Background: an optimization exercise with open tools, aiming at small area. Do not read the settings as production practice.
At most, simulation tests tie the RTL to the original design; equivalence was not proved.
Not every run is shown, and edits may drop behaviour that the tests do not exercise.
Function not checked in runs 2 to 5 and 10: the RTL went through the layout flow alone.

<file path="design/flow/constraint.sdc">
create_clock -name core_clock -period 13.0 [get_ports {clk}]
set_input_delay 2.6000 -clock core_clock [delete_from_list [all_inputs] [get_ports {clk}]]
set_output_delay 2.6000 -clock core_clock [all_outputs]
set_load 0.01 [all_outputs]
</file>
<file path="design/flow/run.sh">
#!/bin/bash
# synth_recipe.tcl (not shown) runs the flow's synth.tcl, then flattens the netlist and writes it again
# the make line also repeats each setting of config.mk as NAME=value (left out here)
make -C /OpenROAD-flow-scripts/flow DESIGN_CONFIG=/design/flow/config.mk WORK_HOME=/design/flow/orfs CLKGATE_MAP_FILE= SYNTH_SCRIPT=/design/flow/synth_recipe.tcl finish
</file>
<file path="design/flow/design.v">
`timescale 1ns / 1ps
module ID(
    input [31:0] instr,
    output reg [6:0] op,
    output reg [2:0] fun,
    output reg [4:0] rs2,
    output reg [4:0] rs1,
    output reg [4:0] rd,
    output reg [31:0] outIns  
    );
always @(*)
begin
    op <= {instr[6:0]};
    fun <= {instr[14:12]};
    rs2 <= {instr[24:20]};
    rs1 <= {instr[19:15]};
    rd <= {instr[11:7]};
    outIns <= instr;
end
endmodule
`timescale 1ns / 1ps
module controller(
    input [6:0] op,   
    input [2:0] fun,   
    output reg[1:0] ALUBsrc,
    output reg[3:0] ALUctr,
    output reg MemtoReg,
    output reg RegWr,
    output reg MemWr,
    output reg[2:0] ExtOp,
    output reg Branch,   
    output reg Jump      
    );
    reg Rtype;
    reg Itype;
    reg lui;
    reg load;
    reg store;
    reg beq;
    reg jal;
always @ (*)
begin
    Rtype = ~op[6] && op[5] && op[4] && ~op[3] && ~op[2] && op[1] && op[0];
    Itype = ~op[6] && ~op[5] && op[4] && ~op[3] && ~op[2] && op[1] && op[0];
    lui = ~op[6] && op[5] && op[4] && ~op[3] && op[2] && op[1] && op[0];
    load = ~op[6] && ~op[5] && ~op[4] && ~op[3] && ~op[2] && op[1] && op[0];
    store = ~op[6] && op[5] && ~op[4] && ~op[3] && ~op[2] && op[1] && op[0];   
    beq = op[6] && op[5] && ~op[4] && ~op[3] && ~op[2] && op[1] && op[0] && (fun == 3'b000);
    jal = op[6] && op[5] && ~op[4] && op[3] && op[2] && op[1] && op[0];
end
always @ (*)
begin
    RegWr <= Rtype || Itype || lui || load;
    MemWr <= store;
    MemtoReg <= load;
    ALUctr <= {{lui || beq}, {((Rtype || Itype) && fun[2]) || lui}, {((Rtype || Itype) && fun[1]) || lui}, {((Rtype || Itype) && fun[0]) || lui}};
    ALUBsrc <= {{Itype || lui || load || store}, {1'b0}};
    ExtOp <= {{jal}, {store || beq}, {lui || beq}};
    Branch <= beq;
    Jump <= jal;
end
endmodule
`timescale 1ns / 1ps
module extender(
    input [31:0] instr,
    input [2:0] ExtOp,
    output reg[31:0] imm
    );
always @ (*)
begin
    case (ExtOp)
    3'd0: imm = {{20{instr[31]}}, instr[31:20]};   
    3'd1: imm = {instr[31:12], 12'b0};   
    3'd2: imm = {{20{instr[31]}}, instr[31:25], instr[11:7]};   
    3'd3: imm = {{20{instr[31]}}, instr[7], instr[30:25], instr[11:8], 1'b0};   
    3'd4: imm = {{12{instr[31]}}, instr[19:12], instr[20], instr[30:21], 1'b0};   
    default: imm = 32'b0;
    endcase
end
endmodule
`timescale 1ns / 1ps
module register_set_32(
    input rst_n,   
    input clk,   
    input [4:0] waddr,   
    input [31:0] wdata,   
    input we,   
    input [4:0] raddr1,   
    output reg[31:0] rdata1,   
    input [4:0] raddr2,   
    output reg[31:0] rdata2   
    );
reg[31:0] mem_r[1:31];   
always @ (posedge clk)
begin
    if(rst_n)   
       begin
            if((waddr != 5'b0) && (we))   
                mem_r[waddr] <= wdata;    
       end
end
always @(*)      
begin   
    if(~rst_n)   
        rdata1 = 32'b0;
    else
        if(raddr1 == 5'b0)   
            rdata1 = 32'b0;
        else
            rdata1 = mem_r[raddr1];
end
always @(*)
begin
    if(~rst_n)   
        rdata2 = 32'b0;
    else
        if(raddr2 == 5'b0)   
            rdata2 = 32'b0;
        else
            rdata2 = mem_r[raddr2];
end
endmodule
`timescale 1ns / 1ps
module MUX(
    input [1:0] select,   
    input [31:0] in0,
    input [31:0] in1,
    input [31:0] in2,
    input [31:0] in3,
    output reg[31:0] out
    );
always @(*) begin
    if(select == 2'b00)
        out <= in0;
    else
        if(select == 2'b01)
            out <= in1;
        else
            if(select == 2'b10)
                out <= in2;
            else
                out <= in3;
end
endmodule
`timescale 1ns / 1ps
module ALU(
    input [31:0] in_A,
    input [31:0] in_B,
    input [3:0] ALUctr,
    output reg ZERO,   
    output reg[31:0]Result
    );
reg [32:0] temp_add;
reg [32:0] temp_sub;
reg AltB;    
reg overflow;
reg AltuB;   
always @ (*)
begin
    temp_sub = in_A + ((~in_B)+1'b1);
    temp_add = in_A + in_B;
    overflow = (temp_sub[32]^((in_A[31]^in_B[31]) != temp_sub[31]));   
    AltB = (overflow^temp_sub[31]);  
    AltuB = (in_A < in_B);  
    if(ALUctr == 4'b0000)   
        Result = temp_add[31:0];
    else 
        if(ALUctr == 4'b0010)   
            Result = {31'b0, {AltB}};
        else
            if(ALUctr == 4'b0011)   
                Result = {31'b0, {AltuB}};
            else
                if(ALUctr == 4'b0110)   
                    Result = in_A | in_B;
                else
                    if(ALUctr == 4'b1000)   
                        Result = temp_sub[31:0];
                    else
                        if(ALUctr == 4'b1111)   
                            Result = in_B;
                        else
                            Result = 32'h00000000;   
    if(Result == 32'h00000000)
        ZERO = 1;
    else
        ZERO = 0;
end
endmodule
`timescale 1ns / 1ps
module MUX2in(
    input select,
    input [31:0] in0,
    input [31:0] in1,
    output [31:0] out
    );
assign out = select ? in1 : in0;
endmodule
`timescale 1ns / 1ps
module next_addr(
    input [31:0] addr,
    input [31:0] imm,
    input Branch,
    input Jump,
    input ZERO,
    output [31:0] next_addr
    );
assign next_addr = (Jump || (Branch && ZERO)) ? (addr + imm) : (addr + 32'd4);
endmodule
`timescale 1ns / 1ps
module pc(
    input clk,
    input rst_n,
    input [31:0] next_addr,
    output reg [31:0] addr
    );
always @(posedge clk or negedge rst_n)
begin
    if(rst_n == 1'b0)
        addr <= 32'b0;
    else
        addr <= next_addr;
end
endmodule
`timescale 1ns / 1ps
module riscv_top(
    input clk,
    input rst_n,
    output [31:0] imem_addr,
    input  [31:0] imem_data,
    output [31:0] dmem_addr,
    output [31:0] dmem_wdata,
    output        dmem_we,
    input  [31:0] dmem_rdata,
    output        wb_en,
    output [4:0]  wb_rd,
    output [31:0] wb_data
    );
wire [6:0] op;
wire [2:0] fun;
wire [4:0] rs1, rs2, rd;
wire [31:0] instr;
wire [1:0] ALUBsrc;
wire [3:0] ALUctr;
wire MemtoReg, RegWr, MemWr, Branch, Jump;
wire [2:0] ExtOp;
wire [31:0] imm;
wire [31:0] rdata1, rdata2;
wire [31:0] alu_b, alu_result;
wire ZERO;
wire [31:0] wdata;
wire [31:0] pc_addr, pc_next;
ID ID_0(
    .instr(imem_data), .op(op), .fun(fun), .rs2(rs2), .rs1(rs1), .rd(rd), .outIns(instr));
controller controller_0(
    .op(op), .fun(fun), .ALUBsrc(ALUBsrc), .ALUctr(ALUctr), .MemtoReg(MemtoReg),
    .RegWr(RegWr), .MemWr(MemWr), .ExtOp(ExtOp), .Branch(Branch), .Jump(Jump));
extender extender_0(.instr(instr), .ExtOp(ExtOp), .imm(imm));
register_set_32 register_set_32_0(
    .rst_n(rst_n), .clk(clk), .waddr(rd), .wdata(wdata), .we(RegWr),
    .raddr1(rs1), .rdata1(rdata1), .raddr2(rs2), .rdata2(rdata2));
MUX MUX_0(.select(ALUBsrc), .in0(rdata2), .in1(32'b0), .in2(imm), .in3(32'b0), .out(alu_b));
ALU ALU_0(.in_A(rdata1), .in_B(alu_b), .ALUctr(ALUctr), .ZERO(ZERO), .Result(alu_result));
MUX2in MUX2in_0(.select(MemtoReg), .in0(alu_result), .in1(dmem_rdata), .out(wdata));
next_addr next_addr_0(
    .addr(pc_addr), .imm(imm), .Branch(Branch), .Jump(Jump), .ZERO(ZERO), .next_addr(pc_next));
pc pc_0(.clk(clk), .rst_n(rst_n), .next_addr(pc_next), .addr(pc_addr));
assign imem_addr  = pc_addr;
assign dmem_addr  = alu_result;
assign dmem_wdata = rdata2;
assign dmem_we    = MemWr & rst_n;
assign wb_en      = RegWr & rst_n & (rd != 5'b0);
assign wb_rd      = rd;
assign wb_data    = wdata;
endmodule
</file>
<file path="design/flow/config.mk">
export PLATFORM = sky130hd
export DESIGN_NAME = riscv_top
export DESIGN_NICKNAME = riscv_top
export VERILOG_FILES = /design/flow/design.v
export SDC_FILE = /design/flow/constraint.sdc
export NUM_CORES = 4
export LEC_CHECK = 0
export CAP_MARGIN = 20
export CORE_MARGIN = 2
export CORE_UTILIZATION = 40
export PLACE_DENSITY = 0.6
export SLEW_MARGIN = 20
</file>
Run 1, signal routing as the flow saved it:
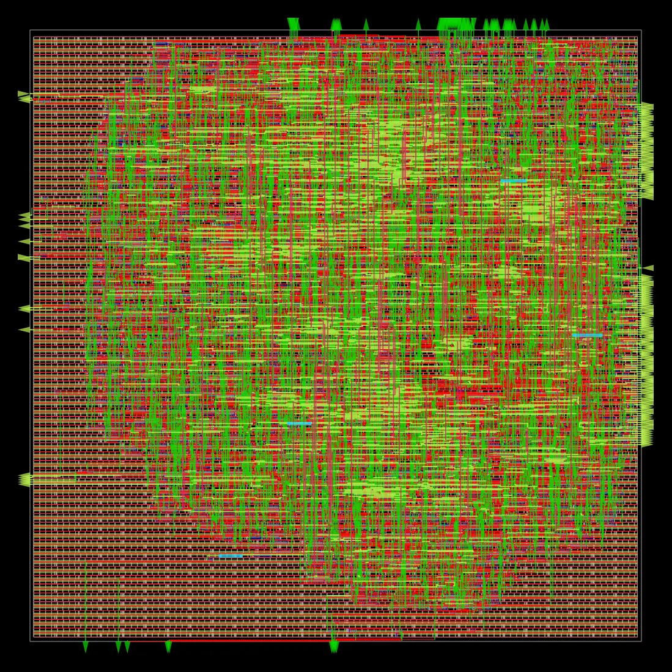
routed len/inst: 34.4 microns
GRT Util Overall: 0.282
DR vias: 38926
M1 WL: 81000 microns
met3 WL: 23400 microns

Run 1, local utilization:
Scale bar: 100 microns. The die is cut into 38 by 38 equal tiles; white is low, dark blue is high, 0 to 100% covered.
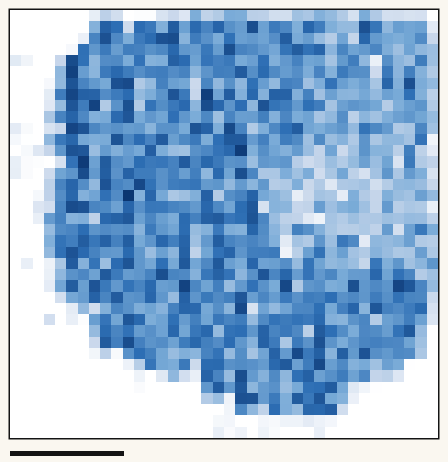
emptiest ninth of the die: south-west
nearly empty tiles: 19%
tiles over 75% full: 13%
Layout Utilization: 0.468
Core ar.: 138000 sq um
Initial Utilization: 0.404

==> results.toml, run 1 <==
[routing]
dr_wl_met2_microns = 90300
avgViaCountPerCell = 6.60
drt.antenna.violating_nets = 0
drt-total-wl_microns = 203000
first_pass_iters = 8
drc = 0
drt_iter0_drc = 5358
dr.max_layer_used = "met5"

[timing]
final-hold-violation-count = 0
tightest_slew_ps = 1170
rsz0062_at_grt = "false"
timing.hold.ws_ps = 486
tns_ps = 0
slew_viol_final = 0
period_needed_ps = 12610
fin_ws_ps = 393
period_share = 0.970
setup_viol = 0
fmax_mhz = 79.3

[clock_network]
cts_resized = 0
cts_max_level = 3
clk_latency_ps = 770
clock-sinks = 1024
cts-buffers-inserted = 107
cts_setup_buffers = 0
root_buffer = "clkbuf_16"
ctsLongestPathBuffers = 3
cts_tree = "built"

[synthesis]
synth_top_family_by_area = "multiplexers"
yosysTopAreaCell = "edfxtp_1"
synthTopCellsByCount = "edfxtp_1 (992), mux4_2 (430), a21oi_1 (211)"
ys.flop_type = "edfxtp_1"
syn_inst = 3783
ys_seq_elements = 1024
yosysSeqAreaShare = 0.550
synth.avg_cell_area_sq_um = 14.7
yosysWarnings = 7
ys_async_sr_fraction = 0.0313
yosys.area_share.simple = 0.0579
synth_fa_ha_area_frac = 0.0297
synth_edf_count = 992
synth-compound-area-share = 0.0935
ys_types = 93
yosys-top-cells-area = "edfxtp_1 (54%), mux4_2 (17%), ha_1 (2.9%)"
synth-xor-area-share = 0.0115

[worst_setup_path]
cp_max_fo = 53
path_buf_inv = 6
worst_path_most_repeated_cell = "buf_4"
crit_type = "primary input to primary output"
crit_start = "imem_data[21]"
end_kind = "primary output"
arrival_ps = 10010
cp_top_family = "compound AO/OA/AOI/OAI gates"
reg2reg_depth = 23
reg2reg_setup_slack_ps = 5480
critical_path.slowest_cell = "a211oi_1"
reg2reg_to = "pc_0.addr[1]"
crit_end = "wb_data[29]"
crit_path_max_incr_delay_ps = 830
cp_cell_sequence = "buf_8 > buf_12 > mux4_2 > mux2i_1 > a21oi_1 > nor3_1 > a211oi_1 > nand2_1 > a21boi_0 > buf_4 > ha_1 > buf_4 > a21oi_1 > o21a_1 > o21ai_0 > o31ai_2 > o21ai_1 > o41ai_1 > mux2i_1 > o21ai_0 > buf_4 > mux2_2 > clkdlybuf4s50_1"
start_kind = "primary input"
crit_required_ps = 10400

[finish]
multi_input_area_share = 0.369
finalNetCount = 4205
final_layout_size_suffix_gt1_frac = 0.249
regArea_sq_um = 30600
multi_input_comb_area_sq_um = 23800
signal_buffers = 393
top_area_cell_class = "sequential cells"
multi_input_cells = 2347
fillers = 11845
inv_count = 136
fin_area_sq_um = 64400
largest_reg_flops = 992
seq_cells = 1024
clock_buffers = 123
largest_register = "register_set_32_0.mem_r"
final-clk-cell-share = 0.0567
bufAreaShareNonClock = 0.0569
largest_registers = "register_set_32_0.mem_r: 992 flops, pc_0.addr: 32 flops"
seq_share = 0.475
mostFrequentLayoutCells = "edfxtp_1 (992), mux4_2 (430), a21oi_1 (205), clkdlybuf4s50_1 (189), buf_4 (180)"
diodes = 5

[placed_design]
dp.cells = 5694
dp_hpwl_microns = 128000
place.gp.congestion = 0.981
place_area_sq_um = 60800

[global_routing]
grt_max_degree = 105
grt-busiest-layer = "met2"
antenna_found_initial = 11
grt_pass1_vias = 37335
overflow = 0
grtUsageMet2 = 0.427
grt_pass1_wl_microns = 282000
use_met3 = 0.0671
grt_use_met1 = 0.393

[die]
rows = 136
tapCellCount = 1794

[hold_path]
min_to = "pc_0.addr[31]"
min-delay-start = "pc_0.addr[31]"
whs_path_depth = 1

[run]
cap_violations = 0

[run_status]
outcome = "complete, no violations"
Run 1, clock network drawn from the DEF:
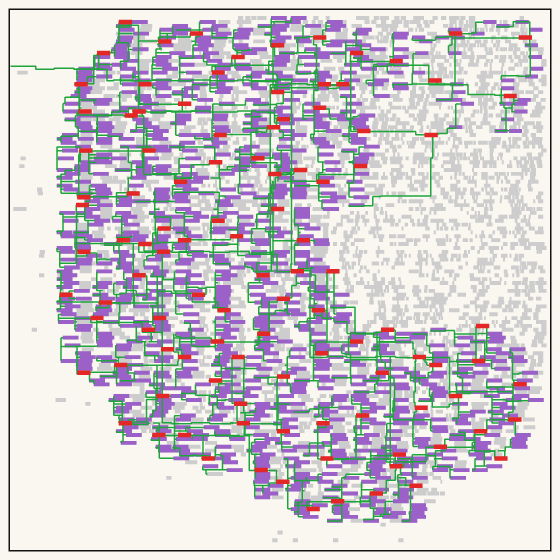
[red] clock-net drivers | count: 107
[green] clock wires | length: 12600 microns
[purple] flip-flops | count: 1024
routed clock nets: 108

Run 1, the whole layout, all layers:
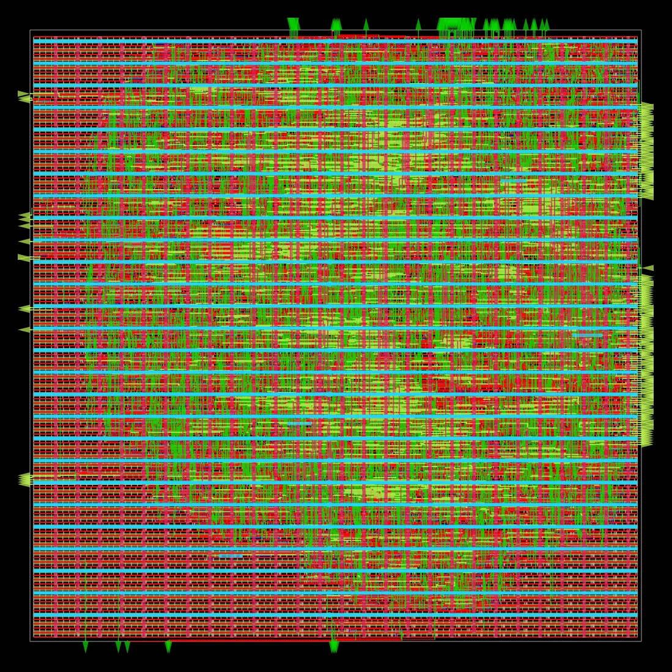
DIE WIDTH: 377 microns
full die area: 142000 sq um
Ports: 201
final non-filler cell total: 5898
die height: 377 microns

Run 1, signal wires on met1:
Scale bar: 100 microns. Supply wires on this layer in gray.
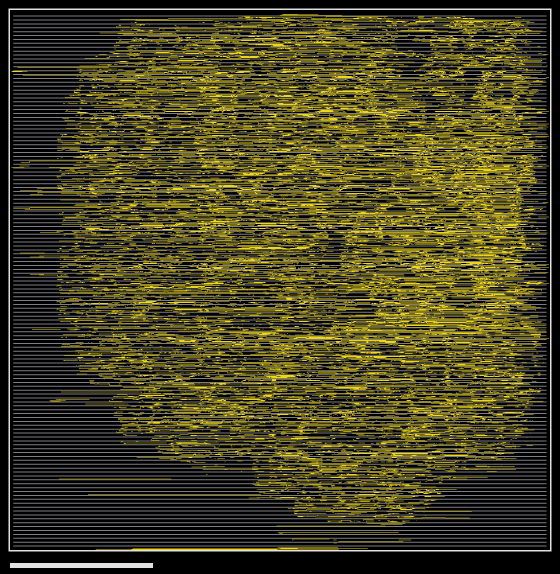

==> run 2: a larger rewrite; changed files in full <==
==> design/flow/design.v <==
module controller(
    input [6:0] op,
    input [2:0] fun,
    output RegWr,     
    output MemWr,     
    output beq,       
    output jal,
    output b_rs2,     
    output sub,       
    output sel_ld,    
    output sel_lui    
    );
wire lo = op[1] & op[0] & ~op[3];
wire Rtype = lo & ~op[6] &  op[5] &  op[4] & ~op[2];
wire Itype = lo & ~op[6] & ~op[5] &  op[4] & ~op[2];
wire lui   = lo & ~op[6] &  op[5] &  op[4] &  op[2];
wire load  = lo & ~op[6] & ~op[5] & ~op[4] & ~op[2];
wire store = lo & ~op[6] &  op[5] & ~op[4] & ~op[2];
assign beq = lo &  op[6] &  op[5] & ~op[4] & ~op[2] & (fun == 3'b000);
assign jal = op[1] & op[0] & op[6] & op[5] & ~op[4] & op[3] & op[2];
assign RegWr  = Rtype | Itype | lui | load;
assign MemWr  = store;
assign b_rs2  = op[5] & (op[4] | op[6]);
assign sub    = op[4] & fun[1];
assign sel_ld = ~op[4];
assign sel_lui = op[2];
endmodule
module extender(
    input [31:0] instr,
    output [31:0] imm_is
    );
wire store = ~instr[4] & instr[5];
assign imm_is = {{20{instr[31]}}, instr[31:25], store ? instr[11:7] : instr[24:20]};
endmodule
module register_set_32(
    input [4:0] raddr,
    input [32*31-1:0] regs,    
    output [31:0] rdata
    );
wire [31:1] sel;
genvar i, b;
generate
for (i = 1; i < 32; i = i + 1) begin : d
    assign sel[i] = (raddr == i);
end
for (b = 0; b < 32; b = b + 1) begin : bt
    wire [9:0] y;
    for (i = 0; i < 10; i = i + 1) begin : s
        MUX aoi(.a0(sel[3*i+1]), .b0(regs[32*(3*i)+b]),
                .a1(sel[3*i+2]), .b1(regs[32*(3*i+1)+b]),
                .a2(sel[3*i+3]), .b2(regs[32*(3*i+2)+b]),
                .y(y[i]));
    end
    assign rdata[b] = ~(&y) | (sel[31] & regs[32*30+b]);
end
endgenerate
endmodule
module MUX(
    input a0, b0,
    input a1, b1,
    input a2, b2,
    output y
    );
assign y = ~((a0 & b0) | (a1 & b1) | (a2 & b2));
endmodule
module ALU(
    input [31:0] in_A,
    input [31:0] in_B,
    input sub,
    input [2:0] fun,
    output [31:0] sum,
    output [31:0] result,
    output eq
    );
wire [31:0] bx = in_B ^ {32{sub}};
wire [32:0] s = {1'b0, in_A} + {1'b0, bx} + {32'b0, sub};
assign sum = s[31:0];
wire ltu = ~s[32];
wire lt  = ltu ^ in_A[31] ^ in_B[31];
assign eq = (in_A == in_B);
wire is_add = (fun == 3'b000);
wire is_slt = ~fun[2] & fun[1];
wire is_or  = (fun == 3'b110);
assign result = ({32{is_add}} & sum)
              | {31'b0, is_slt & (fun[0] ? ltu : lt)}
              | ({32{is_or}} & (in_A | in_B));
endmodule
module MUX2in(
    input select,
    input [31:0] in0,
    input [31:0] in1,
    output [31:0] out
    );
assign out = select ? in1 : in0;
endmodule
module next_addr(
    input [31:1] addr,
    input [31:0] instr,
    input jal,
    input taken,
    output [31:1] next_addr
    );
wire [31:1] immb = {{20{instr[31]}}, instr[7], instr[30:25], instr[11:8]};
wire [31:1] immj = {{12{instr[31]}}, instr[19:12], instr[20], instr[30:21]};
wire [31:1] inc  = taken ? (jal ? immj : immb) : 31'd2;
assign next_addr = addr + inc;
endmodule
module pc(
    input clk,
    input rst_n,
    input [31:1] next_addr,
    output [31:0] addr
    );
reg [31:1] q;
always @(posedge clk or negedge rst_n)
begin
    if(rst_n == 1'b0)
        q <= 31'b0;
    else
        q <= next_addr;
end
assign addr = {q, 1'b0};
endmodule
module riscv_top(
    input clk,
    input rst_n,
    output [31:0] imem_addr,
    input  [31:0] imem_data,
    output [31:0] dmem_addr,
    output [31:0] dmem_wdata,
    output        dmem_we,
    input  [31:0] dmem_rdata,
    output        wb_en,
    output [4:0]  wb_rd,
    output [31:0] wb_data
    );
wire [31:0] ins = imem_data;
wire [4:0] rs1 = ins[19:15];
wire [4:0] rs2 = ins[24:20];
wire [4:0] rd  = ins[11:7];
wire RegWr, MemWr, beq, jal, b_rs2, sub, sel_ld, sel_lui;
controller controller_0(
    .op(ins[6:0]), .fun(ins[14:12]), .RegWr(RegWr), .MemWr(MemWr),
    .beq(beq), .jal(jal), .b_rs2(b_rs2), .sub(sub), .sel_ld(sel_ld), .sel_lui(sel_lui));
wire [32*31-1:0] regs;
genvar gi;
generate
for (gi = 1; gi < 32; gi = gi + 1) begin : rf
    reg [31:0] r;
    always @(posedge clk)
        if (wb_en && rd == gi)
            r <= wb_data;
    assign regs[32*(gi-1) +: 32] = r;
end
endgenerate
wire [31:0] rdata1, rdata2;
register_set_32 rport1(.raddr(rs1), .regs(regs), .rdata(rdata1));
register_set_32 rport2(.raddr(rs2), .regs(regs), .rdata(rdata2));
wire [31:0] imm_is;
extender extender_0(.instr(ins), .imm_is(imm_is));
wire [31:0] alu_b;
MUX2in MUX_b(.select(b_rs2), .in0(imm_is), .in1(rdata2), .out(alu_b));
wire [31:0] sum, alu_ri;
wire eq;
ALU ALU_0(.in_A(rdata1), .in_B(alu_b), .sub(sub), .fun(ins[14:12]),
          .sum(sum), .result(alu_ri), .eq(eq));
assign wb_data = sel_ld ? dmem_rdata : (sel_lui ? {ins[31:12], 12'b0} : alu_ri);
wire [31:0] pc_addr;
wire [31:1] pc_next;
next_addr next_addr_0(.addr(pc_addr[31:1]), .instr(ins), .jal(jal), .taken(jal | (beq & eq)),
                      .next_addr(pc_next));
pc pc_0(.clk(clk), .rst_n(rst_n), .next_addr(pc_next), .addr(pc_addr));
assign imem_addr  = pc_addr;
assign dmem_addr  = sum;
assign dmem_wdata = rdata2;
assign dmem_we    = MemWr & rst_n;
assign wb_en      = RegWr & rst_n & (rd != 5'b0);
assign wb_rd      = rd;
endmodule
==> design/flow/config.mk <==
export PLATFORM = sky130hd
export DESIGN_NAME = riscv_top
export DESIGN_NICKNAME = riscv_top
export VERILOG_FILES = /design/flow/design.v
export SDC_FILE = /design/flow/constraint.sdc
export NUM_CORES = 4
export LEC_CHECK = 0
export CAP_MARGIN = 20
export CORE_MARGIN = 2
export CORE_UTILIZATION = 40
export PLACE_DENSITY = 0.6
export SLEW_MARGIN = 20
export SYNTH_HIERARCHICAL = 1
Run 2, signal wires on met1:
Scale bar: 100 microns. Supply wires on this layer in gray.
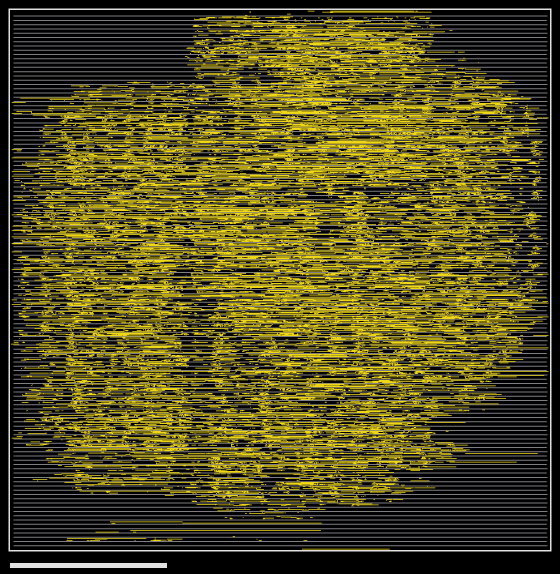
share of all routed wire: 36%
wire length on this layer: 72.8 mm
routing usage on met1: 0.430
final WL: 201000 microns
DR vias: 36699

==> results.toml, run 2 <==
[die]
die_h_microns = 344
dieArea_sq_um = 118000
tapCellCount = 1512
pin_count = 201

[worst_setup_path]
crit_path_max_incr_delay_ps = 810
reg2reg_depth = 21
start_kind = "primary input"
path_buf_inv = 3
crit_required_ps = 10400
end_kind = "primary output"
arrival_ps = 10210
cp_cell_sequence = "clkdlybuf4s50_1 > nand3b_1 > nor2_4 > buf_4 > a222oi_1 > nand4_1 > a2111o_1 > mux2_4 > xor2_1 > ha_1 > o211ai_1 > a21oi_1 > o2111ai_1 > a21oi_1 > nor2_1 > xnor2_1 > o2bb2ai_1 > mux2i_1 > o21ai_2 > clkdlybuf4s50_1"
reg2reg_setup_slack_ps = 6080
cp_max_fo = 22
cp_top_family = "compound AO/OA/AOI/OAI gates"

[clock_network]
cts_tree = "built"
cts_resized = 0
clk_latency_ps = 730
clock-sinks = 1023
cts_max_level = 3
root_buffer = "clkbuf_16"
cts-buffers-inserted = 104

[global_routing]
grtUsageMet2 = 0.479
grt_pass1_wl_microns = 271000
overflow = 0
grt_max_degree = 45
grt_pass1_vias = 34183
antenna_found_initial = 26

[timing]
fmax_mhz = 78.1
tns_ps = 0
timing.hold.ws_ps = 519
period_needed_ps = 12810
period_share = 0.985
slew_viol_final = 0

[synthesis]
ys_seq_elements = 1023
synth.avg_cell_area_sq_um = 15.4
synth-xor-area-share = 0.0176
yosysTopAreaCell = "edfxtp_1"
ys.flop_type = "edfxtp_1"
ys_types = 89
yosys-top-cells-area = "edfxtp_1 (64%), a222oi_1 (14%), ha_1 (2.5%)"
synth_edf_count = 992
yosysWarnings = 8
synth-compound-area-share = 0.193
synthTopCellsByCount = "edfxtp_1 (992), a222oi_1 (640), nand2_1 (169)"

[routing]
wl_met3_microns = 33900
first_pass_iters = 13
drc = 0
dr.max_layer_used = "met5"
drt.antenna.violating_nets = 0
wl_met1_microns = 72800

[run_status]
outcome = "complete, no violations"

[finish]
signal_buffers = 413
clock_buffers = 117
final-clk-cell-share = 0.0640
regArea_sq_um = 30600
largest_reg_flops = 992
fin_area_sq_um = 55600
fillers = 9853
layout.cells.non_filler = 5014
mostFrequentLayoutCells = "edfxtp_1 (992), a222oi_1 (640), clkdlybuf4s50_1 (197), buf_4 (185), nand2_1 (169)"
seq_cells = 1023
multi_input_area_share = 0.276
final_util = 0.486
diodes = 8

[placed_design]
place_area_sq_um = 52000
place.gp.congestion = 1.02
dp_hpwl_microns = 137000
dp.cells = 4816

[hold_path]
min-delay-start = "pc_0.q[1]"
min_to = "pc_0.q[1]"

[run]
cap_violations = 0
Run 2, where the registers sit:
Scale bar: 100 microns. Other cells in gray.
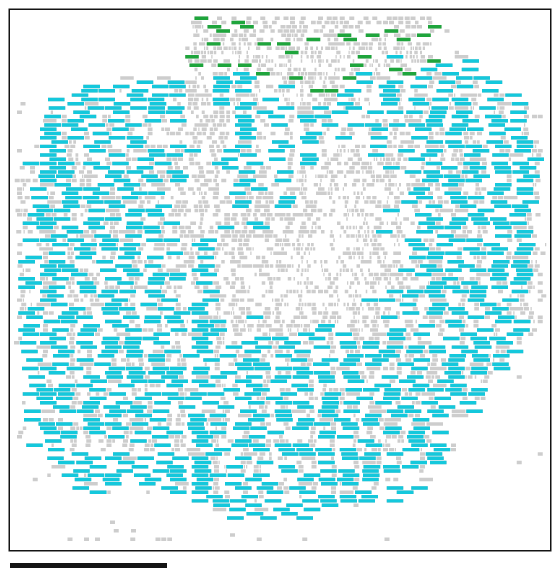
| color | name in the netlist | placed flops |
|---|---|---|
| cyan | `rf.r` | 992 |
| green | `pc_0.q` | 31 |

Run 2, the whole layout, all layers:
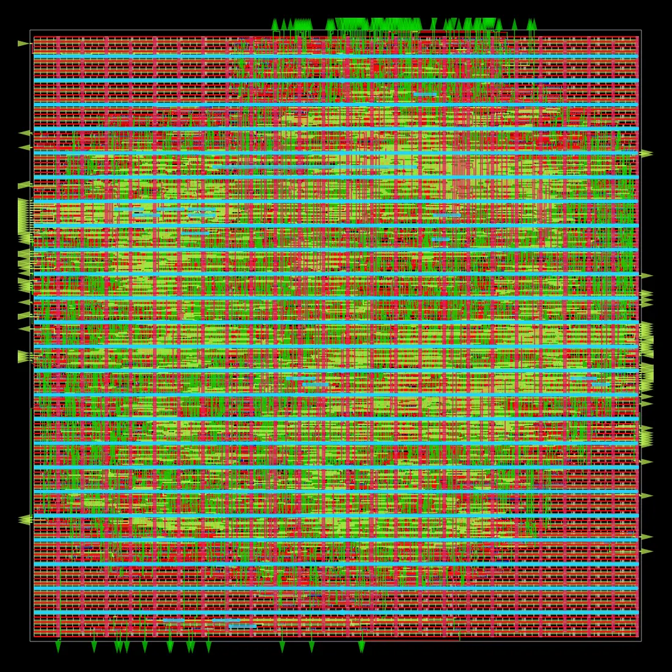

==> run 3: a larger rewrite; changed files in full <==
==> design/flow/design.v <==
module register_set_32(
    input [4:0] raddr,
    input [32*31-1:0] regs,    
    output [31:0] rdata
    );
wire [31:1] sel;
genvar i, b;
generate
for (i = 1; i < 32; i = i + 1) begin : d
    assign sel[i] = (raddr == i);
end
for (b = 0; b < 32; b = b + 1) begin : bt
    wire [9:0] y;
    for (i = 0; i < 10; i = i + 1) begin : s
        MUX aoi(.a0(sel[3*i+1]), .b0(regs[32*(3*i)+b]),
                .a1(sel[3*i+2]), .b1(regs[32*(3*i+1)+b]),
                .a2(sel[3*i+3]), .b2(regs[32*(3*i+2)+b]),
                .y(y[i]));
    end
    assign rdata[b] = ~(&y) | (sel[31] & regs[32*30+b]);
end
endgenerate
endmodule
module MUX(
    input a0, b0,
    input a1, b1,
    input a2, b2,
    output y
    );
assign y = ~((a0 & b0) | (a1 & b1) | (a2 & b2));
endmodule
module ALU #(parameter N = 32) (
    input [N-1:0] a,
    input [N-1:0] b,
    input cin,
    output [N-1:0] s,
    output cout,
    output [N-1:0] p
    );
localparam L = $clog2(N);
wire [N-1:0] g = a & b;
assign p = a ^ b;
reg [N-1:0] G, P;
integer l, i;
always @(*) begin
    G = g;
    P = p;
    G[0] = g[0] | (p[0] & cin);
    for (l = 0; l < L; l = l + 1)
        for (i = 0; i < N; i = i + 1)
            if (((i + 1) % (2 << l)) == 0) begin
                G[i] = G[i] | (P[i] & G[i - (1 << l)]);
                P[i] = P[i] & P[i - (1 << l)];
            end
    for (l = L - 2; l >= 0; l = l - 1)
        for (i = 0; i < N; i = i + 1)
            if (i >= (3 << l) - 1 && ((i + 1 - (3 << l)) % (2 << l)) == 0) begin
                G[i] = G[i] | (P[i] & G[i - (1 << l)]);
                P[i] = P[i] & P[i - (1 << l)];
            end
end
assign s = p ^ {G[N-2:0], cin};
assign cout = G[N-1];
endmodule
module next_addr(
    input [31:1] addr,
    input [31:0] instr,
    input jal,
    input taken,
    output [31:1] next_addr
    );
wire [31:1] immb = {{20{instr[31]}}, instr[7], instr[30:25], instr[11:8]};
wire [31:1] immj = {{12{instr[31]}}, instr[19:12], instr[20], instr[30:21]};
wire [31:1] inc  = taken ? (jal ? immj : immb) : 31'd2;
wire co;
wire [31:1] pp;
ALU #(.N(31)) add(.a(addr), .b(inc), .cin(1'b0), .s(next_addr), .cout(co), .p(pp));
endmodule
module pc(
    input clk,
    input rst_n,
    input [31:1] next_addr,
    output [31:0] addr
    );
reg [31:1] q;
always @(posedge clk or negedge rst_n)
begin
    if(rst_n == 1'b0)
        q <= 31'b0;
    else
        q <= next_addr;
end
assign addr = {q, 1'b0};
endmodule
module riscv_top(
    input clk,
    input rst_n,
    output [31:0] imem_addr,
    input  [31:0] imem_data,
    output [31:0] dmem_addr,
    output [31:0] dmem_wdata,
    output        dmem_we,
    input  [31:0] dmem_rdata,
    output        wb_en,
    output [4:0]  wb_rd,
    output [31:0] wb_data
    );
wire [31:0] ins = imem_data;
wire [6:0] op = ins[6:0];
wire [2:0] f3 = ins[14:12];
wire [4:0] rs1 = ins[19:15];
wire [4:0] rs2 = ins[24:20];
wire [4:0] rd  = ins[11:7];
wire lo    = op[1] & op[0] & ~op[3];
wire Rtype = lo & ~op[6] &  op[5] &  op[4] & ~op[2];
wire Itype = lo & ~op[6] & ~op[5] &  op[4] & ~op[2];
wire lui   = lo & ~op[6] &  op[5] &  op[4] &  op[2];
wire load  = lo & ~op[6] & ~op[5] & ~op[4] & ~op[2];
wire store = lo & ~op[6] &  op[5] & ~op[4] & ~op[2];
wire beq   = lo &  op[6] &  op[5] & ~op[4] & ~op[2] & (f3 == 3'b000);
wire jal   = op[1] & op[0] & op[6] & op[5] & ~op[4] & op[3] & op[2];
wire [32*31-1:0] regs;
genvar gi;
generate
for (gi = 1; gi < 32; gi = gi + 1) begin : rf
    reg [31:0] r;
    always @(posedge clk)
        if (wb_en && rd == gi)
            r <= wb_data;
    assign regs[32*(gi-1) +: 32] = r;
end
endgenerate
wire [31:0] rdata1, rdata2;
register_set_32 rport1(.raddr(rs1), .regs(regs), .rdata(rdata1));
register_set_32 rport2(.raddr(rs2), .regs(regs), .rdata(rdata2));
wire b_rs2 = op[5] & (op[4] | op[6]);
wire st_imm = op[5] & ~op[4];
wire [31:0] imm_is = {{20{ins[31]}}, ins[31:25], st_imm ? ins[11:7] : ins[24:20]};
wire [31:0] alu_b = b_rs2 ? rdata2 : imm_is;
wire sub = op[4] & f3[1];
wire [31:0] sum, pr;
wire cout;
ALU #(.N(32)) alu(.a(rdata1), .b(alu_b ^ {32{sub}}), .cin(sub), .s(sum), .cout(cout), .p(pr));
wire ltu = ~cout;
wire lt  = ltu ^ rdata1[31] ^ alu_b[31];
wire eq  = ~|pr;         
wire s_ld  = ~op[4];
wire s_lui = op[4] & op[2];
wire s_ri  = op[4] & ~op[2];
wire s_add = s_ri & (f3 == 3'b000);
wire s_or  = s_ri & (f3 == 3'b110);
wire s_lt  = s_ri & ~f3[2] & f3[1];
assign wb_data = ({32{s_ld}}  & dmem_rdata)
               | ({32{s_lui}} & {ins[31:12], 12'b0})
               | ({32{s_add}} & sum)
               | ({32{s_or}}  & (rdata1 | alu_b))
               | {31'b0, s_lt & (f3[0] ? ltu : lt)};
wire [31:0] pc_addr;
wire [31:1] pc_next;
next_addr next_addr_0(.addr(pc_addr[31:1]), .instr(ins), .jal(jal), .taken(jal | (beq & eq)),
                      .next_addr(pc_next));
pc pc_0(.clk(clk), .rst_n(rst_n), .next_addr(pc_next), .addr(pc_addr));
assign imem_addr  = pc_addr;
assign dmem_addr  = sum;
assign dmem_wdata = rdata2;
assign dmem_we    = store & rst_n;
assign wb_en      = (Rtype | Itype | lui | load) & rst_n & (rd != 5'b0);
assign wb_rd      = rd;
endmodule
==> design/flow/config.mk <==
export PLATFORM = sky130hd
export DESIGN_NAME = riscv_top
export DESIGN_NICKNAME = riscv_top
export VERILOG_FILES = /design/flow/design.v
export SDC_FILE = /design/flow/constraint.sdc
export NUM_CORES = 4
export LEC_CHECK = 0
export CAP_MARGIN = 20
export CORE_MARGIN = 2
export CORE_UTILIZATION = 40
export CTS_BUF_LIST = sky130_fd_sc_hd__clkbuf_4
export PLACE_DENSITY = 0.6
export SLEW_MARGIN = 20
export SYNTH_HIERARCHICAL = 1
Run 3, the whole layout, all layers:
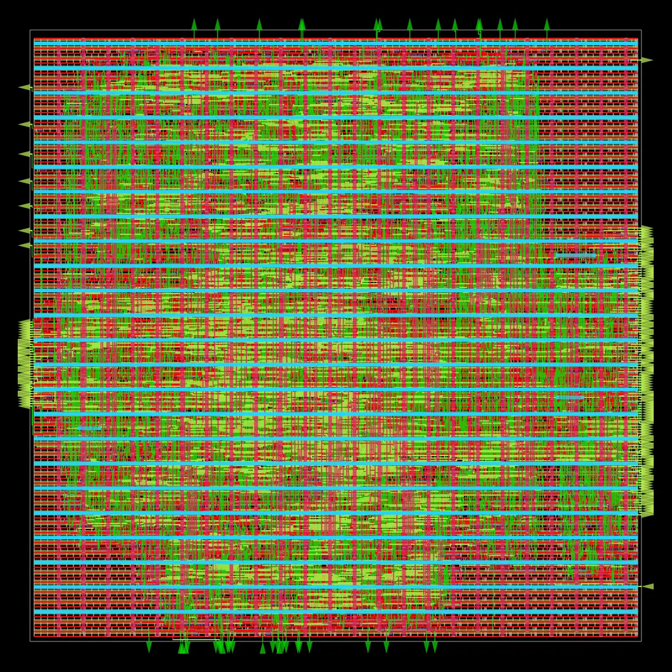
Layout Utilization: 0.488
Design Area, Final: 53300 sq um

Run 3, local utilization:
Scale bar: 100 microns. The die is cut into 34 by 34 equal tiles; white is low, dark blue is high, 0 to 100% covered.
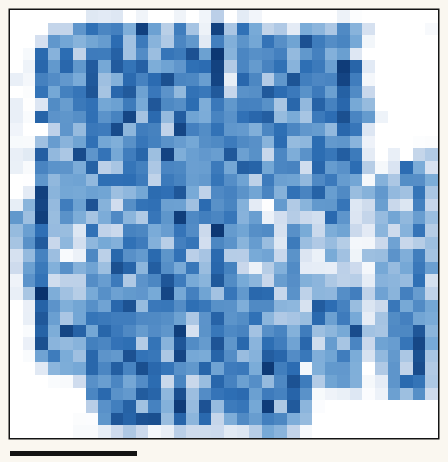
Initial Utilization: 0.405
Core ar.: 109000 sq um

==> results.toml, run 3 <==
[run_status]
outcome = "complete, no violations"

[global_routing]
grt_pass1_vias = 34864
grt_use_met1 = 0.421
grt_max_degree = 45
use_met3 = 0.108
grtUsageMet2 = 0.514
grt_usage = 0.340
grt_pass1_wl_microns = 266000
grt-busiest-layer = "met2"
overflow = 0
antenna_found_initial = 11

[worst_setup_path]
r2r-start = "rf[1].r[24]"
start_kind = "primary input"
path_buf_inv = 4
worst-path-stages = 23
crit_required_ps = 10400
end_kind = "primary output"
cp_max_fo = 31
reg2reg_setup_slack_ps = 5580
reg2reg_to = "pc_0.q[31]"
arrival_ps = 10300
reg2reg_depth = 24
crit_start = "imem_data[21]"
crit_end = "wb_data[15]"
critical_path.slowest_cell = "clkdlybuf4s50_1"
cp_cell_sequence = "clkdlybuf4s50_1 > or3b_1 > buf_4 > nor2_4 > buf_4 > a222oi_1 > nand4_1 > a2111o_1 > o21ai_0 > a31oi_1 > xnor2_1 > fa_1 > a211oi_1 > o21ai_2 > o2111ai_2 > and2_1 > o21a_1 > o21ai_1 > fa_1 > xor2_1 > a221oi_2 > o22ai_2 > clkdlybuf4s50_1"
cp_top_family = "compound AO/OA/AOI/OAI gates"
crit_path_max_incr_delay_ps = 800
crit_type = "primary input to primary output"

[routing]
drc = 0
dr_wl_met2_microns = 86100
dr.max_layer_used = "met5"
wl_met3_microns = 29700
vias = 35870
avgViaCountPerCell = 7.23
first_pass_iters = 13
drt.antenna.violating_nets = 0
wl_met1_microns = 66900
drt_iter0_drc = 9031
wl_per_cell_microns = 39.7
drt-total-wl_microns = 197000

[placed_design]
place_area_sq_um = 50000
dp.cells = 4488
dp_hpwl_microns = 121000
place.gp.congestion = 0.982
io_buffers = 199
pre_cts_slack_ps = 122

[timing]
setup_viol = 0
max-slew-margin-rel = 0.292
slew_viol_final = 0
timing.hold.ws_ps = 611
final-hold-violation-count = 0
rsz0062_at_grt = "false"
fin_ws_ps = 98.3
fin_skew_ps = 109
period_share = 0.992
period_needed_ps = 12900
fmax_mhz = 77.5
tightest_slew_ps = 1060
tns_ps = 0

[finish]
final-clk-cell-share = 0.0625
clock_buffers = 391
top_area_cell_class = "sequential cells"
seq_cells = 1023
final_common_cell = "edfxtp_1"
diodes = 2
bufAreaShareNonClock = 0.0626
mostFrequentLayoutCells = "edfxtp_1 (992), a222oi_1 (640), clkbuf_4 (391), clkdlybuf4s50_1 (198), buf_4 (178)"
multi_input_area_share = 0.262
seq_share = 0.573
fillers = 9420
multi_input_cells = 1542
regArea_sq_um = 30600
layout.cells.non_filler = 4962
multi_input_comb_area_sq_um = 14000
finalNetCount = 3462
signal_buffers = 379
syn2layout_area_growth_pct = 20.5
inv_count = 68
final_layout_size_suffix_gt1_frac = 0.213
largest_reg_flops = 992
largest_register = "rf.r"
largest_registers = "rf.r: 992 flops, pc_0.q: 31 flops"

[clock_network]
clk_pin_slew_worst_paths_ps = 50
clk_latency_ps = 1200
cts-buffers-inserted = 288
root_buffer = "clkbuf_4"
cts_hold_buffers = 0
cts_resized = 0
ctsLongestPathBuffers = 4
clock-sinks = 1023
cts_tree = "built"
cts_setup_buffers = 0
cts_max_level = 5

[die]
rows = 121
die_h_microns = 337
pin_count = 201
dieWidth_microns = 337
tapCellCount = 1476
dieArea_sq_um = 113000

[synthesis]
syn_inst = 2692
yosysWarnings = 10
syn-cell-area_sq_um = 44200
synth.avg_cell_area_sq_um = 16.4

[hold_path]
min-delay-start = "pc_0.q[23]"
whs_path_depth = 1
min_to = "pc_0.q[23]"
hold_path_class = "register to register"

[run]
cap_violations = 0
Run 3, signal routing as the flow saved it:
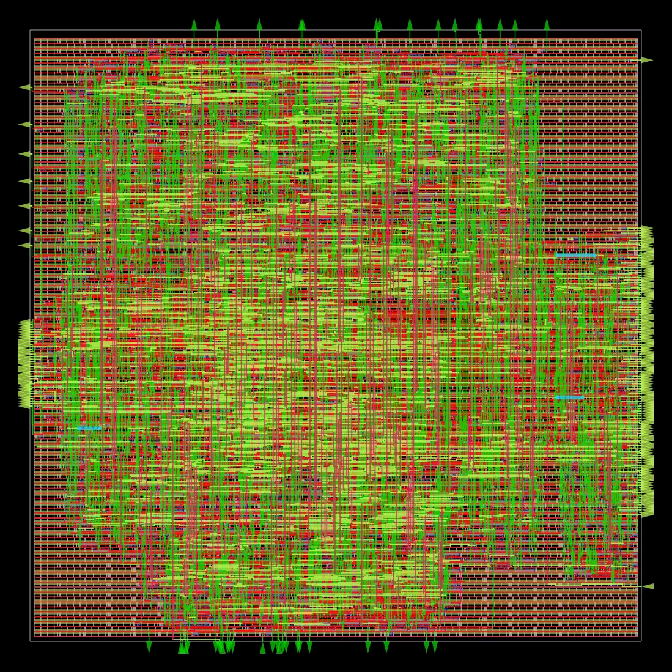

==> run 4, diff against run 3 <==
--- a/design/flow/design.v
+++ b/design/flow/design.v
@@ -37,7 +37,7 @@
     output cout,
     output [N-1:0] p
     );
-localparam L = $clog2(N);
+localparam L = 5;    
 wire [N-1:0] g = a & b;
 assign p = a ^ b;
 reg [N-1:0] G, P;
==> design/flow/flow/run.sh (new file) <==
#!/bin/bash
# Own layout flow: the standard ORFS flow (standard.sh, unchanged synthesis),
# with small port buffers and a clock tree of clkbuf_8 without dummy loads.
set -euo pipefail
cd "$(dirname "$0")/.."
export BUFFER_PORTS_ARGS="-buffer_cell sky130_fd_sc_hd__buf_1"
export CTS_ARGS="-sink_clustering_enable -repair_clock_nets -dont_use_dummy_load -buf_list sky130_fd_sc_hd__clkbuf_8 -sink_clustering_size 16 -sink_clustering_max_diameter 60"
bash standard.sh finish > run_standard.log 2>&1
==> design/flow/standard.sh (new file) <==
#!/bin/bash
# synth_recipe.tcl (not shown) runs the flow's synth.tcl, then flattens the netlist and writes it again
# the make line also repeats each setting of config.mk as NAME=value (left out here)
make -C /OpenROAD-flow-scripts/flow DESIGN_CONFIG=/design/flow/config.mk WORK_HOME=/design/flow/orfs CLKGATE_MAP_FILE= SYNTH_SCRIPT=/design/flow/synth_recipe.tcl "${@:-finish}"
==> design/flow/config.mk (replaced) <==
export PLATFORM = sky130hd
export DESIGN_NAME = riscv_top
export DESIGN_NICKNAME = riscv_top
export VERILOG_FILES = /design/flow/design.v
export SDC_FILE = /design/flow/constraint.sdc
export NUM_CORES = 4
export LEC_CHECK = 0
export CAP_MARGIN = 5
export CORE_MARGIN = 2
export CORE_UTILIZATION = 45
export PLACE_DENSITY = 0.65
export SLEW_MARGIN = 5
export SYNTH_HIERARCHICAL = 1
removed: design/flow/run.sh
Run 4, signal routing as the flow saved it:
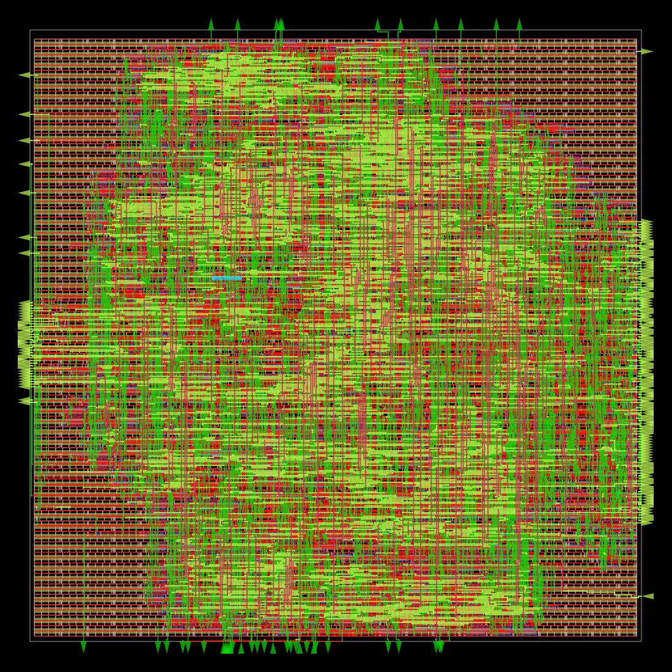
routed wl met2: 78900 microns
Top Layer Used: met5
met3 WL: 32300 microns
final WL: 185000 microns

==> results.toml, run 4 <==
[die]
dieWidth_microns = 318
dieArea_sq_um = 101000
pin_count = 201
tapCellCount = 1276
rows = 114
die_h_microns = 318

[placed_design]
place.gp.congestion = 1.01
place_area_sq_um = 48200
dp.cells = 4258
pre_cts_slack_ps = 816
io_buffers = 199
dp_hpwl_microns = 116000

[synthesis]
syn_inst = 2692
syn-cell-area_sq_um = 44200
yosysWarnings = 10
synth.avg_cell_area_sq_um = 16.4

[timing]
fin_ws_ps = 433
fmax_mhz = 79.6
tns_ps = 0
period_needed_ps = 12570
tightest_slew_ps = 1430
setup_viol = 0
rsz0062_at_grt = "false"
period_share = 0.967
final-hold-violation-count = 0
max-slew-margin-rel = 0.0407
fin_skew_ps = 69.8
slew_viol_final = 0
timing.hold.ws_ps = 580

[worst_setup_path]
reg2reg_depth = 23
crit_type = "primary input to primary output"
path_buf_inv = 4
start_kind = "primary input"
r2r-start = "rf[10].r[31]"
worst-path-stages = 23
critical_path.slowest_cell = "a221oi_1"
end_kind = "primary output"
crit_path_max_incr_delay_ps = 910
crit_end = "wb_data[21]"
reg2reg_to = "pc_0.q[21]"
cp_top_family = "compound AO/OA/AOI/OAI gates"
reg2reg_setup_slack_ps = 5200
crit_start = "imem_data[23]"
cp_max_fo = 31
crit_required_ps = 10400
arrival_ps = 9970
cp_cell_sequence = "buf_1 > buf_4 > or3b_1 > nor2_4 > buf_4 > a222oi_1 > nand4_1 > a2111o_1 > o21ai_0 > a31oi_1 > xnor2_1 > fa_1 > a211oi_1 > o21ai_2 > o2111ai_1 > o22a_1 > nand3_1 > and2_1 > fa_1 > xor2_1 > a221oi_1 > o22ai_2 > buf_1"

[clock_network]
root_buffer = "clkbuf_8"
cts_tree = "built"
clk_latency_ps = 770
clock-sinks = 1023
cts_resized = 0
cts_setup_buffers = 0
ctsLongestPathBuffers = 3
cts-buffers-inserted = 83
cts_max_level = 3
clk_pin_slew_worst_paths_ps = 80
cts_hold_buffers = 0

[finish]
seq_share = 0.619
multi_input_comb_area_sq_um = 13900
clock_buffers = 83
regArea_sq_um = 30600
largest_registers = "rf.r: 992 flops, pc_0.q: 31 flops"
final_common_cell = "edfxtp_1"
inv_count = 68
multi_input_cells = 1542
largest_register = "rf.r"
diodes = 8
seq_cells = 1023
final_layout_size_suffix_gt1_frac = 0.124
final-clk-cell-share = 0.0231
fin_area_sq_um = 49400
finalNetCount = 3227
multi_input_area_share = 0.282
bufAreaShareNonClock = 0.0380
mostFrequentLayoutCells = "edfxtp_1 (992), a222oi_1 (640), buf_1 (196), buf_4 (150), nand4_1 (137)"
layout.cells.non_filler = 4349
syn2layout_area_growth_pct = 11.6
top_area_cell_class = "sequential cells"
largest_reg_flops = 992
signal_buffers = 349
fillers = 8025

[routing]
drc = 0
wl_per_cell_microns = 42.6
avgViaCountPerCell = 8.10
vias = 35225
drt.antenna.violating_nets = 0
drt_iter0_drc = 10615
first_pass_iters = 14
wl_met1_microns = 62000

[hold_path]
min-delay-start = "pc_0.q[2]"
min_to = "pc_0.q[2]"
hold_path_class = "register to register"
whs_path_depth = 1

[global_routing]
grt_pass1_vias = 33965
grt_use_met1 = 0.454
use_met3 = 0.133
grt_max_degree = 33
antenna_found_initial = 8
overflow = 0
grtUsageMet2 = 0.525
grt_usage = 0.355
grt_pass1_wl_microns = 254000
grt-busiest-layer = "met2"

[run_status]
outcome = "complete, no violations"

[run]
cap_violations = 0
Run 4, local utilization:
Scale bar: 100 microns. The die is cut into 32 by 32 equal tiles; white is low, dark blue is high, 0 to 100% covered.
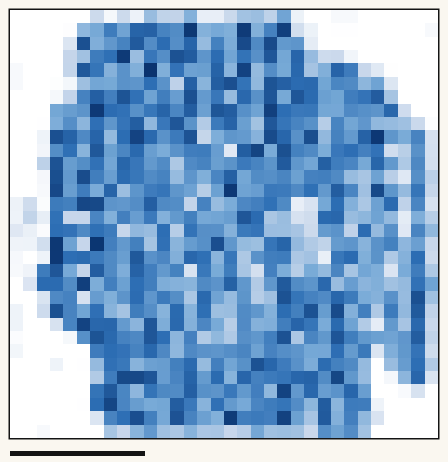
Layout Utilization: 0.509
Core ar.: 97000 sq um
Initial Utilization: 0.456

Run 4, where the registers sit:
Scale bar: 100 microns. Other cells in gray.
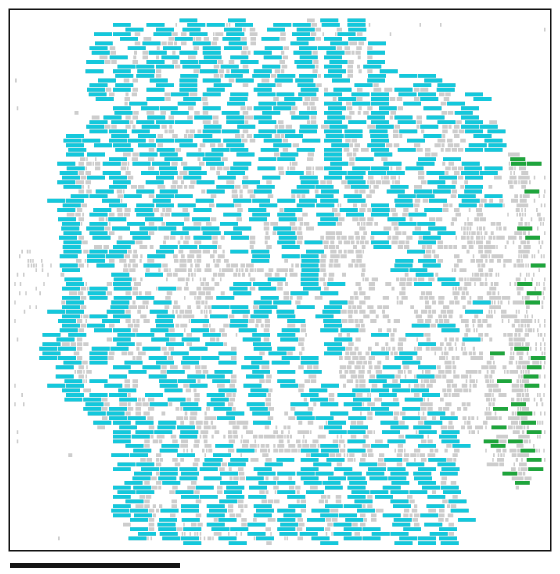

==> run 5, diff against run 4 <==
==> design/flow/config.mk (replaced) <==
export PLATFORM = sky130hd
export DESIGN_NAME = riscv_top
export DESIGN_NICKNAME = riscv_top
export VERILOG_FILES = /design/flow/design.v
export SDC_FILE = /design/flow/constraint.sdc
export NUM_CORES = 4
export LEC_CHECK = 0
export CAP_MARGIN = 20
export CORE_MARGIN = 2
export CORE_UTILIZATION = 55
export PLACE_DENSITY = 0.7
export SLEW_MARGIN = 20
export SYNTH_HIERARCHICAL = 1
Run 5, where the registers sit:
Scale bar: 100 microns. Other cells in gray.
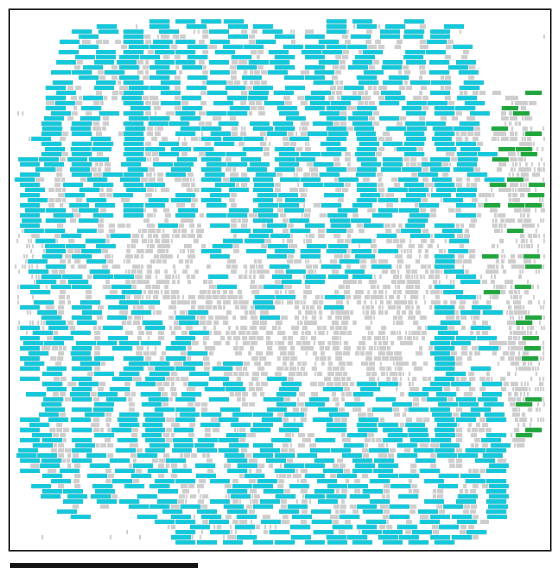
| color | name in the netlist | placed flops |
|---|---|---|
| green | `pc_0.q` | 31 |
| cyan | `rf.r` | 992 |

==> results.toml, run 5 <==
[run_status]
outcome = "complete, no violations"

[finish]
inv_count = 68
finalNetCount = 3229
signal_buffers = 349
syn2layout_area_growth_pct = 11.1
largest_reg_flops = 992
fillers = 5862
mostFrequentLayoutCells = "edfxtp_1 (992), a222oi_1 (640), buf_1 (196), buf_4 (150), nand4_1 (137)"
layout.cells.non_filler = 4123
diodes = 6
fin_area_sq_um = 49100
final_layout_size_suffix_gt1_frac = 0.125
seq_share = 0.622
largest_register = "rf.r"
multi_input_comb_area_sq_um = 13900
final-clk-cell-share = 0.0238
seq_cells = 1023
multi_input_area_share = 0.284
top_area_cell_class = "sequential cells"
final_common_cell = "edfxtp_1"

[worst_setup_path]
start_kind = "primary input"
arrival_ps = 10090
r2r-start = "rf[25].r[24]"
crit_end = "wb_data[15]"
worst-path-stages = 22
crit_required_ps = 10400
critical_path.slowest_cell = "a221oi_1"
crit_path_max_incr_delay_ps = 930
crit_type = "primary input to primary output"
end_kind = "primary output"
reg2reg_setup_slack_ps = 5380
cp_max_fo = 21
cp_top_family = "compound AO/OA/AOI/OAI gates"
reg2reg_depth = 24
cp_cell_sequence = "buf_1 > nand3b_1 > nor2_4 > buf_4 > a222oi_1 > nand4_1 > a2111o_1 > o21ai_0 > a31oi_1 > xnor2_1 > fa_1 > a211oi_1 > o21ai_2 > o2111ai_1 > and2_1 > o21a_1 > o21ai_1 > fa_1 > xor2_1 > a221oi_1 > o22ai_2 > buf_1"
reg2reg_to = "pc_0.q[31]"
path_buf_inv = 3

[timing]
fin_skew_ps = 76.9
rsz0062_at_grt = "false"
setup_viol = 0
max-slew-margin-rel = 0.194
period_share = 0.976
tightest_slew_ps = 1210
tns_ps = 0
fmax_mhz = 78.8
timing.hold.ws_ps = 602

[synthesis]
syn-cell-area_sq_um = 44200
yosysWarnings = 10
syn_inst = 2692

[routing]
drc = 0
avgViaCountPerCell = 8.58
wl_met3_microns = 35700
dr_wl_met2_microns = 72900
wl_per_cell_microns = 42.8
dr.max_layer_used = "met5"
drt_iter0_drc = 11167
drt-total-wl_microns = 177000

[placed_design]
dp.cells = 4032
place_area_sq_um = 48000
io_buffers = 199
pre_cts_slack_ps = 974
place.gp.congestion = 1.02

[clock_network]
cts_hold_buffers = 0
cts_tree = "built"
root_buffer = "clkbuf_8"
clock-sinks = 1023
cts_max_level = 3
clk_pin_slew_worst_paths_ps = 90
cts_setup_buffers = 0
clk_latency_ps = 750
cts_resized = 0

[global_routing]
overflow = 0
grt_usage = 0.419
grtUsageMet2 = 0.606
use_met3 = 0.186
grt_max_degree = 51
grt-busiest-layer = "met2"

[hold_path]
min_to = "pc_0.q[2]"
hold_path_class = "register to register"
whs_path_depth = 1

[die]
tapCellCount = 1050
dieWidth_microns = 288
dieArea_sq_um = 82700
die_h_microns = 288

[run]
cap_violations = 0
Run 5, local utilization:
Scale bar: 100 microns. The die is cut into 29 by 29 equal tiles; white is low, dark blue is high, 0 to 100% covered.
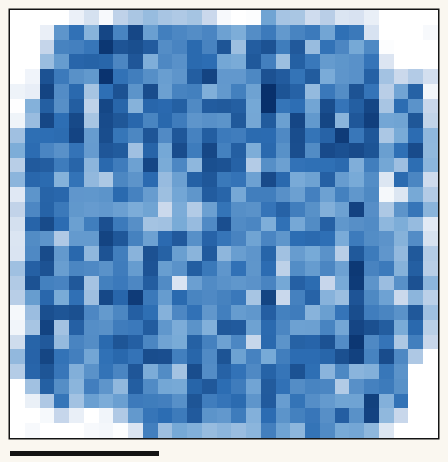
Layout Utilization: 0.620
Initial Utilization: 0.558
Core ar.: 79300 sq um

Run 5, signal wires on met1:
Scale bar: 100 microns. Supply wires on this layer in gray.
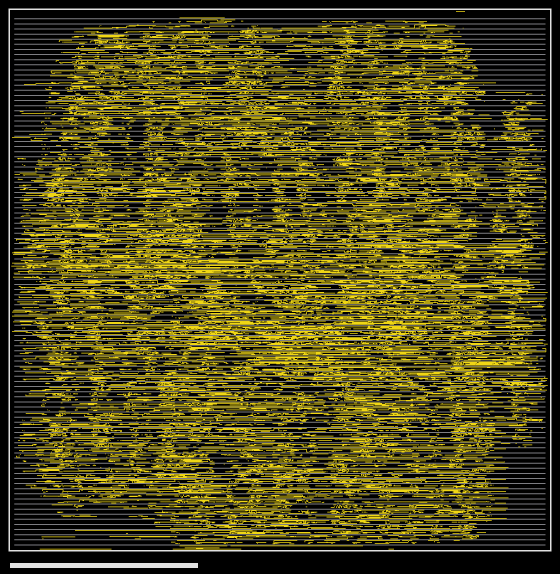

==> run 6, diff against run 5 <==
--- a/design/flow/design.v
+++ b/design/flow/design.v
@@ -76,22 +76,6 @@
 wire [31:1] pp;
 ALU #(.N(31)) add(.a(addr), .b(inc), .cin(1'b0), .s(next_addr), .cout(co), .p(pp));
 endmodule
-module pc(
-    input clk,
-    input rst_n,
-    input [31:1] next_addr,
-    output [31:0] addr
-    );
-reg [31:1] q;
-always @(posedge clk or negedge rst_n)
-begin
-    if(rst_n == 1'b0)
-        q <= 31'b0;
-    else
-        q <= next_addr;
-end
-assign addr = {q, 1'b0};
-endmodule
 module riscv_top(
     input clk,
     input rst_n,
@@ -155,11 +139,15 @@
                | ({32{s_add}} & sum)
                | ({32{s_or}}  & (rdata1 | alu_b))
                | {31'b0, s_lt & (f3[0] ? ltu : lt)};
-wire [31:0] pc_addr;
+reg  [31:0] pc_addr;
 wire [31:1] pc_next;
 next_addr next_addr_0(.addr(pc_addr[31:1]), .instr(ins), .jal(jal), .taken(jal | (beq & eq)),
                       .next_addr(pc_next));
-pc pc_0(.clk(clk), .rst_n(rst_n), .next_addr(pc_next), .addr(pc_addr));
+always @(posedge clk or negedge rst_n)
+    if (rst_n == 1'b0)
+        pc_addr <= 32'b0;
+    else
+        pc_addr <= {pc_next, pc_addr[0]};
 assign imem_addr  = pc_addr;
 assign dmem_addr  = sum;
 assign dmem_wdata = rdata2;
==> design/flow/config.mk (replaced) <==
export PLATFORM = sky130hd
export DESIGN_NAME = riscv_top
export DESIGN_NICKNAME = riscv_top
export VERILOG_FILES = /design/flow/design.v
export SDC_FILE = /design/flow/constraint.sdc
export NUM_CORES = 4
export LEC_CHECK = 0
export CAP_MARGIN = 5
export CORE_MARGIN = 2
export CORE_UTILIZATION = 45
export PLACE_DENSITY = 0.65
export SLEW_MARGIN = 5
export SYNTH_HIERARCHICAL = 1
Run 6, signal wires on met1:
Scale bar: 100 microns. Supply wires on this layer in gray.
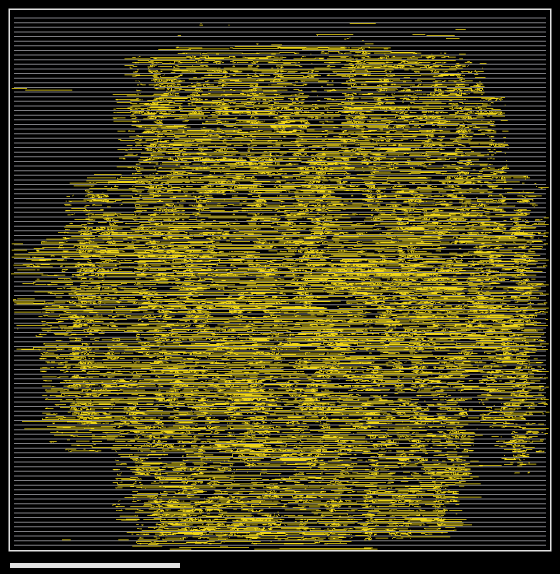
longest straight run: 109 microns
main direction: horizontal
wire length on this layer: 60.0 mm
nets with wire on the layer: 3045
final WL: 181000 microns
routing usage on met1: 0.447
DR vias: 35256

==> results.toml, run 6 <==
[worst_setup_path]
worst-path-stages = 21
reg2reg_depth = 23
r2r-start = "rf[25].r[28]"
cp_max_fo = 17
cp_top_family = "compound AO/OA/AOI/OAI gates"
arrival_ps = 9840
reg2reg_setup_slack_ps = 5650
start_kind = "primary input"
crit_start = "imem_data[20]"

[global_routing]
overflow = 0
grt-busiest-layer = "met2"
antenna_found_initial = 10
use_met3 = 0.145
grt_pass1_wl_microns = 250000
grt_pass1_vias = 33187

[run_status]
outcome = "complete, no violations"

[clock_network]
clk_latency_ps = 770
cts_hold_buffers = 0
cts_setup_buffers = 0
root_buffer = "clkbuf_8"
cts_tree = "built"
cts_max_level = 3
cts-buffers-inserted = 84

[finish]
syn2layout_area_growth_pct = 11.9
multi_input_cells = 1542
final_common_cell = "edfxtp_1"
finalNetCount = 3245
clock_buffers = 84
diodes = 9
fin_area_sq_um = 49500
inv_count = 68
final_layout_size_suffix_gt1_frac = 0.129
layout.cells.non_filler = 4368
largest_registers = "rf.r: 992 flops, pc_addr: 31 flops"
largest_reg_flops = 992

[synthesis]
yosysWarnings = 9
syn-cell-area_sq_um = 44200

[routing]
wl_met3_microns = 33900
first_pass_iters = 15

[timing]
tightest_slew_ps = 1210
timing.hold.ws_ps = 576
final-hold-violation-count = 0
setup_viol = 0
fin_ws_ps = 561
max-slew-margin-rel = 0.190
period_needed_ps = 12440
rsz0062_at_grt = "false"
period_share = 0.957
fin_skew_ps = 64.1

[hold_path]
whs_path_depth = 1
min-delay-start = "pc_addr[2]"
min_to = "pc_addr[2]"
hold_path_class = "register to register"

[die]
pin_count = 201
initial_core_util = 0.456
tapCellCount = 1276
core_area_sq_um = 97000

[placed_design]
dp.cells = 4275
dp_hpwl_microns = 121000
place_area_sq_um = 48300
pre_cts_slack_ps = 959

[run]
cap_violations = 0
Run 6, where the registers sit:
Scale bar: 100 microns. Other cells in gray.
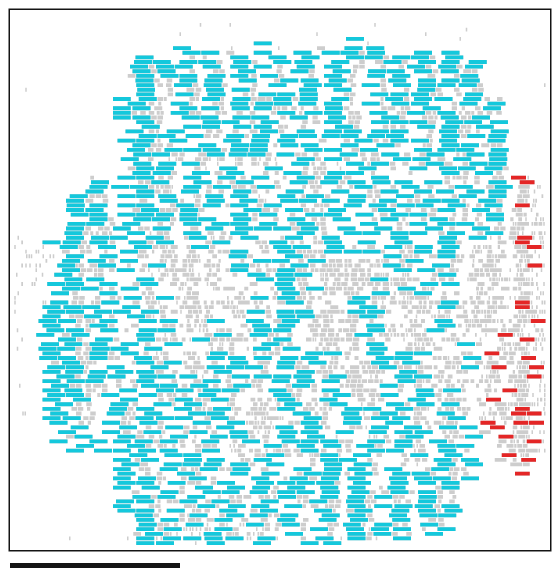
| color | name in the netlist | placed flops |
|---|---|---|
| red | `pc_addr` | 31 |
| cyan | `rf.r` | 992 |
Seq area share: 0.617
register area: 30600 sq um
Layout Utilization: 0.510

Run 6, the whole layout, all layers:
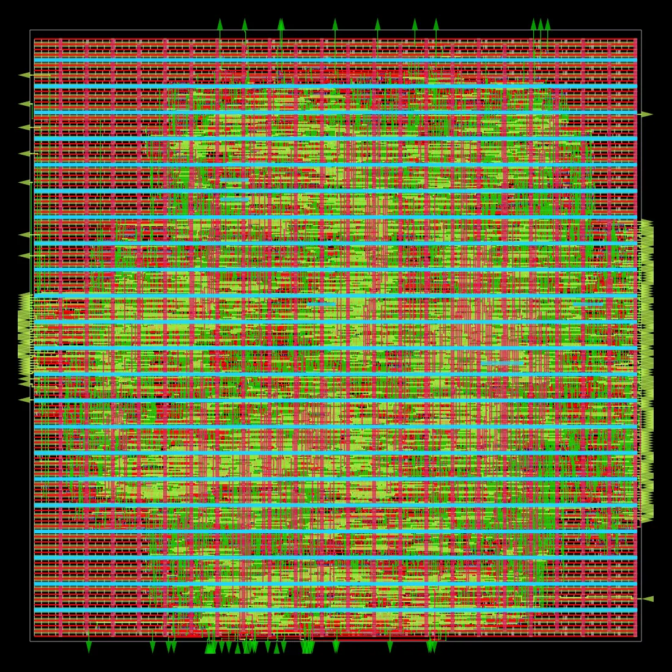

==> run 7, diff against run 6 <==
--- a/design/flow/design.v
+++ b/design/flow/design.v
@@ -1,3 +1,10 @@
+module extender(
+    input a1, a2,
+    input b1, b2,
+    output y
+    );
+assign y = (a1 & a2) | (b1 & b2);
+endmodule
 module register_set_32(
     input [4:0] raddr,
     input [32*31-1:0] regs,    
@@ -104,13 +111,18 @@
 wire beq   = lo &  op[6] &  op[5] & ~op[4] & ~op[2] & (f3 == 3'b000);
 wire jal   = op[1] & op[0] & op[6] & op[5] & ~op[4] & op[3] & op[2];
 wire [32*31-1:0] regs;
-genvar gi;
+genvar gi, gb;
 generate
 for (gi = 1; gi < 32; gi = gi + 1) begin : rf
+    wire we = wb_en && rd == gi;
+    wire wen = ~we;
+    wire [31:0] d;
     reg [31:0] r;
+    for (gb = 0; gb < 32; gb = gb + 1) begin : b
+        extender hold(.a1(we), .a2(wb_data[gb]), .b1(wen), .b2(r[gb]), .y(d[gb]));
+    end
     always @(posedge clk)
-        if (wb_en && rd == gi)
-            r <= wb_data;
+        r <= d;
     assign regs[32*(gi-1) +: 32] = r;
 end
 endgenerate
Run 7, the whole layout, all layers:
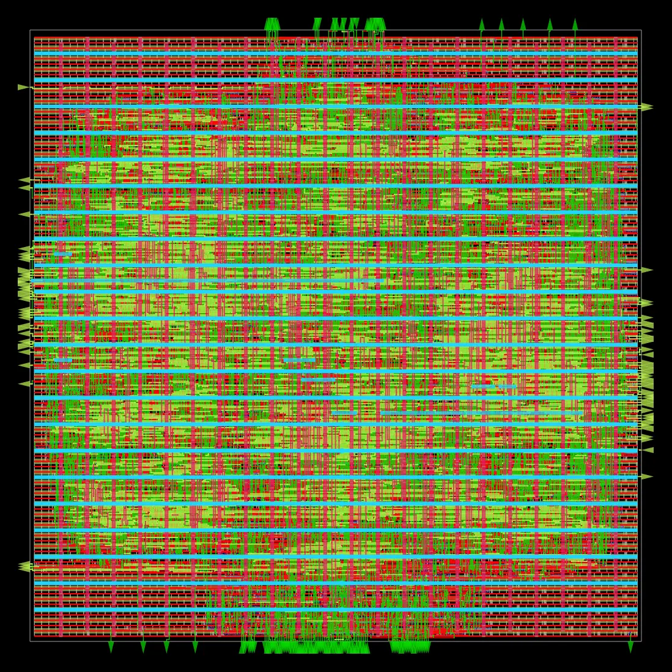
final non-filler cell total: 5376
die height: 314 microns
full die area: 98600 sq um
Layout Utilization: 0.509

==> results.toml, run 7 <==
[timing]
timing.hold.ws_ps = 503
period_needed_ps = 12830
tns_ps = 0
max-slew-margin-rel = 0.0558
final-hold-violation-count = 0
period_share = 0.987
fin_ws_ps = 174
rsz0062_at_grt = "false"
slew_viol_final = 0
setup_viol = 0
fmax_mhz = 78.0
fin_skew_ps = 80.9

[global_routing]
grt_use_met1 = 0.511
grt_pass1_vias = 40270
grt-busiest-layer = "met2"
grt_usage = 0.398
overflow = 0
grt_max_degree = 51
use_met3 = 0.188
grtUsageMet2 = 0.557

[finish]
multi_input_comb_area_sq_um = 22900
fin_area_sq_um = 48500
largest_reg_flops = 992
largest_register = "rf.r"
inv_count = 72
largest_registers = "rf.r: 992 flops, pc_addr: 31 flops"
bufAreaShareNonClock = 0.0378
seq_cells = 1023
finalNetCount = 4267
regArea_sq_um = 20600
multi_input_area_share = 0.473
clock_buffers = 88
top_area_cell_class = "multi-input combinational cells"
seq_share = 0.426
syn2layout_area_growth_pct = 12.1
signal_buffers = 343
mostFrequentLayoutCells = "a22o_1 (992), dfxtp_1 (992), a222oi_1 (640), buf_1 (196), buf_4 (144)"
fillers = 8585
final-clk-cell-share = 0.0250
diodes = 6

[clock_network]
root_buffer = "clkbuf_8"
cts_hold_buffers = 0
cts-buffers-inserted = 88
cts_setup_buffers = 0
ctsLongestPathBuffers = 3
cts_max_level = 3
clk_pin_slew_worst_paths_ps = 80
cts_resized = 0

[routing]
drt.antenna.violating_nets = 0
drt_iter0_drc = 11998
avgViaCountPerCell = 8.15
vias = 43817
wl_per_cell_microns = 38.6
drc = 0
wl_met1_microns = 76300
dr.max_layer_used = "met5"
wl_met3_microns = 35900
dr_wl_met2_microns = 83100
first_pass_iters = 15
drt-total-wl_microns = 208000

[hold_path]
min-delay-start = "rf[8].r[27]"
whs_path_depth = 1

[worst_setup_path]
cp_top_family = "compound AO/OA/AOI/OAI gates"
reg2reg_to = "pc_addr[30]"
r2r-start = "rf[19].r[31]"
cp_max_fo = 32
start_kind = "primary input"
crit_end = "wb_data[25]"
cp_cell_sequence = "buf_1 > nand3b_1 > nor2_4 > a222oi_1 > nand4_1 > a2111o_1 > o211a_1 > a211oi_1 > xnor2_1 > inv_1 > fa_1 > inv_1 > fa_1 > a211oi_2 > o21ai_2 > o2111ai_2 > o22ai_2 > a21boi_1 > inv_1 > fa_1 > xor2_1 > a221oi_1 > o22ai_2 > buf_1"
worst-path-stages = 24
path_buf_inv = 5
crit_path_max_incr_delay_ps = 1180
crit_start = "imem_data[20]"
arrival_ps = 10230
crit_type = "primary input to primary output"

[die]
pin_count = 201
initial_core_util = 0.454
core_area_sq_um = 95200
dieWidth_microns = 314

[placed_design]
io_buffers = 199
dp_hpwl_microns = 123000
place.gp.congestion = 1.04

[run]
cap_violations = 0

[run_status]
outcome = "complete, no violations"

[synthesis]
syn-cell-area_sq_um = 43200
Run 7, clock network drawn from the DEF:
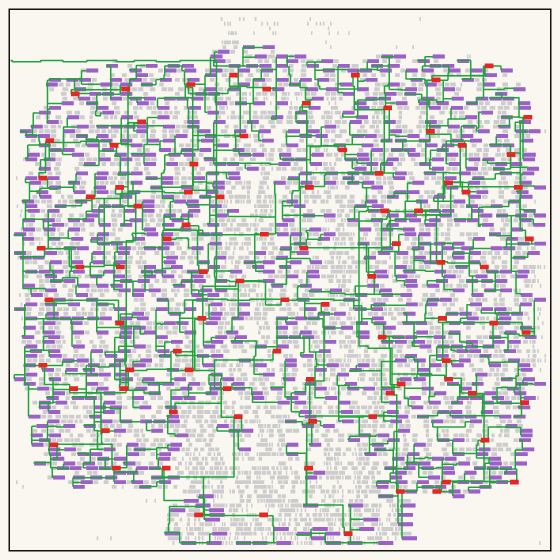
[red] clock-net drivers | count: 88
[purple] flip-flops | count: 1023
[green] clock wires | length: 12000 microns
flops lie: spread over the die
routed clock nets: 89

Run 7, where the registers sit:
Scale bar: 100 microns. Other cells in gray.
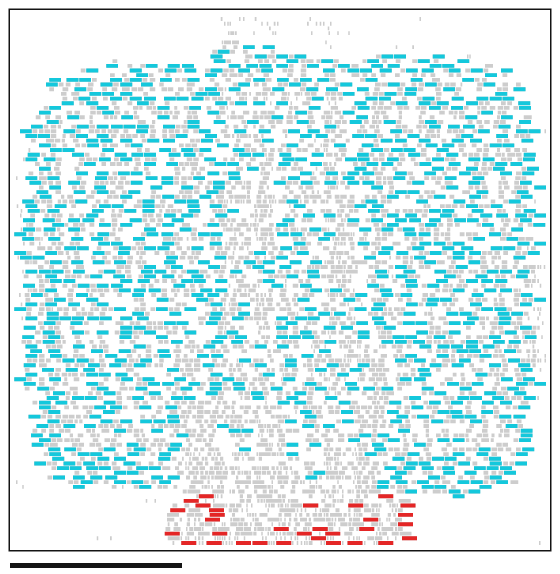

==> run 8, diff against run 7 <==
--- a/design/flow/design.v
+++ b/design/flow/design.v
@@ -79,9 +79,60 @@
 wire [31:1] immb = {{20{instr[31]}}, instr[7], instr[30:25], instr[11:8]};
 wire [31:1] immj = {{12{instr[31]}}, instr[19:12], instr[20], instr[30:21]};
 wire [31:1] inc  = taken ? (jal ? immj : immb) : 31'd2;
-wire co;
-wire [31:1] pp;
-ALU #(.N(31)) add(.a(addr), .b(inc), .cin(1'b0), .s(next_addr), .cout(co), .p(pp));
+wire [31:0] sum;
+pc_adder add(.a({addr, 1'b0}), .b({inc, 1'b0}), .s(sum));
+assign next_addr = sum[31:1];
+endmodule
+module pc_adder(
+    input [31:0] a,
+    input [31:0] b,
+    output [31:0] s
+    );
+wire [31:0] p = a ^ b;
+wire [31:0] g = a & b;
+wire [7:0] bg, bp;
+genvar k;
+generate
+for (k = 0; k < 8; k = k + 1) begin : blk
+    wire [3:0] gg = g[4*k +: 4];
+    wire [3:0] pp = p[4*k +: 4];
+    wire g10 = gg[1] | (pp[1] & gg[0]);
+    wire p10 = pp[1] & pp[0];
+    wire g32 = gg[3] | (pp[3] & gg[2]);
+    wire p32 = pp[3] & pp[2];
+    assign bg[k] = g32 | (p32 & g10);
+    assign bp[k] = p32 & p10;
+end
+endgenerate
+reg [7:0] G, P;
+integer l, i;
+always @(*) begin
+    G = bg;
+    P = bp;
+    for (l = 0; l < 3; l = l + 1)
+        for (i = 0; i < 8; i = i + 1)
+            if (((i + 1) % (2 << l)) == 0) begin
+                G[i] = G[i] | (P[i] & G[i - (1 << l)]);
+                P[i] = P[i] & P[i - (1 << l)];
+            end
+    for (l = 1; l >= 0; l = l - 1)
+        for (i = 0; i < 8; i = i + 1)
+            if (i >= (3 << l) - 1 && ((i + 1 - (3 << l)) % (2 << l)) == 0) begin
+                G[i] = G[i] | (P[i] & G[i - (1 << l)]);
+                P[i] = P[i] & P[i - (1 << l)];
+            end
+end
+wire [7:0] cb = {G[6:0], 1'b0};
+wire [31:0] c;
+generate
+for (k = 0; k < 8; k = k + 1) begin : rip
+    assign c[4*k]   = cb[k];
+    assign c[4*k+1] = g[4*k]   | (p[4*k]   & c[4*k]);
+    assign c[4*k+2] = g[4*k+1] | (p[4*k+1] & c[4*k+1]);
+    assign c[4*k+3] = g[4*k+2] | (p[4*k+2] & c[4*k+2]);
+end
+endgenerate
+assign s = p ^ c;
 endmodule
 module riscv_top(
     input clk,
==> design/flow/flow/run.sh (replaced) <==
#!/bin/bash
# Own layout flow: the standard ORFS flow (standard.sh, unchanged synthesis),
# with small port buffers and a clock tree of clkbuf_8 without dummy loads.
set -euo pipefail
cd "$(dirname "$0")/.."
export BUFFER_PORTS_ARGS="-buffer_cell sky130_fd_sc_hd__buf_1"
export CTS_ARGS="-sink_clustering_enable -repair_clock_nets -dont_use_dummy_load -buf_list sky130_fd_sc_hd__clkbuf_8 -sink_clustering_size 16 -sink_clustering_max_diameter 70"
bash standard.sh finish > run_standard.log 2>&1
Run 8, where the registers sit:
Scale bar: 100 microns. Other cells in gray.
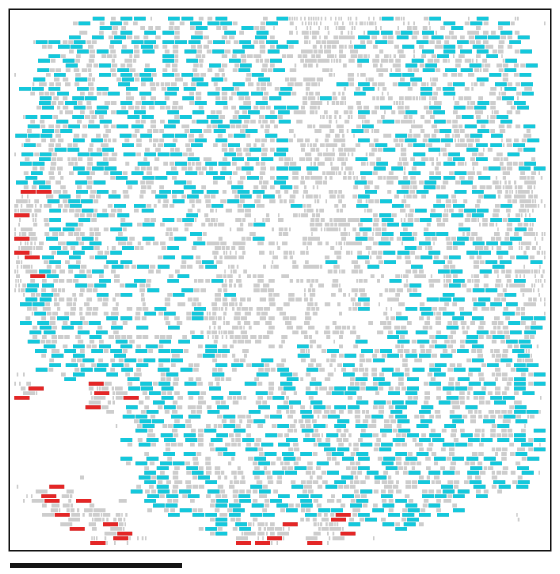
| color | name in the netlist | placed flops |
|---|---|---|
| red | `pc_addr` | 31 |
| cyan | `rf.r` | 992 |
register area: 20600 sq um
Seq area share: 0.427
Layout Utilization: 0.509

==> results.toml, run 8 <==
[routing]
first_pass_iters = 13
avgViaCountPerCell = 8.21
drt-total-wl_microns = 225000
drc = 0
wl_met3_microns = 38900
dr_wl_met2_microns = 87200
vias = 43874

[finish]
multi_input_area_share = 0.475
signal_buffers = 339
diodes = 7
fillers = 8573
largest_registers = "rf.r: 992 flops, pc_addr: 31 flops"
finalNetCount = 4240
clock_buffers = 77
fin_area_sq_um = 48300
syn2layout_area_growth_pct = 12.0
seq_cells = 1023
final_common_cell = "a22o_1"
inv_count = 71
largest_register = "rf.r"
multi_input_comb_area_sq_um = 23000
largest_reg_flops = 992
multi_input_cells = 2563
mostFrequentLayoutCells = "a22o_1 (993), dfxtp_1 (992), a222oi_1 (640), buf_1 (196), buf_4 (140)"

[global_routing]
grt_max_degree = 43
grt_pass1_vias = 39212
use_met3 = 0.196
antenna_found_initial = 9
grt_pass1_wl_microns = 312000

[worst_setup_path]
crit_start = "imem_data[20]"
crit_required_ps = 10400
worst-path-stages = 23
crit_type = "primary input to primary output"
reg2reg_depth = 20
reg2reg_setup_slack_ps = 4950
cp_max_fo = 32
reg2reg_to = "pc_addr[31]"
worst_path_most_repeated_cell = "fa_1"
arrival_ps = 9700
crit_path_max_incr_delay_ps = 1100
r2r-start = "rf[10].r[14]"
path_buf_inv = 4
end_kind = "primary output"

[synthesis]
synth.avg_cell_area_sq_um = 11.6
synth_edf_count = 0
yosys.area_share.simple = 0.0615
yosysWarnings = 9
ys.flop_type = "dfxtp_1"
syn_inst = 3718
synthTopCellsByCount = "a22o_1 (993), dfxtp_1 (992), a222oi_1 (640)"
ys_async_sr_fraction = 0.0303
yosysTopAreaCell = "dfxtp_1"
yosys-top-cells-area = "dfxtp_1 (46%), a22o_1 (20%), a222oi_1 (15%)"
synth-xor-area-share = 0.0114
yosysSeqAreaShare = 0.478

[timing]
setup_viol = 0
fin_ws_ps = 698
period_share = 0.946
timing.hold.ws_ps = 499
tightest_slew_ps = 1340
slew_viol_final = 0
period_needed_ps = 12300
tns_ps = 0
fin_skew_ps = 126

[placed_design]
io_buffers = 199
place.gp.congestion = 1.03
dp.cells = 5261

[clock_network]
clk_latency_ps = 810
clk_pin_slew_worst_paths_ps = 60
ctsLongestPathBuffers = 3
cts_hold_buffers = 0
cts_tree = "built"

[die]
dieWidth_microns = 314
core_area_sq_um = 95000
die_h_microns = 314
initial_core_util = 0.454
tapCellCount = 1265
rows = 113
pin_count = 201

[run]
cap_violations = 0

[hold_path]
min-delay-start = "rf[14].r[29]"
whs_path_depth = 1

[run_status]
outcome = "complete, no violations"
Run 8, local utilization:
Scale bar: 100 microns. The die is cut into 31 by 31 equal tiles; white is low, dark blue is high, 0 to 100% covered.
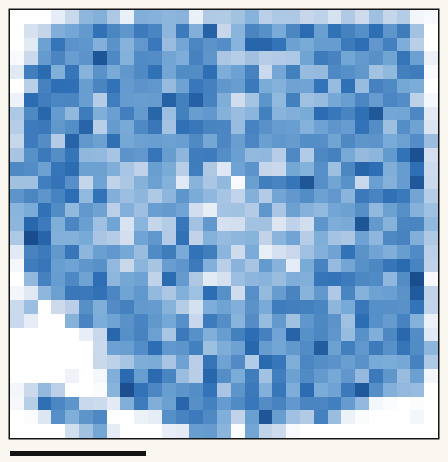
mean over tiles: 48%
tiles over 75% full: 4.9%
fullest tile: 89%
emptiest ninth of the die: south-west
nearly empty tiles: 6.8%

Run 8, clock network drawn from the DEF:
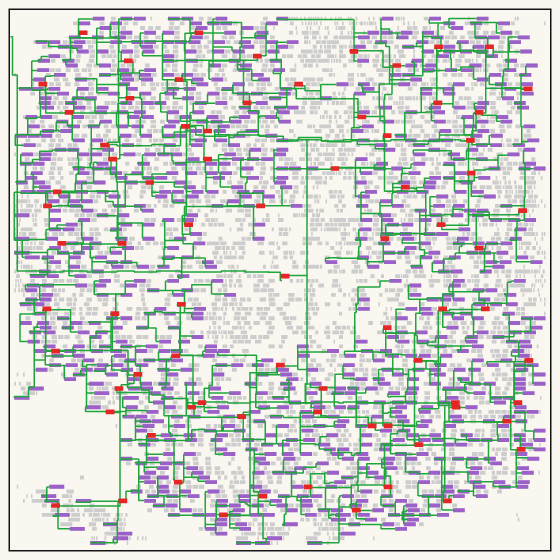

==> run 9, diff against run 8 <==
--- a/design/flow/config.mk
+++ b/design/flow/config.mk
@@ -7,7 +7,7 @@
 export LEC_CHECK = 0
 export CAP_MARGIN = 5
 export CORE_MARGIN = 2
-export CORE_UTILIZATION = 45
-export PLACE_DENSITY = 0.65
+export CORE_UTILIZATION = 60
+export PLACE_DENSITY = 0.85
 export SLEW_MARGIN = 5
 export SYNTH_HIERARCHICAL = 1
Run 9, clock network drawn from the DEF:
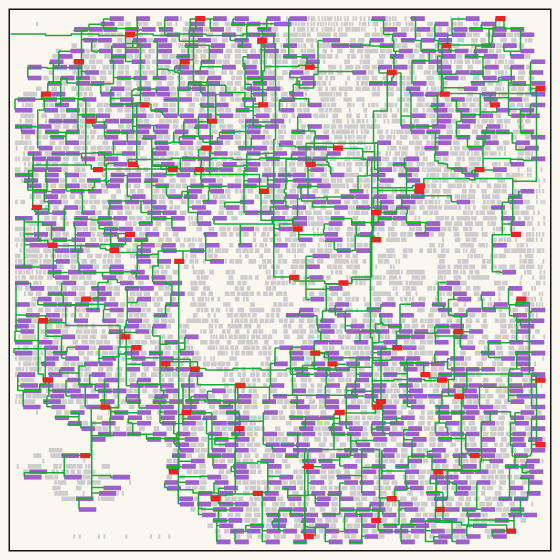
[purple] flip-flops | count: 1023
[green] clock wires | length: 10900 microns
[red] clock-net drivers | count: 75
routed clock nets: 76
flops lie: spread over the die

Run 9, signal routing as the flow saved it:
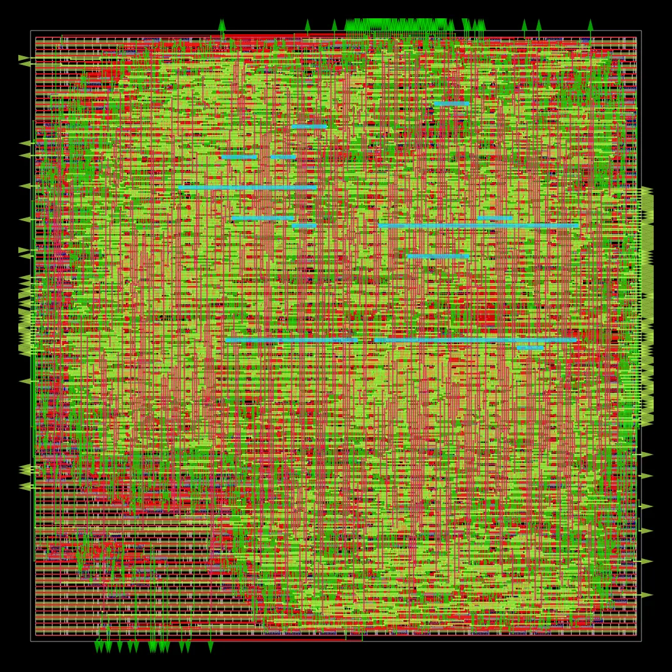
routed len/inst: 40.8 microns
met3 WL: 40900 microns

==> results.toml, run 9 <==
[run_status]
outcome = "complete, no violations"

[timing]
setup_viol = 0
fin_ws_ps = 727
fin_skew_ps = 106
tns_ps = 0
max-slew-margin-rel = 0.0528
rsz0062_at_grt = "false"
fmax_mhz = 81.5
final-hold-violation-count = 0
timing.hold.ws_ps = 508
period_share = 0.944

[finish]
multi_input_comb_area_sq_um = 22600
largest_registers = "rf.r: 992 flops, pc_addr: 31 flops"
bufAreaShareNonClock = 0.0394
layout.cells.non_filler = 5043
largest_reg_flops = 992
finalNetCount = 4248
final_common_cell = "a22o_1"
fin_area_sq_um = 47600
inv_count = 71
diodes = 12
final_util = 0.668
seq_share = 0.433
mostFrequentLayoutCells = "a22o_1 (993), dfxtp_1 (992), a222oi_1 (640), buf_1 (197), buf_4 (150)"
regArea_sq_um = 20600
seq_cells = 1023

[synthesis]
yosys-top-cells-area = "dfxtp_1 (46%), a22o_1 (20%), a222oi_1 (15%)"
syn_inst = 3718
yosysTopAreaCell = "dfxtp_1"
synth_fa_ha_area_frac = 0.0356
synthTopCellsByCount = "a22o_1 (993), dfxtp_1 (992), a222oi_1 (640)"
synth.avg_cell_area_sq_um = 11.6
yosys.area_share.simple = 0.0615

[hold_path]
min_to = "rf[11].r[29]"
min-delay-start = "rf[11].r[29]"
hold_path_class = "register to register"

[worst_setup_path]
start_kind = "primary input"
cp_cell_sequence = "buf_1 > or3b_1 > nor2_2 > buf_4 > a222oi_1 > nand4_1 > a2111o_1 > mux2i_1 > xnor2_1 > ha_1 > a21oi_1 > o21ai_0 > a21oi_1 > o22ai_2 > a21boi_1 > inv_1 > fa_1 > a221oi_1 > o22ai_2 > buf_4 > buf_1"
cp_top_family = "compound AO/OA/AOI/OAI gates"
worst-path-stages = 21
crit_path_max_incr_delay_ps = 750
reg2reg_depth = 22
crit_required_ps = 10400
reg2reg_to = "pc_addr[18]"
crit_start = "imem_data[21]"

[die]
core_area_sq_um = 71400
initial_core_util = 0.605
pin_count = 201

[routing]
first_pass_iters = 15
drc = 0
drt.antenna.violating_nets = 0
dr_wl_met2_microns = 76600
avgViaCountPerCell = 8.97
vias = 45237
dr.max_layer_used = "met5"

[global_routing]
grt_usage = 0.527
grt_pass1_wl_microns = 288000
grt_max_degree = 43
use_met3 = 0.281

[clock_network]
cts_resized = 0
clk_latency_ps = 790
cts_setup_buffers = 0

[placed_design]
dp.cells = 4956
pre_cts_slack_ps = 1430

[run]
cap_violations = 0
Run 9, the whole layout, all layers:
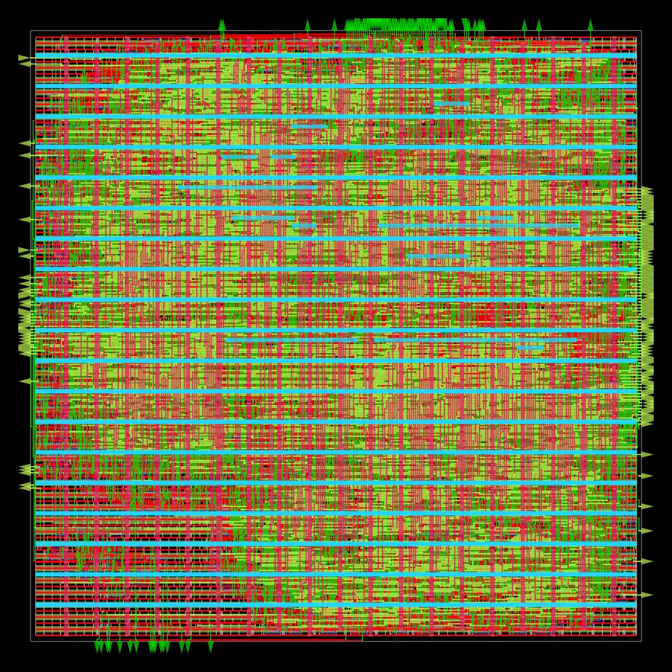

## Run 10: files that changed since run 9, shown whole
==> design/flow/design.v <==
module controller(
    input en,
    input [4:0] addr,
    output [31:1] we
    );
genvar i;
generate
for (i = 1; i < 32; i = i + 1) begin : d
    assign we[i] = en & (addr == i);
end
endgenerate
endmodule
module register_set_32 #(parameter W = 16) (
    input [4:0] raddr,
    input [W*31-1:0] regs,     
    output [W-1:0] rdata
    );
wire [31:1] sel;
genvar i, b;
generate
for (i = 1; i < 32; i = i + 1) begin : d
    assign sel[i] = (raddr == i);
end
for (b = 0; b < W; b = b + 1) begin : bt
    wire [9:0] y;
    for (i = 0; i < 10; i = i + 1) begin : s
        MUX aoi(.a0(sel[3*i+1]), .b0(regs[W*(3*i)+b]),
                .a1(sel[3*i+2]), .b1(regs[W*(3*i+1)+b]),
                .a2(sel[3*i+3]), .b2(regs[W*(3*i+2)+b]),
                .y(y[i]));
    end
    assign rdata[b] = ~(&y) | (sel[31] & regs[W*30+b]);
end
endgenerate
endmodule
module MUX(
    input a0, b0,
    input a1, b1,
    input a2, b2,
    output y
    );
assign y = ~((a0 & b0) | (a1 & b1) | (a2 & b2));
endmodule
module ALU #(parameter N = 32) (
    input [N-1:0] a,
    input [N-1:0] b,
    input cin,
    output [N-1:0] s,
    output cout,
    output [N-1:0] p
    );
localparam L = 5;    
wire [N-1:0] g = a & b;
assign p = a ^ b;
reg [N-1:0] G, P;
integer l, i;
always @(*) begin
    G = g;
    P = p;
    G[0] = g[0] | (p[0] & cin);
    for (l = 0; l < L; l = l + 1)
        for (i = 0; i < N; i = i + 1)
            if (((i + 1) % (2 << l)) == 0) begin
                G[i] = G[i] | (P[i] & G[i - (1 << l)]);
                P[i] = P[i] & P[i - (1 << l)];
            end
    for (l = L - 2; l >= 0; l = l - 1)
        for (i = 0; i < N; i = i + 1)
            if (i >= (3 << l) - 1 && ((i + 1 - (3 << l)) % (2 << l)) == 0) begin
                G[i] = G[i] | (P[i] & G[i - (1 << l)]);
                P[i] = P[i] & P[i - (1 << l)];
            end
end
assign s = p ^ {G[N-2:0], cin};
assign cout = G[N-1];
endmodule
module next_addr(
    input [31:1] addr,
    input [31:0] instr,
    input jal,
    input taken,
    output [31:1] next_addr
    );
wire [31:1] immb = {{20{instr[31]}}, instr[7], instr[30:25], instr[11:8]};
wire [31:1] immj = {{12{instr[31]}}, instr[19:12], instr[20], instr[30:21]};
wire [31:1] inc  = taken ? (jal ? immj : immb) : 31'd2;
wire co;
wire [31:1] pp;
ALU #(.N(31)) add(.a(addr), .b(inc), .cin(1'b0), .s(next_addr), .cout(co), .p(pp));
endmodule
module riscv_top(
    input clk,
    input rst_n,
    output [31:0] imem_addr,
    input  [31:0] imem_data,
    output [31:0] dmem_addr,
    output [31:0] dmem_wdata,
    output        dmem_we,
    input  [31:0] dmem_rdata,
    output        wb_en,
    output [4:0]  wb_rd,
    output [31:0] wb_data
    );
wire [31:0] ins = imem_data;
wire [6:0] op = ins[6:0];
wire [2:0] f3 = ins[14:12];
wire [4:0] rs1 = ins[19:15];
wire [4:0] rs2 = ins[24:20];
wire [4:0] rd  = ins[11:7];
wire lo    = op[1] & op[0] & ~op[3];
wire Rtype = lo & ~op[6] &  op[5] &  op[4] & ~op[2];
wire Itype = lo & ~op[6] & ~op[5] &  op[4] & ~op[2];
wire lui   = lo & ~op[6] &  op[5] &  op[4] &  op[2];
wire load  = lo & ~op[6] & ~op[5] & ~op[4] & ~op[2];
wire store = lo & ~op[6] &  op[5] & ~op[4] & ~op[2];
wire beq   = lo &  op[6] &  op[5] & ~op[4] & ~op[2] & (f3 == 3'b000);
wire jal   = op[1] & op[0] & op[6] & op[5] & ~op[4] & op[3] & op[2];
wire [31:1] we_lo, we_hi;
controller wdec_lo(.en(wb_en), .addr(rd), .we(we_lo));
controller wdec_hi(.en(wb_en), .addr(rd), .we(we_hi));
wire [16*31-1:0] regs_lo, regs_hi;
genvar gi;
generate
for (gi = 1; gi < 32; gi = gi + 1) begin : rf
    reg [31:0] r;
    always @(posedge clk) begin
        if (we_lo[gi])
            r[15:0] <= wb_data[15:0];
        if (we_hi[gi])
            r[31:16] <= wb_data[31:16];
    end
    assign regs_lo[16*(gi-1) +: 16] = r[15:0];
    assign regs_hi[16*(gi-1) +: 16] = r[31:16];
end
endgenerate
wire [31:0] rdata1, rdata2;
register_set_32 rport1_lo(.raddr(rs1), .regs(regs_lo), .rdata(rdata1[15:0]));
register_set_32 rport1_hi(.raddr(rs1), .regs(regs_hi), .rdata(rdata1[31:16]));
register_set_32 rport2_lo(.raddr(rs2), .regs(regs_lo), .rdata(rdata2[15:0]));
register_set_32 rport2_hi(.raddr(rs2), .regs(regs_hi), .rdata(rdata2[31:16]));
wire b_rs2 = op[5] & (op[4] | op[6]);
wire st_imm = op[5] & ~op[4];
wire [31:0] imm_is = {{20{ins[31]}}, ins[31:25], st_imm ? ins[11:7] : ins[24:20]};
wire [31:0] alu_b = b_rs2 ? rdata2 : imm_is;
wire sub = op[4] & f3[1];
wire [31:0] sum, pr;
wire cout;
ALU #(.N(32)) alu(.a(rdata1), .b(alu_b ^ {32{sub}}), .cin(sub), .s(sum), .cout(cout), .p(pr));
wire ltu = ~cout;
wire lt  = ltu ^ rdata1[31] ^ alu_b[31];
wire eq  = ~|pr;         
wire s_ld  = ~op[4];
wire s_lui = op[4] & op[2];
wire s_ri  = op[4] & ~op[2];
wire s_add = s_ri & (f3 == 3'b000);
wire s_or  = s_ri & (f3 == 3'b110);
wire s_lt  = s_ri & ~f3[2] & f3[1];
assign wb_data = ({32{s_ld}}  & dmem_rdata)
               | ({32{s_lui}} & {ins[31:12], 12'b0})
               | ({32{s_add}} & sum)
               | ({32{s_or}}  & (rdata1 | alu_b))
               | {31'b0, s_lt & (f3[0] ? ltu : lt)};
reg  [31:0] pc_addr;
wire [31:1] pc_next;
next_addr next_addr_0(.addr(pc_addr[31:1]), .instr(ins), .jal(jal), .taken(jal | (beq & eq)),
                      .next_addr(pc_next));
always @(posedge clk or negedge rst_n)
    if (rst_n == 1'b0)
        pc_addr <= 32'b0;
    else
        pc_addr <= {pc_next, pc_addr[0]};
assign imem_addr  = pc_addr;
assign dmem_addr  = sum;
assign dmem_wdata = rdata2;
assign dmem_we    = store & rst_n;
assign wb_en      = (Rtype | Itype | lui | load) & rst_n & (rd != 5'b0);
assign wb_rd      = rd;
endmodule
==> design/flow/flow/run.sh <==
#!/bin/bash
# Own layout flow: the standard ORFS flow (standard.sh, unchanged synthesis),
# with small port buffers and a clock tree of clkbuf_8 without dummy loads.
set -euo pipefail
cd "$(dirname "$0")/.."
export BUFFER_PORTS_ARGS="-buffer_cell sky130_fd_sc_hd__buf_1"
export CTS_ARGS="-sink_clustering_enable -repair_clock_nets -dont_use_dummy_load -buf_list sky130_fd_sc_hd__clkbuf_8 -sink_clustering_size 16 -sink_clustering_max_diameter 60"
bash standard.sh finish > run_standard.log 2>&1
==> design/flow/config.mk <==
export PLATFORM = sky130hd
export DESIGN_NAME = riscv_top
export DESIGN_NICKNAME = riscv_top
export VERILOG_FILES = /design/flow/design.v
export SDC_FILE = /design/flow/constraint.sdc
export NUM_CORES = 4
export LEC_CHECK = 0
export CAP_MARGIN = 5
export CORE_MARGIN = 2
export CORE_UTILIZATION = 45
export PLACE_DENSITY = 0.65
export SLEW_MARGIN = 5
export SYNTH_HIERARCHICAL = 1
Run 10, the whole layout, all layers:
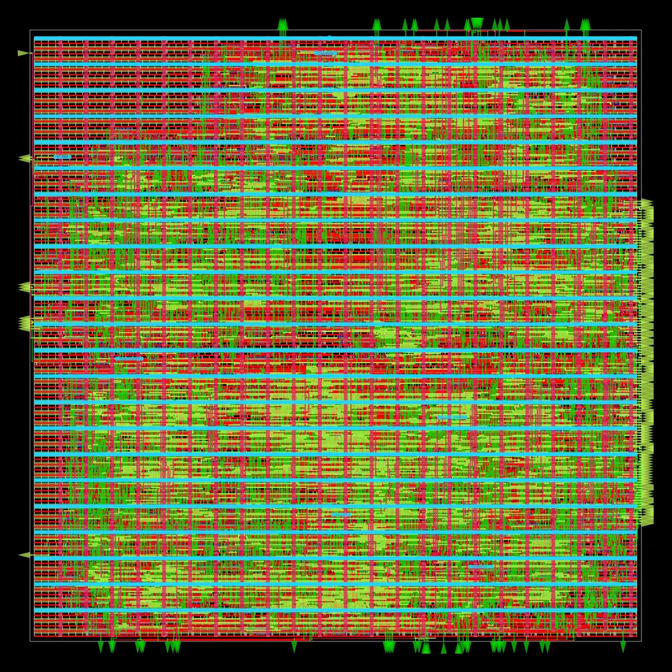
Design Area, Final: 50000 sq um
final non-filler cell total: 4559

==> results.toml, run 10 <==
[run_status]
outcome = "complete, no violations"

[routing]
drc = 0
drt_iter0_drc = 9758
drt.antenna.violating_nets = 0
wl_per_cell_microns = 40.8
avgViaCountPerCell = 7.75
drt-total-wl_microns = 186000
dr_wl_met2_microns = 74300
vias = 35312
first_pass_iters = 13
dr.max_layer_used = "met5"
wl_met1_microns = 70800
wl_met3_microns = 34300

[placed_design]
io_buffers = 199
dp.cells = 4450
pre_cts_slack_ps = 1080
dp_hpwl_microns = 128000
place.gp.congestion = 1.02
place_area_sq_um = 48700

[timing]
fin_skew_ps = 88.0
slew_viol_final = 0
fin_ws_ps = 796
period_share = 0.939
timing.hold.ws_ps = 595
rsz0062_at_grt = "false"
tns_ps = 0
fmax_mhz = 81.9
period_needed_ps = 12200
tightest_slew_ps = 1300
max-slew-margin-rel = 0.130
final-hold-violation-count = 0
setup_viol = 0

[finish]
diodes = 13
signal_buffers = 408
final_common_cell = "edfxtp_1"
multi_input_area_share = 0.279
final-clk-cell-share = 0.0261
mostFrequentLayoutCells = "edfxtp_1 (992), a222oi_1 (640), buf_4 (209), buf_1 (197), nor2_1 (192)"
largest_register = "rf.r"
largest_reg_flops = 992
top_area_cell_class = "sequential cells"
final_layout_size_suffix_gt1_frac = 0.123
clock_buffers = 95
syn2layout_area_growth_pct = 11.4
finalNetCount = 3421
bufAreaShareNonClock = 0.0464
largest_registers = "rf.r: 992 flops, pc_addr: 31 flops"
seq_share = 0.611
inv_count = 65
multi_input_comb_area_sq_um = 13900
multi_input_cells = 1668
seq_cells = 1023
fillers = 8226
regArea_sq_um = 30600

[worst_setup_path]
r2r-start = "rf[25].r[2]"
reg2reg_setup_slack_ps = 6140
crit_end = "wb_data[22]"
reg2reg_depth = 25
crit_required_ps = 10400
arrival_ps = 9600
end_kind = "primary output"
cp_max_fo = 20
critical_path.slowest_cell = "nor2_1"
reg2reg_to = "pc_addr[31]"
worst_path_most_repeated_cell = "fa_1"
crit_type = "primary input to primary output"
cp_top_family = "compound AO/OA/AOI/OAI gates"
crit_start = "imem_data[20]"
path_buf_inv = 5
cp_cell_sequence = "buf_1 > buf_4 > or3b_1 > nor2_1 > a222oi_1 > nand4_1 > a2111o_1 > o211a_1 > a211oi_1 > xnor2_1 > inv_1 > fa_1 > inv_1 > fa_1 > a211oi_1 > o21ai_2 > o2111ai_1 > o22a_1 > nand3_1 > a41o_1 > fa_1 > a221oi_1 > o22ai_2 > buf_1"
worst-path-stages = 24
start_kind = "primary input"
crit_path_max_incr_delay_ps = 890

[run]
cap_violations = 0

[clock_network]
cts_hold_buffers = 0
cts_tree = "built"
ctsLongestPathBuffers = 3
cts-buffers-inserted = 95
clk_latency_ps = 810
cts_max_level = 3
clock-sinks = 1023
clk_pin_slew_worst_paths_ps = 60
cts_resized = 0
root_buffer = "clkbuf_8"
cts_setup_buffers = 0

[die]
die_h_microns = 320
rows = 115
pin_count = 201
tapCellCount = 1287
dieWidth_microns = 320
dieArea_sq_um = 102000

[global_routing]
grt_max_degree = 51
grt-busiest-layer = "met1"
overflow = 0
antenna_found_initial = 18
grt_use_met1 = 0.500
grtUsageMet2 = 0.479
use_met3 = 0.164
grt_usage = 0.352
grt_pass1_vias = 32366
grt_pass1_wl_microns = 253000

[synthesis]
syn_inst = 2823
synth.avg_cell_area_sq_um = 15.9
yosysWarnings = 9
syn-cell-area_sq_um = 44900

[hold_path]
min-delay-start = "pc_addr[2]"
min_to = "pc_addr[2]"
whs_path_depth = 1
hold_path_class = "register to register"
Run 10, local utilization:
Scale bar: 100 microns. The die is cut into 32 by 32 equal tiles; white is low, dark blue is high, 0 to 100% covered.
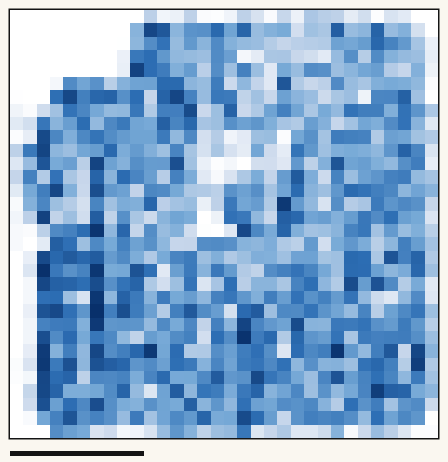
tiles over 75% full: 13%
nearly empty tiles: 8.0%
fullest tile: 100%
Core ar.: 98600 sq um
Initial Utilization: 0.455
Layout Utilization: 0.507

[separate check: timing with driven ports]
In the flow no input, the clock included, has a driving cell. The finished layouts below were timed again as built, in two steps. Step 1 (the two cells are an assumption about what drives the block):
set clk [get_ports {clk}]
set_driving_cell -lib_cell sky130_fd_sc_hd__clkbuf_16 $clk
set_driving_cell -lib_cell sky130_fd_sc_hd__buf_2 [delete_from_list [all_inputs] $clk]
Step 2 moves the port delays by t, midway between the first and last clock arrival at a register: inputs arrive t later, outputs are due t later. That takes back most of the time a late clock gives input paths. Slacks: no drivers / after step 1 / after step 2; pairs: no drivers / after step 1.
run | t, ns | setup WS [ns] | worst hold slack (ns)
run 1 | 0.829 | 0.393 / 0.342 / 0.342 | 0.486 / 0.486 / 0.486
run 2 | 0.774 | 0.191 / 0.078 / 0.078 | 0.519 / 0.519 / 0.519
run 3 | 1.214 | 0.098 / 0.073 / 0.073 | 0.611 / 0.611 / 0.611
run 4 | 0.804 | 0.433 / 0.396 / 0.396 | 0.580 / 0.580 / 0.580
run 5 | 0.780 | 0.314 / 0.282 / 0.282 | 0.602 / 0.602 / 0.602
run 6 | 0.809 | 0.561 / 0.523 / 0.523 | 0.576 / 0.576 / 0.576
run 7 | 0.831 | 0.174 / 0.042 / 0.042 | 0.503 / 0.503 / 0.503
run 8 | 0.825 | 0.698 / 0.668 / 0.668 | 0.499 / 0.499 / 0.499
run 9 | 0.808 | 0.727 / 0.610 / 0.198 | 0.508 / 0.508 / 0.508
run 10 | 0.833 | 0.796 / 0.764 / 0.764 | 0.595 / 0.595 / 0.595
After both steps every run listed still meets setup and hold. The setup slack of run 9, which loses most, moves by -0.117 ns with the drivers and by -0.529 ns with both steps.
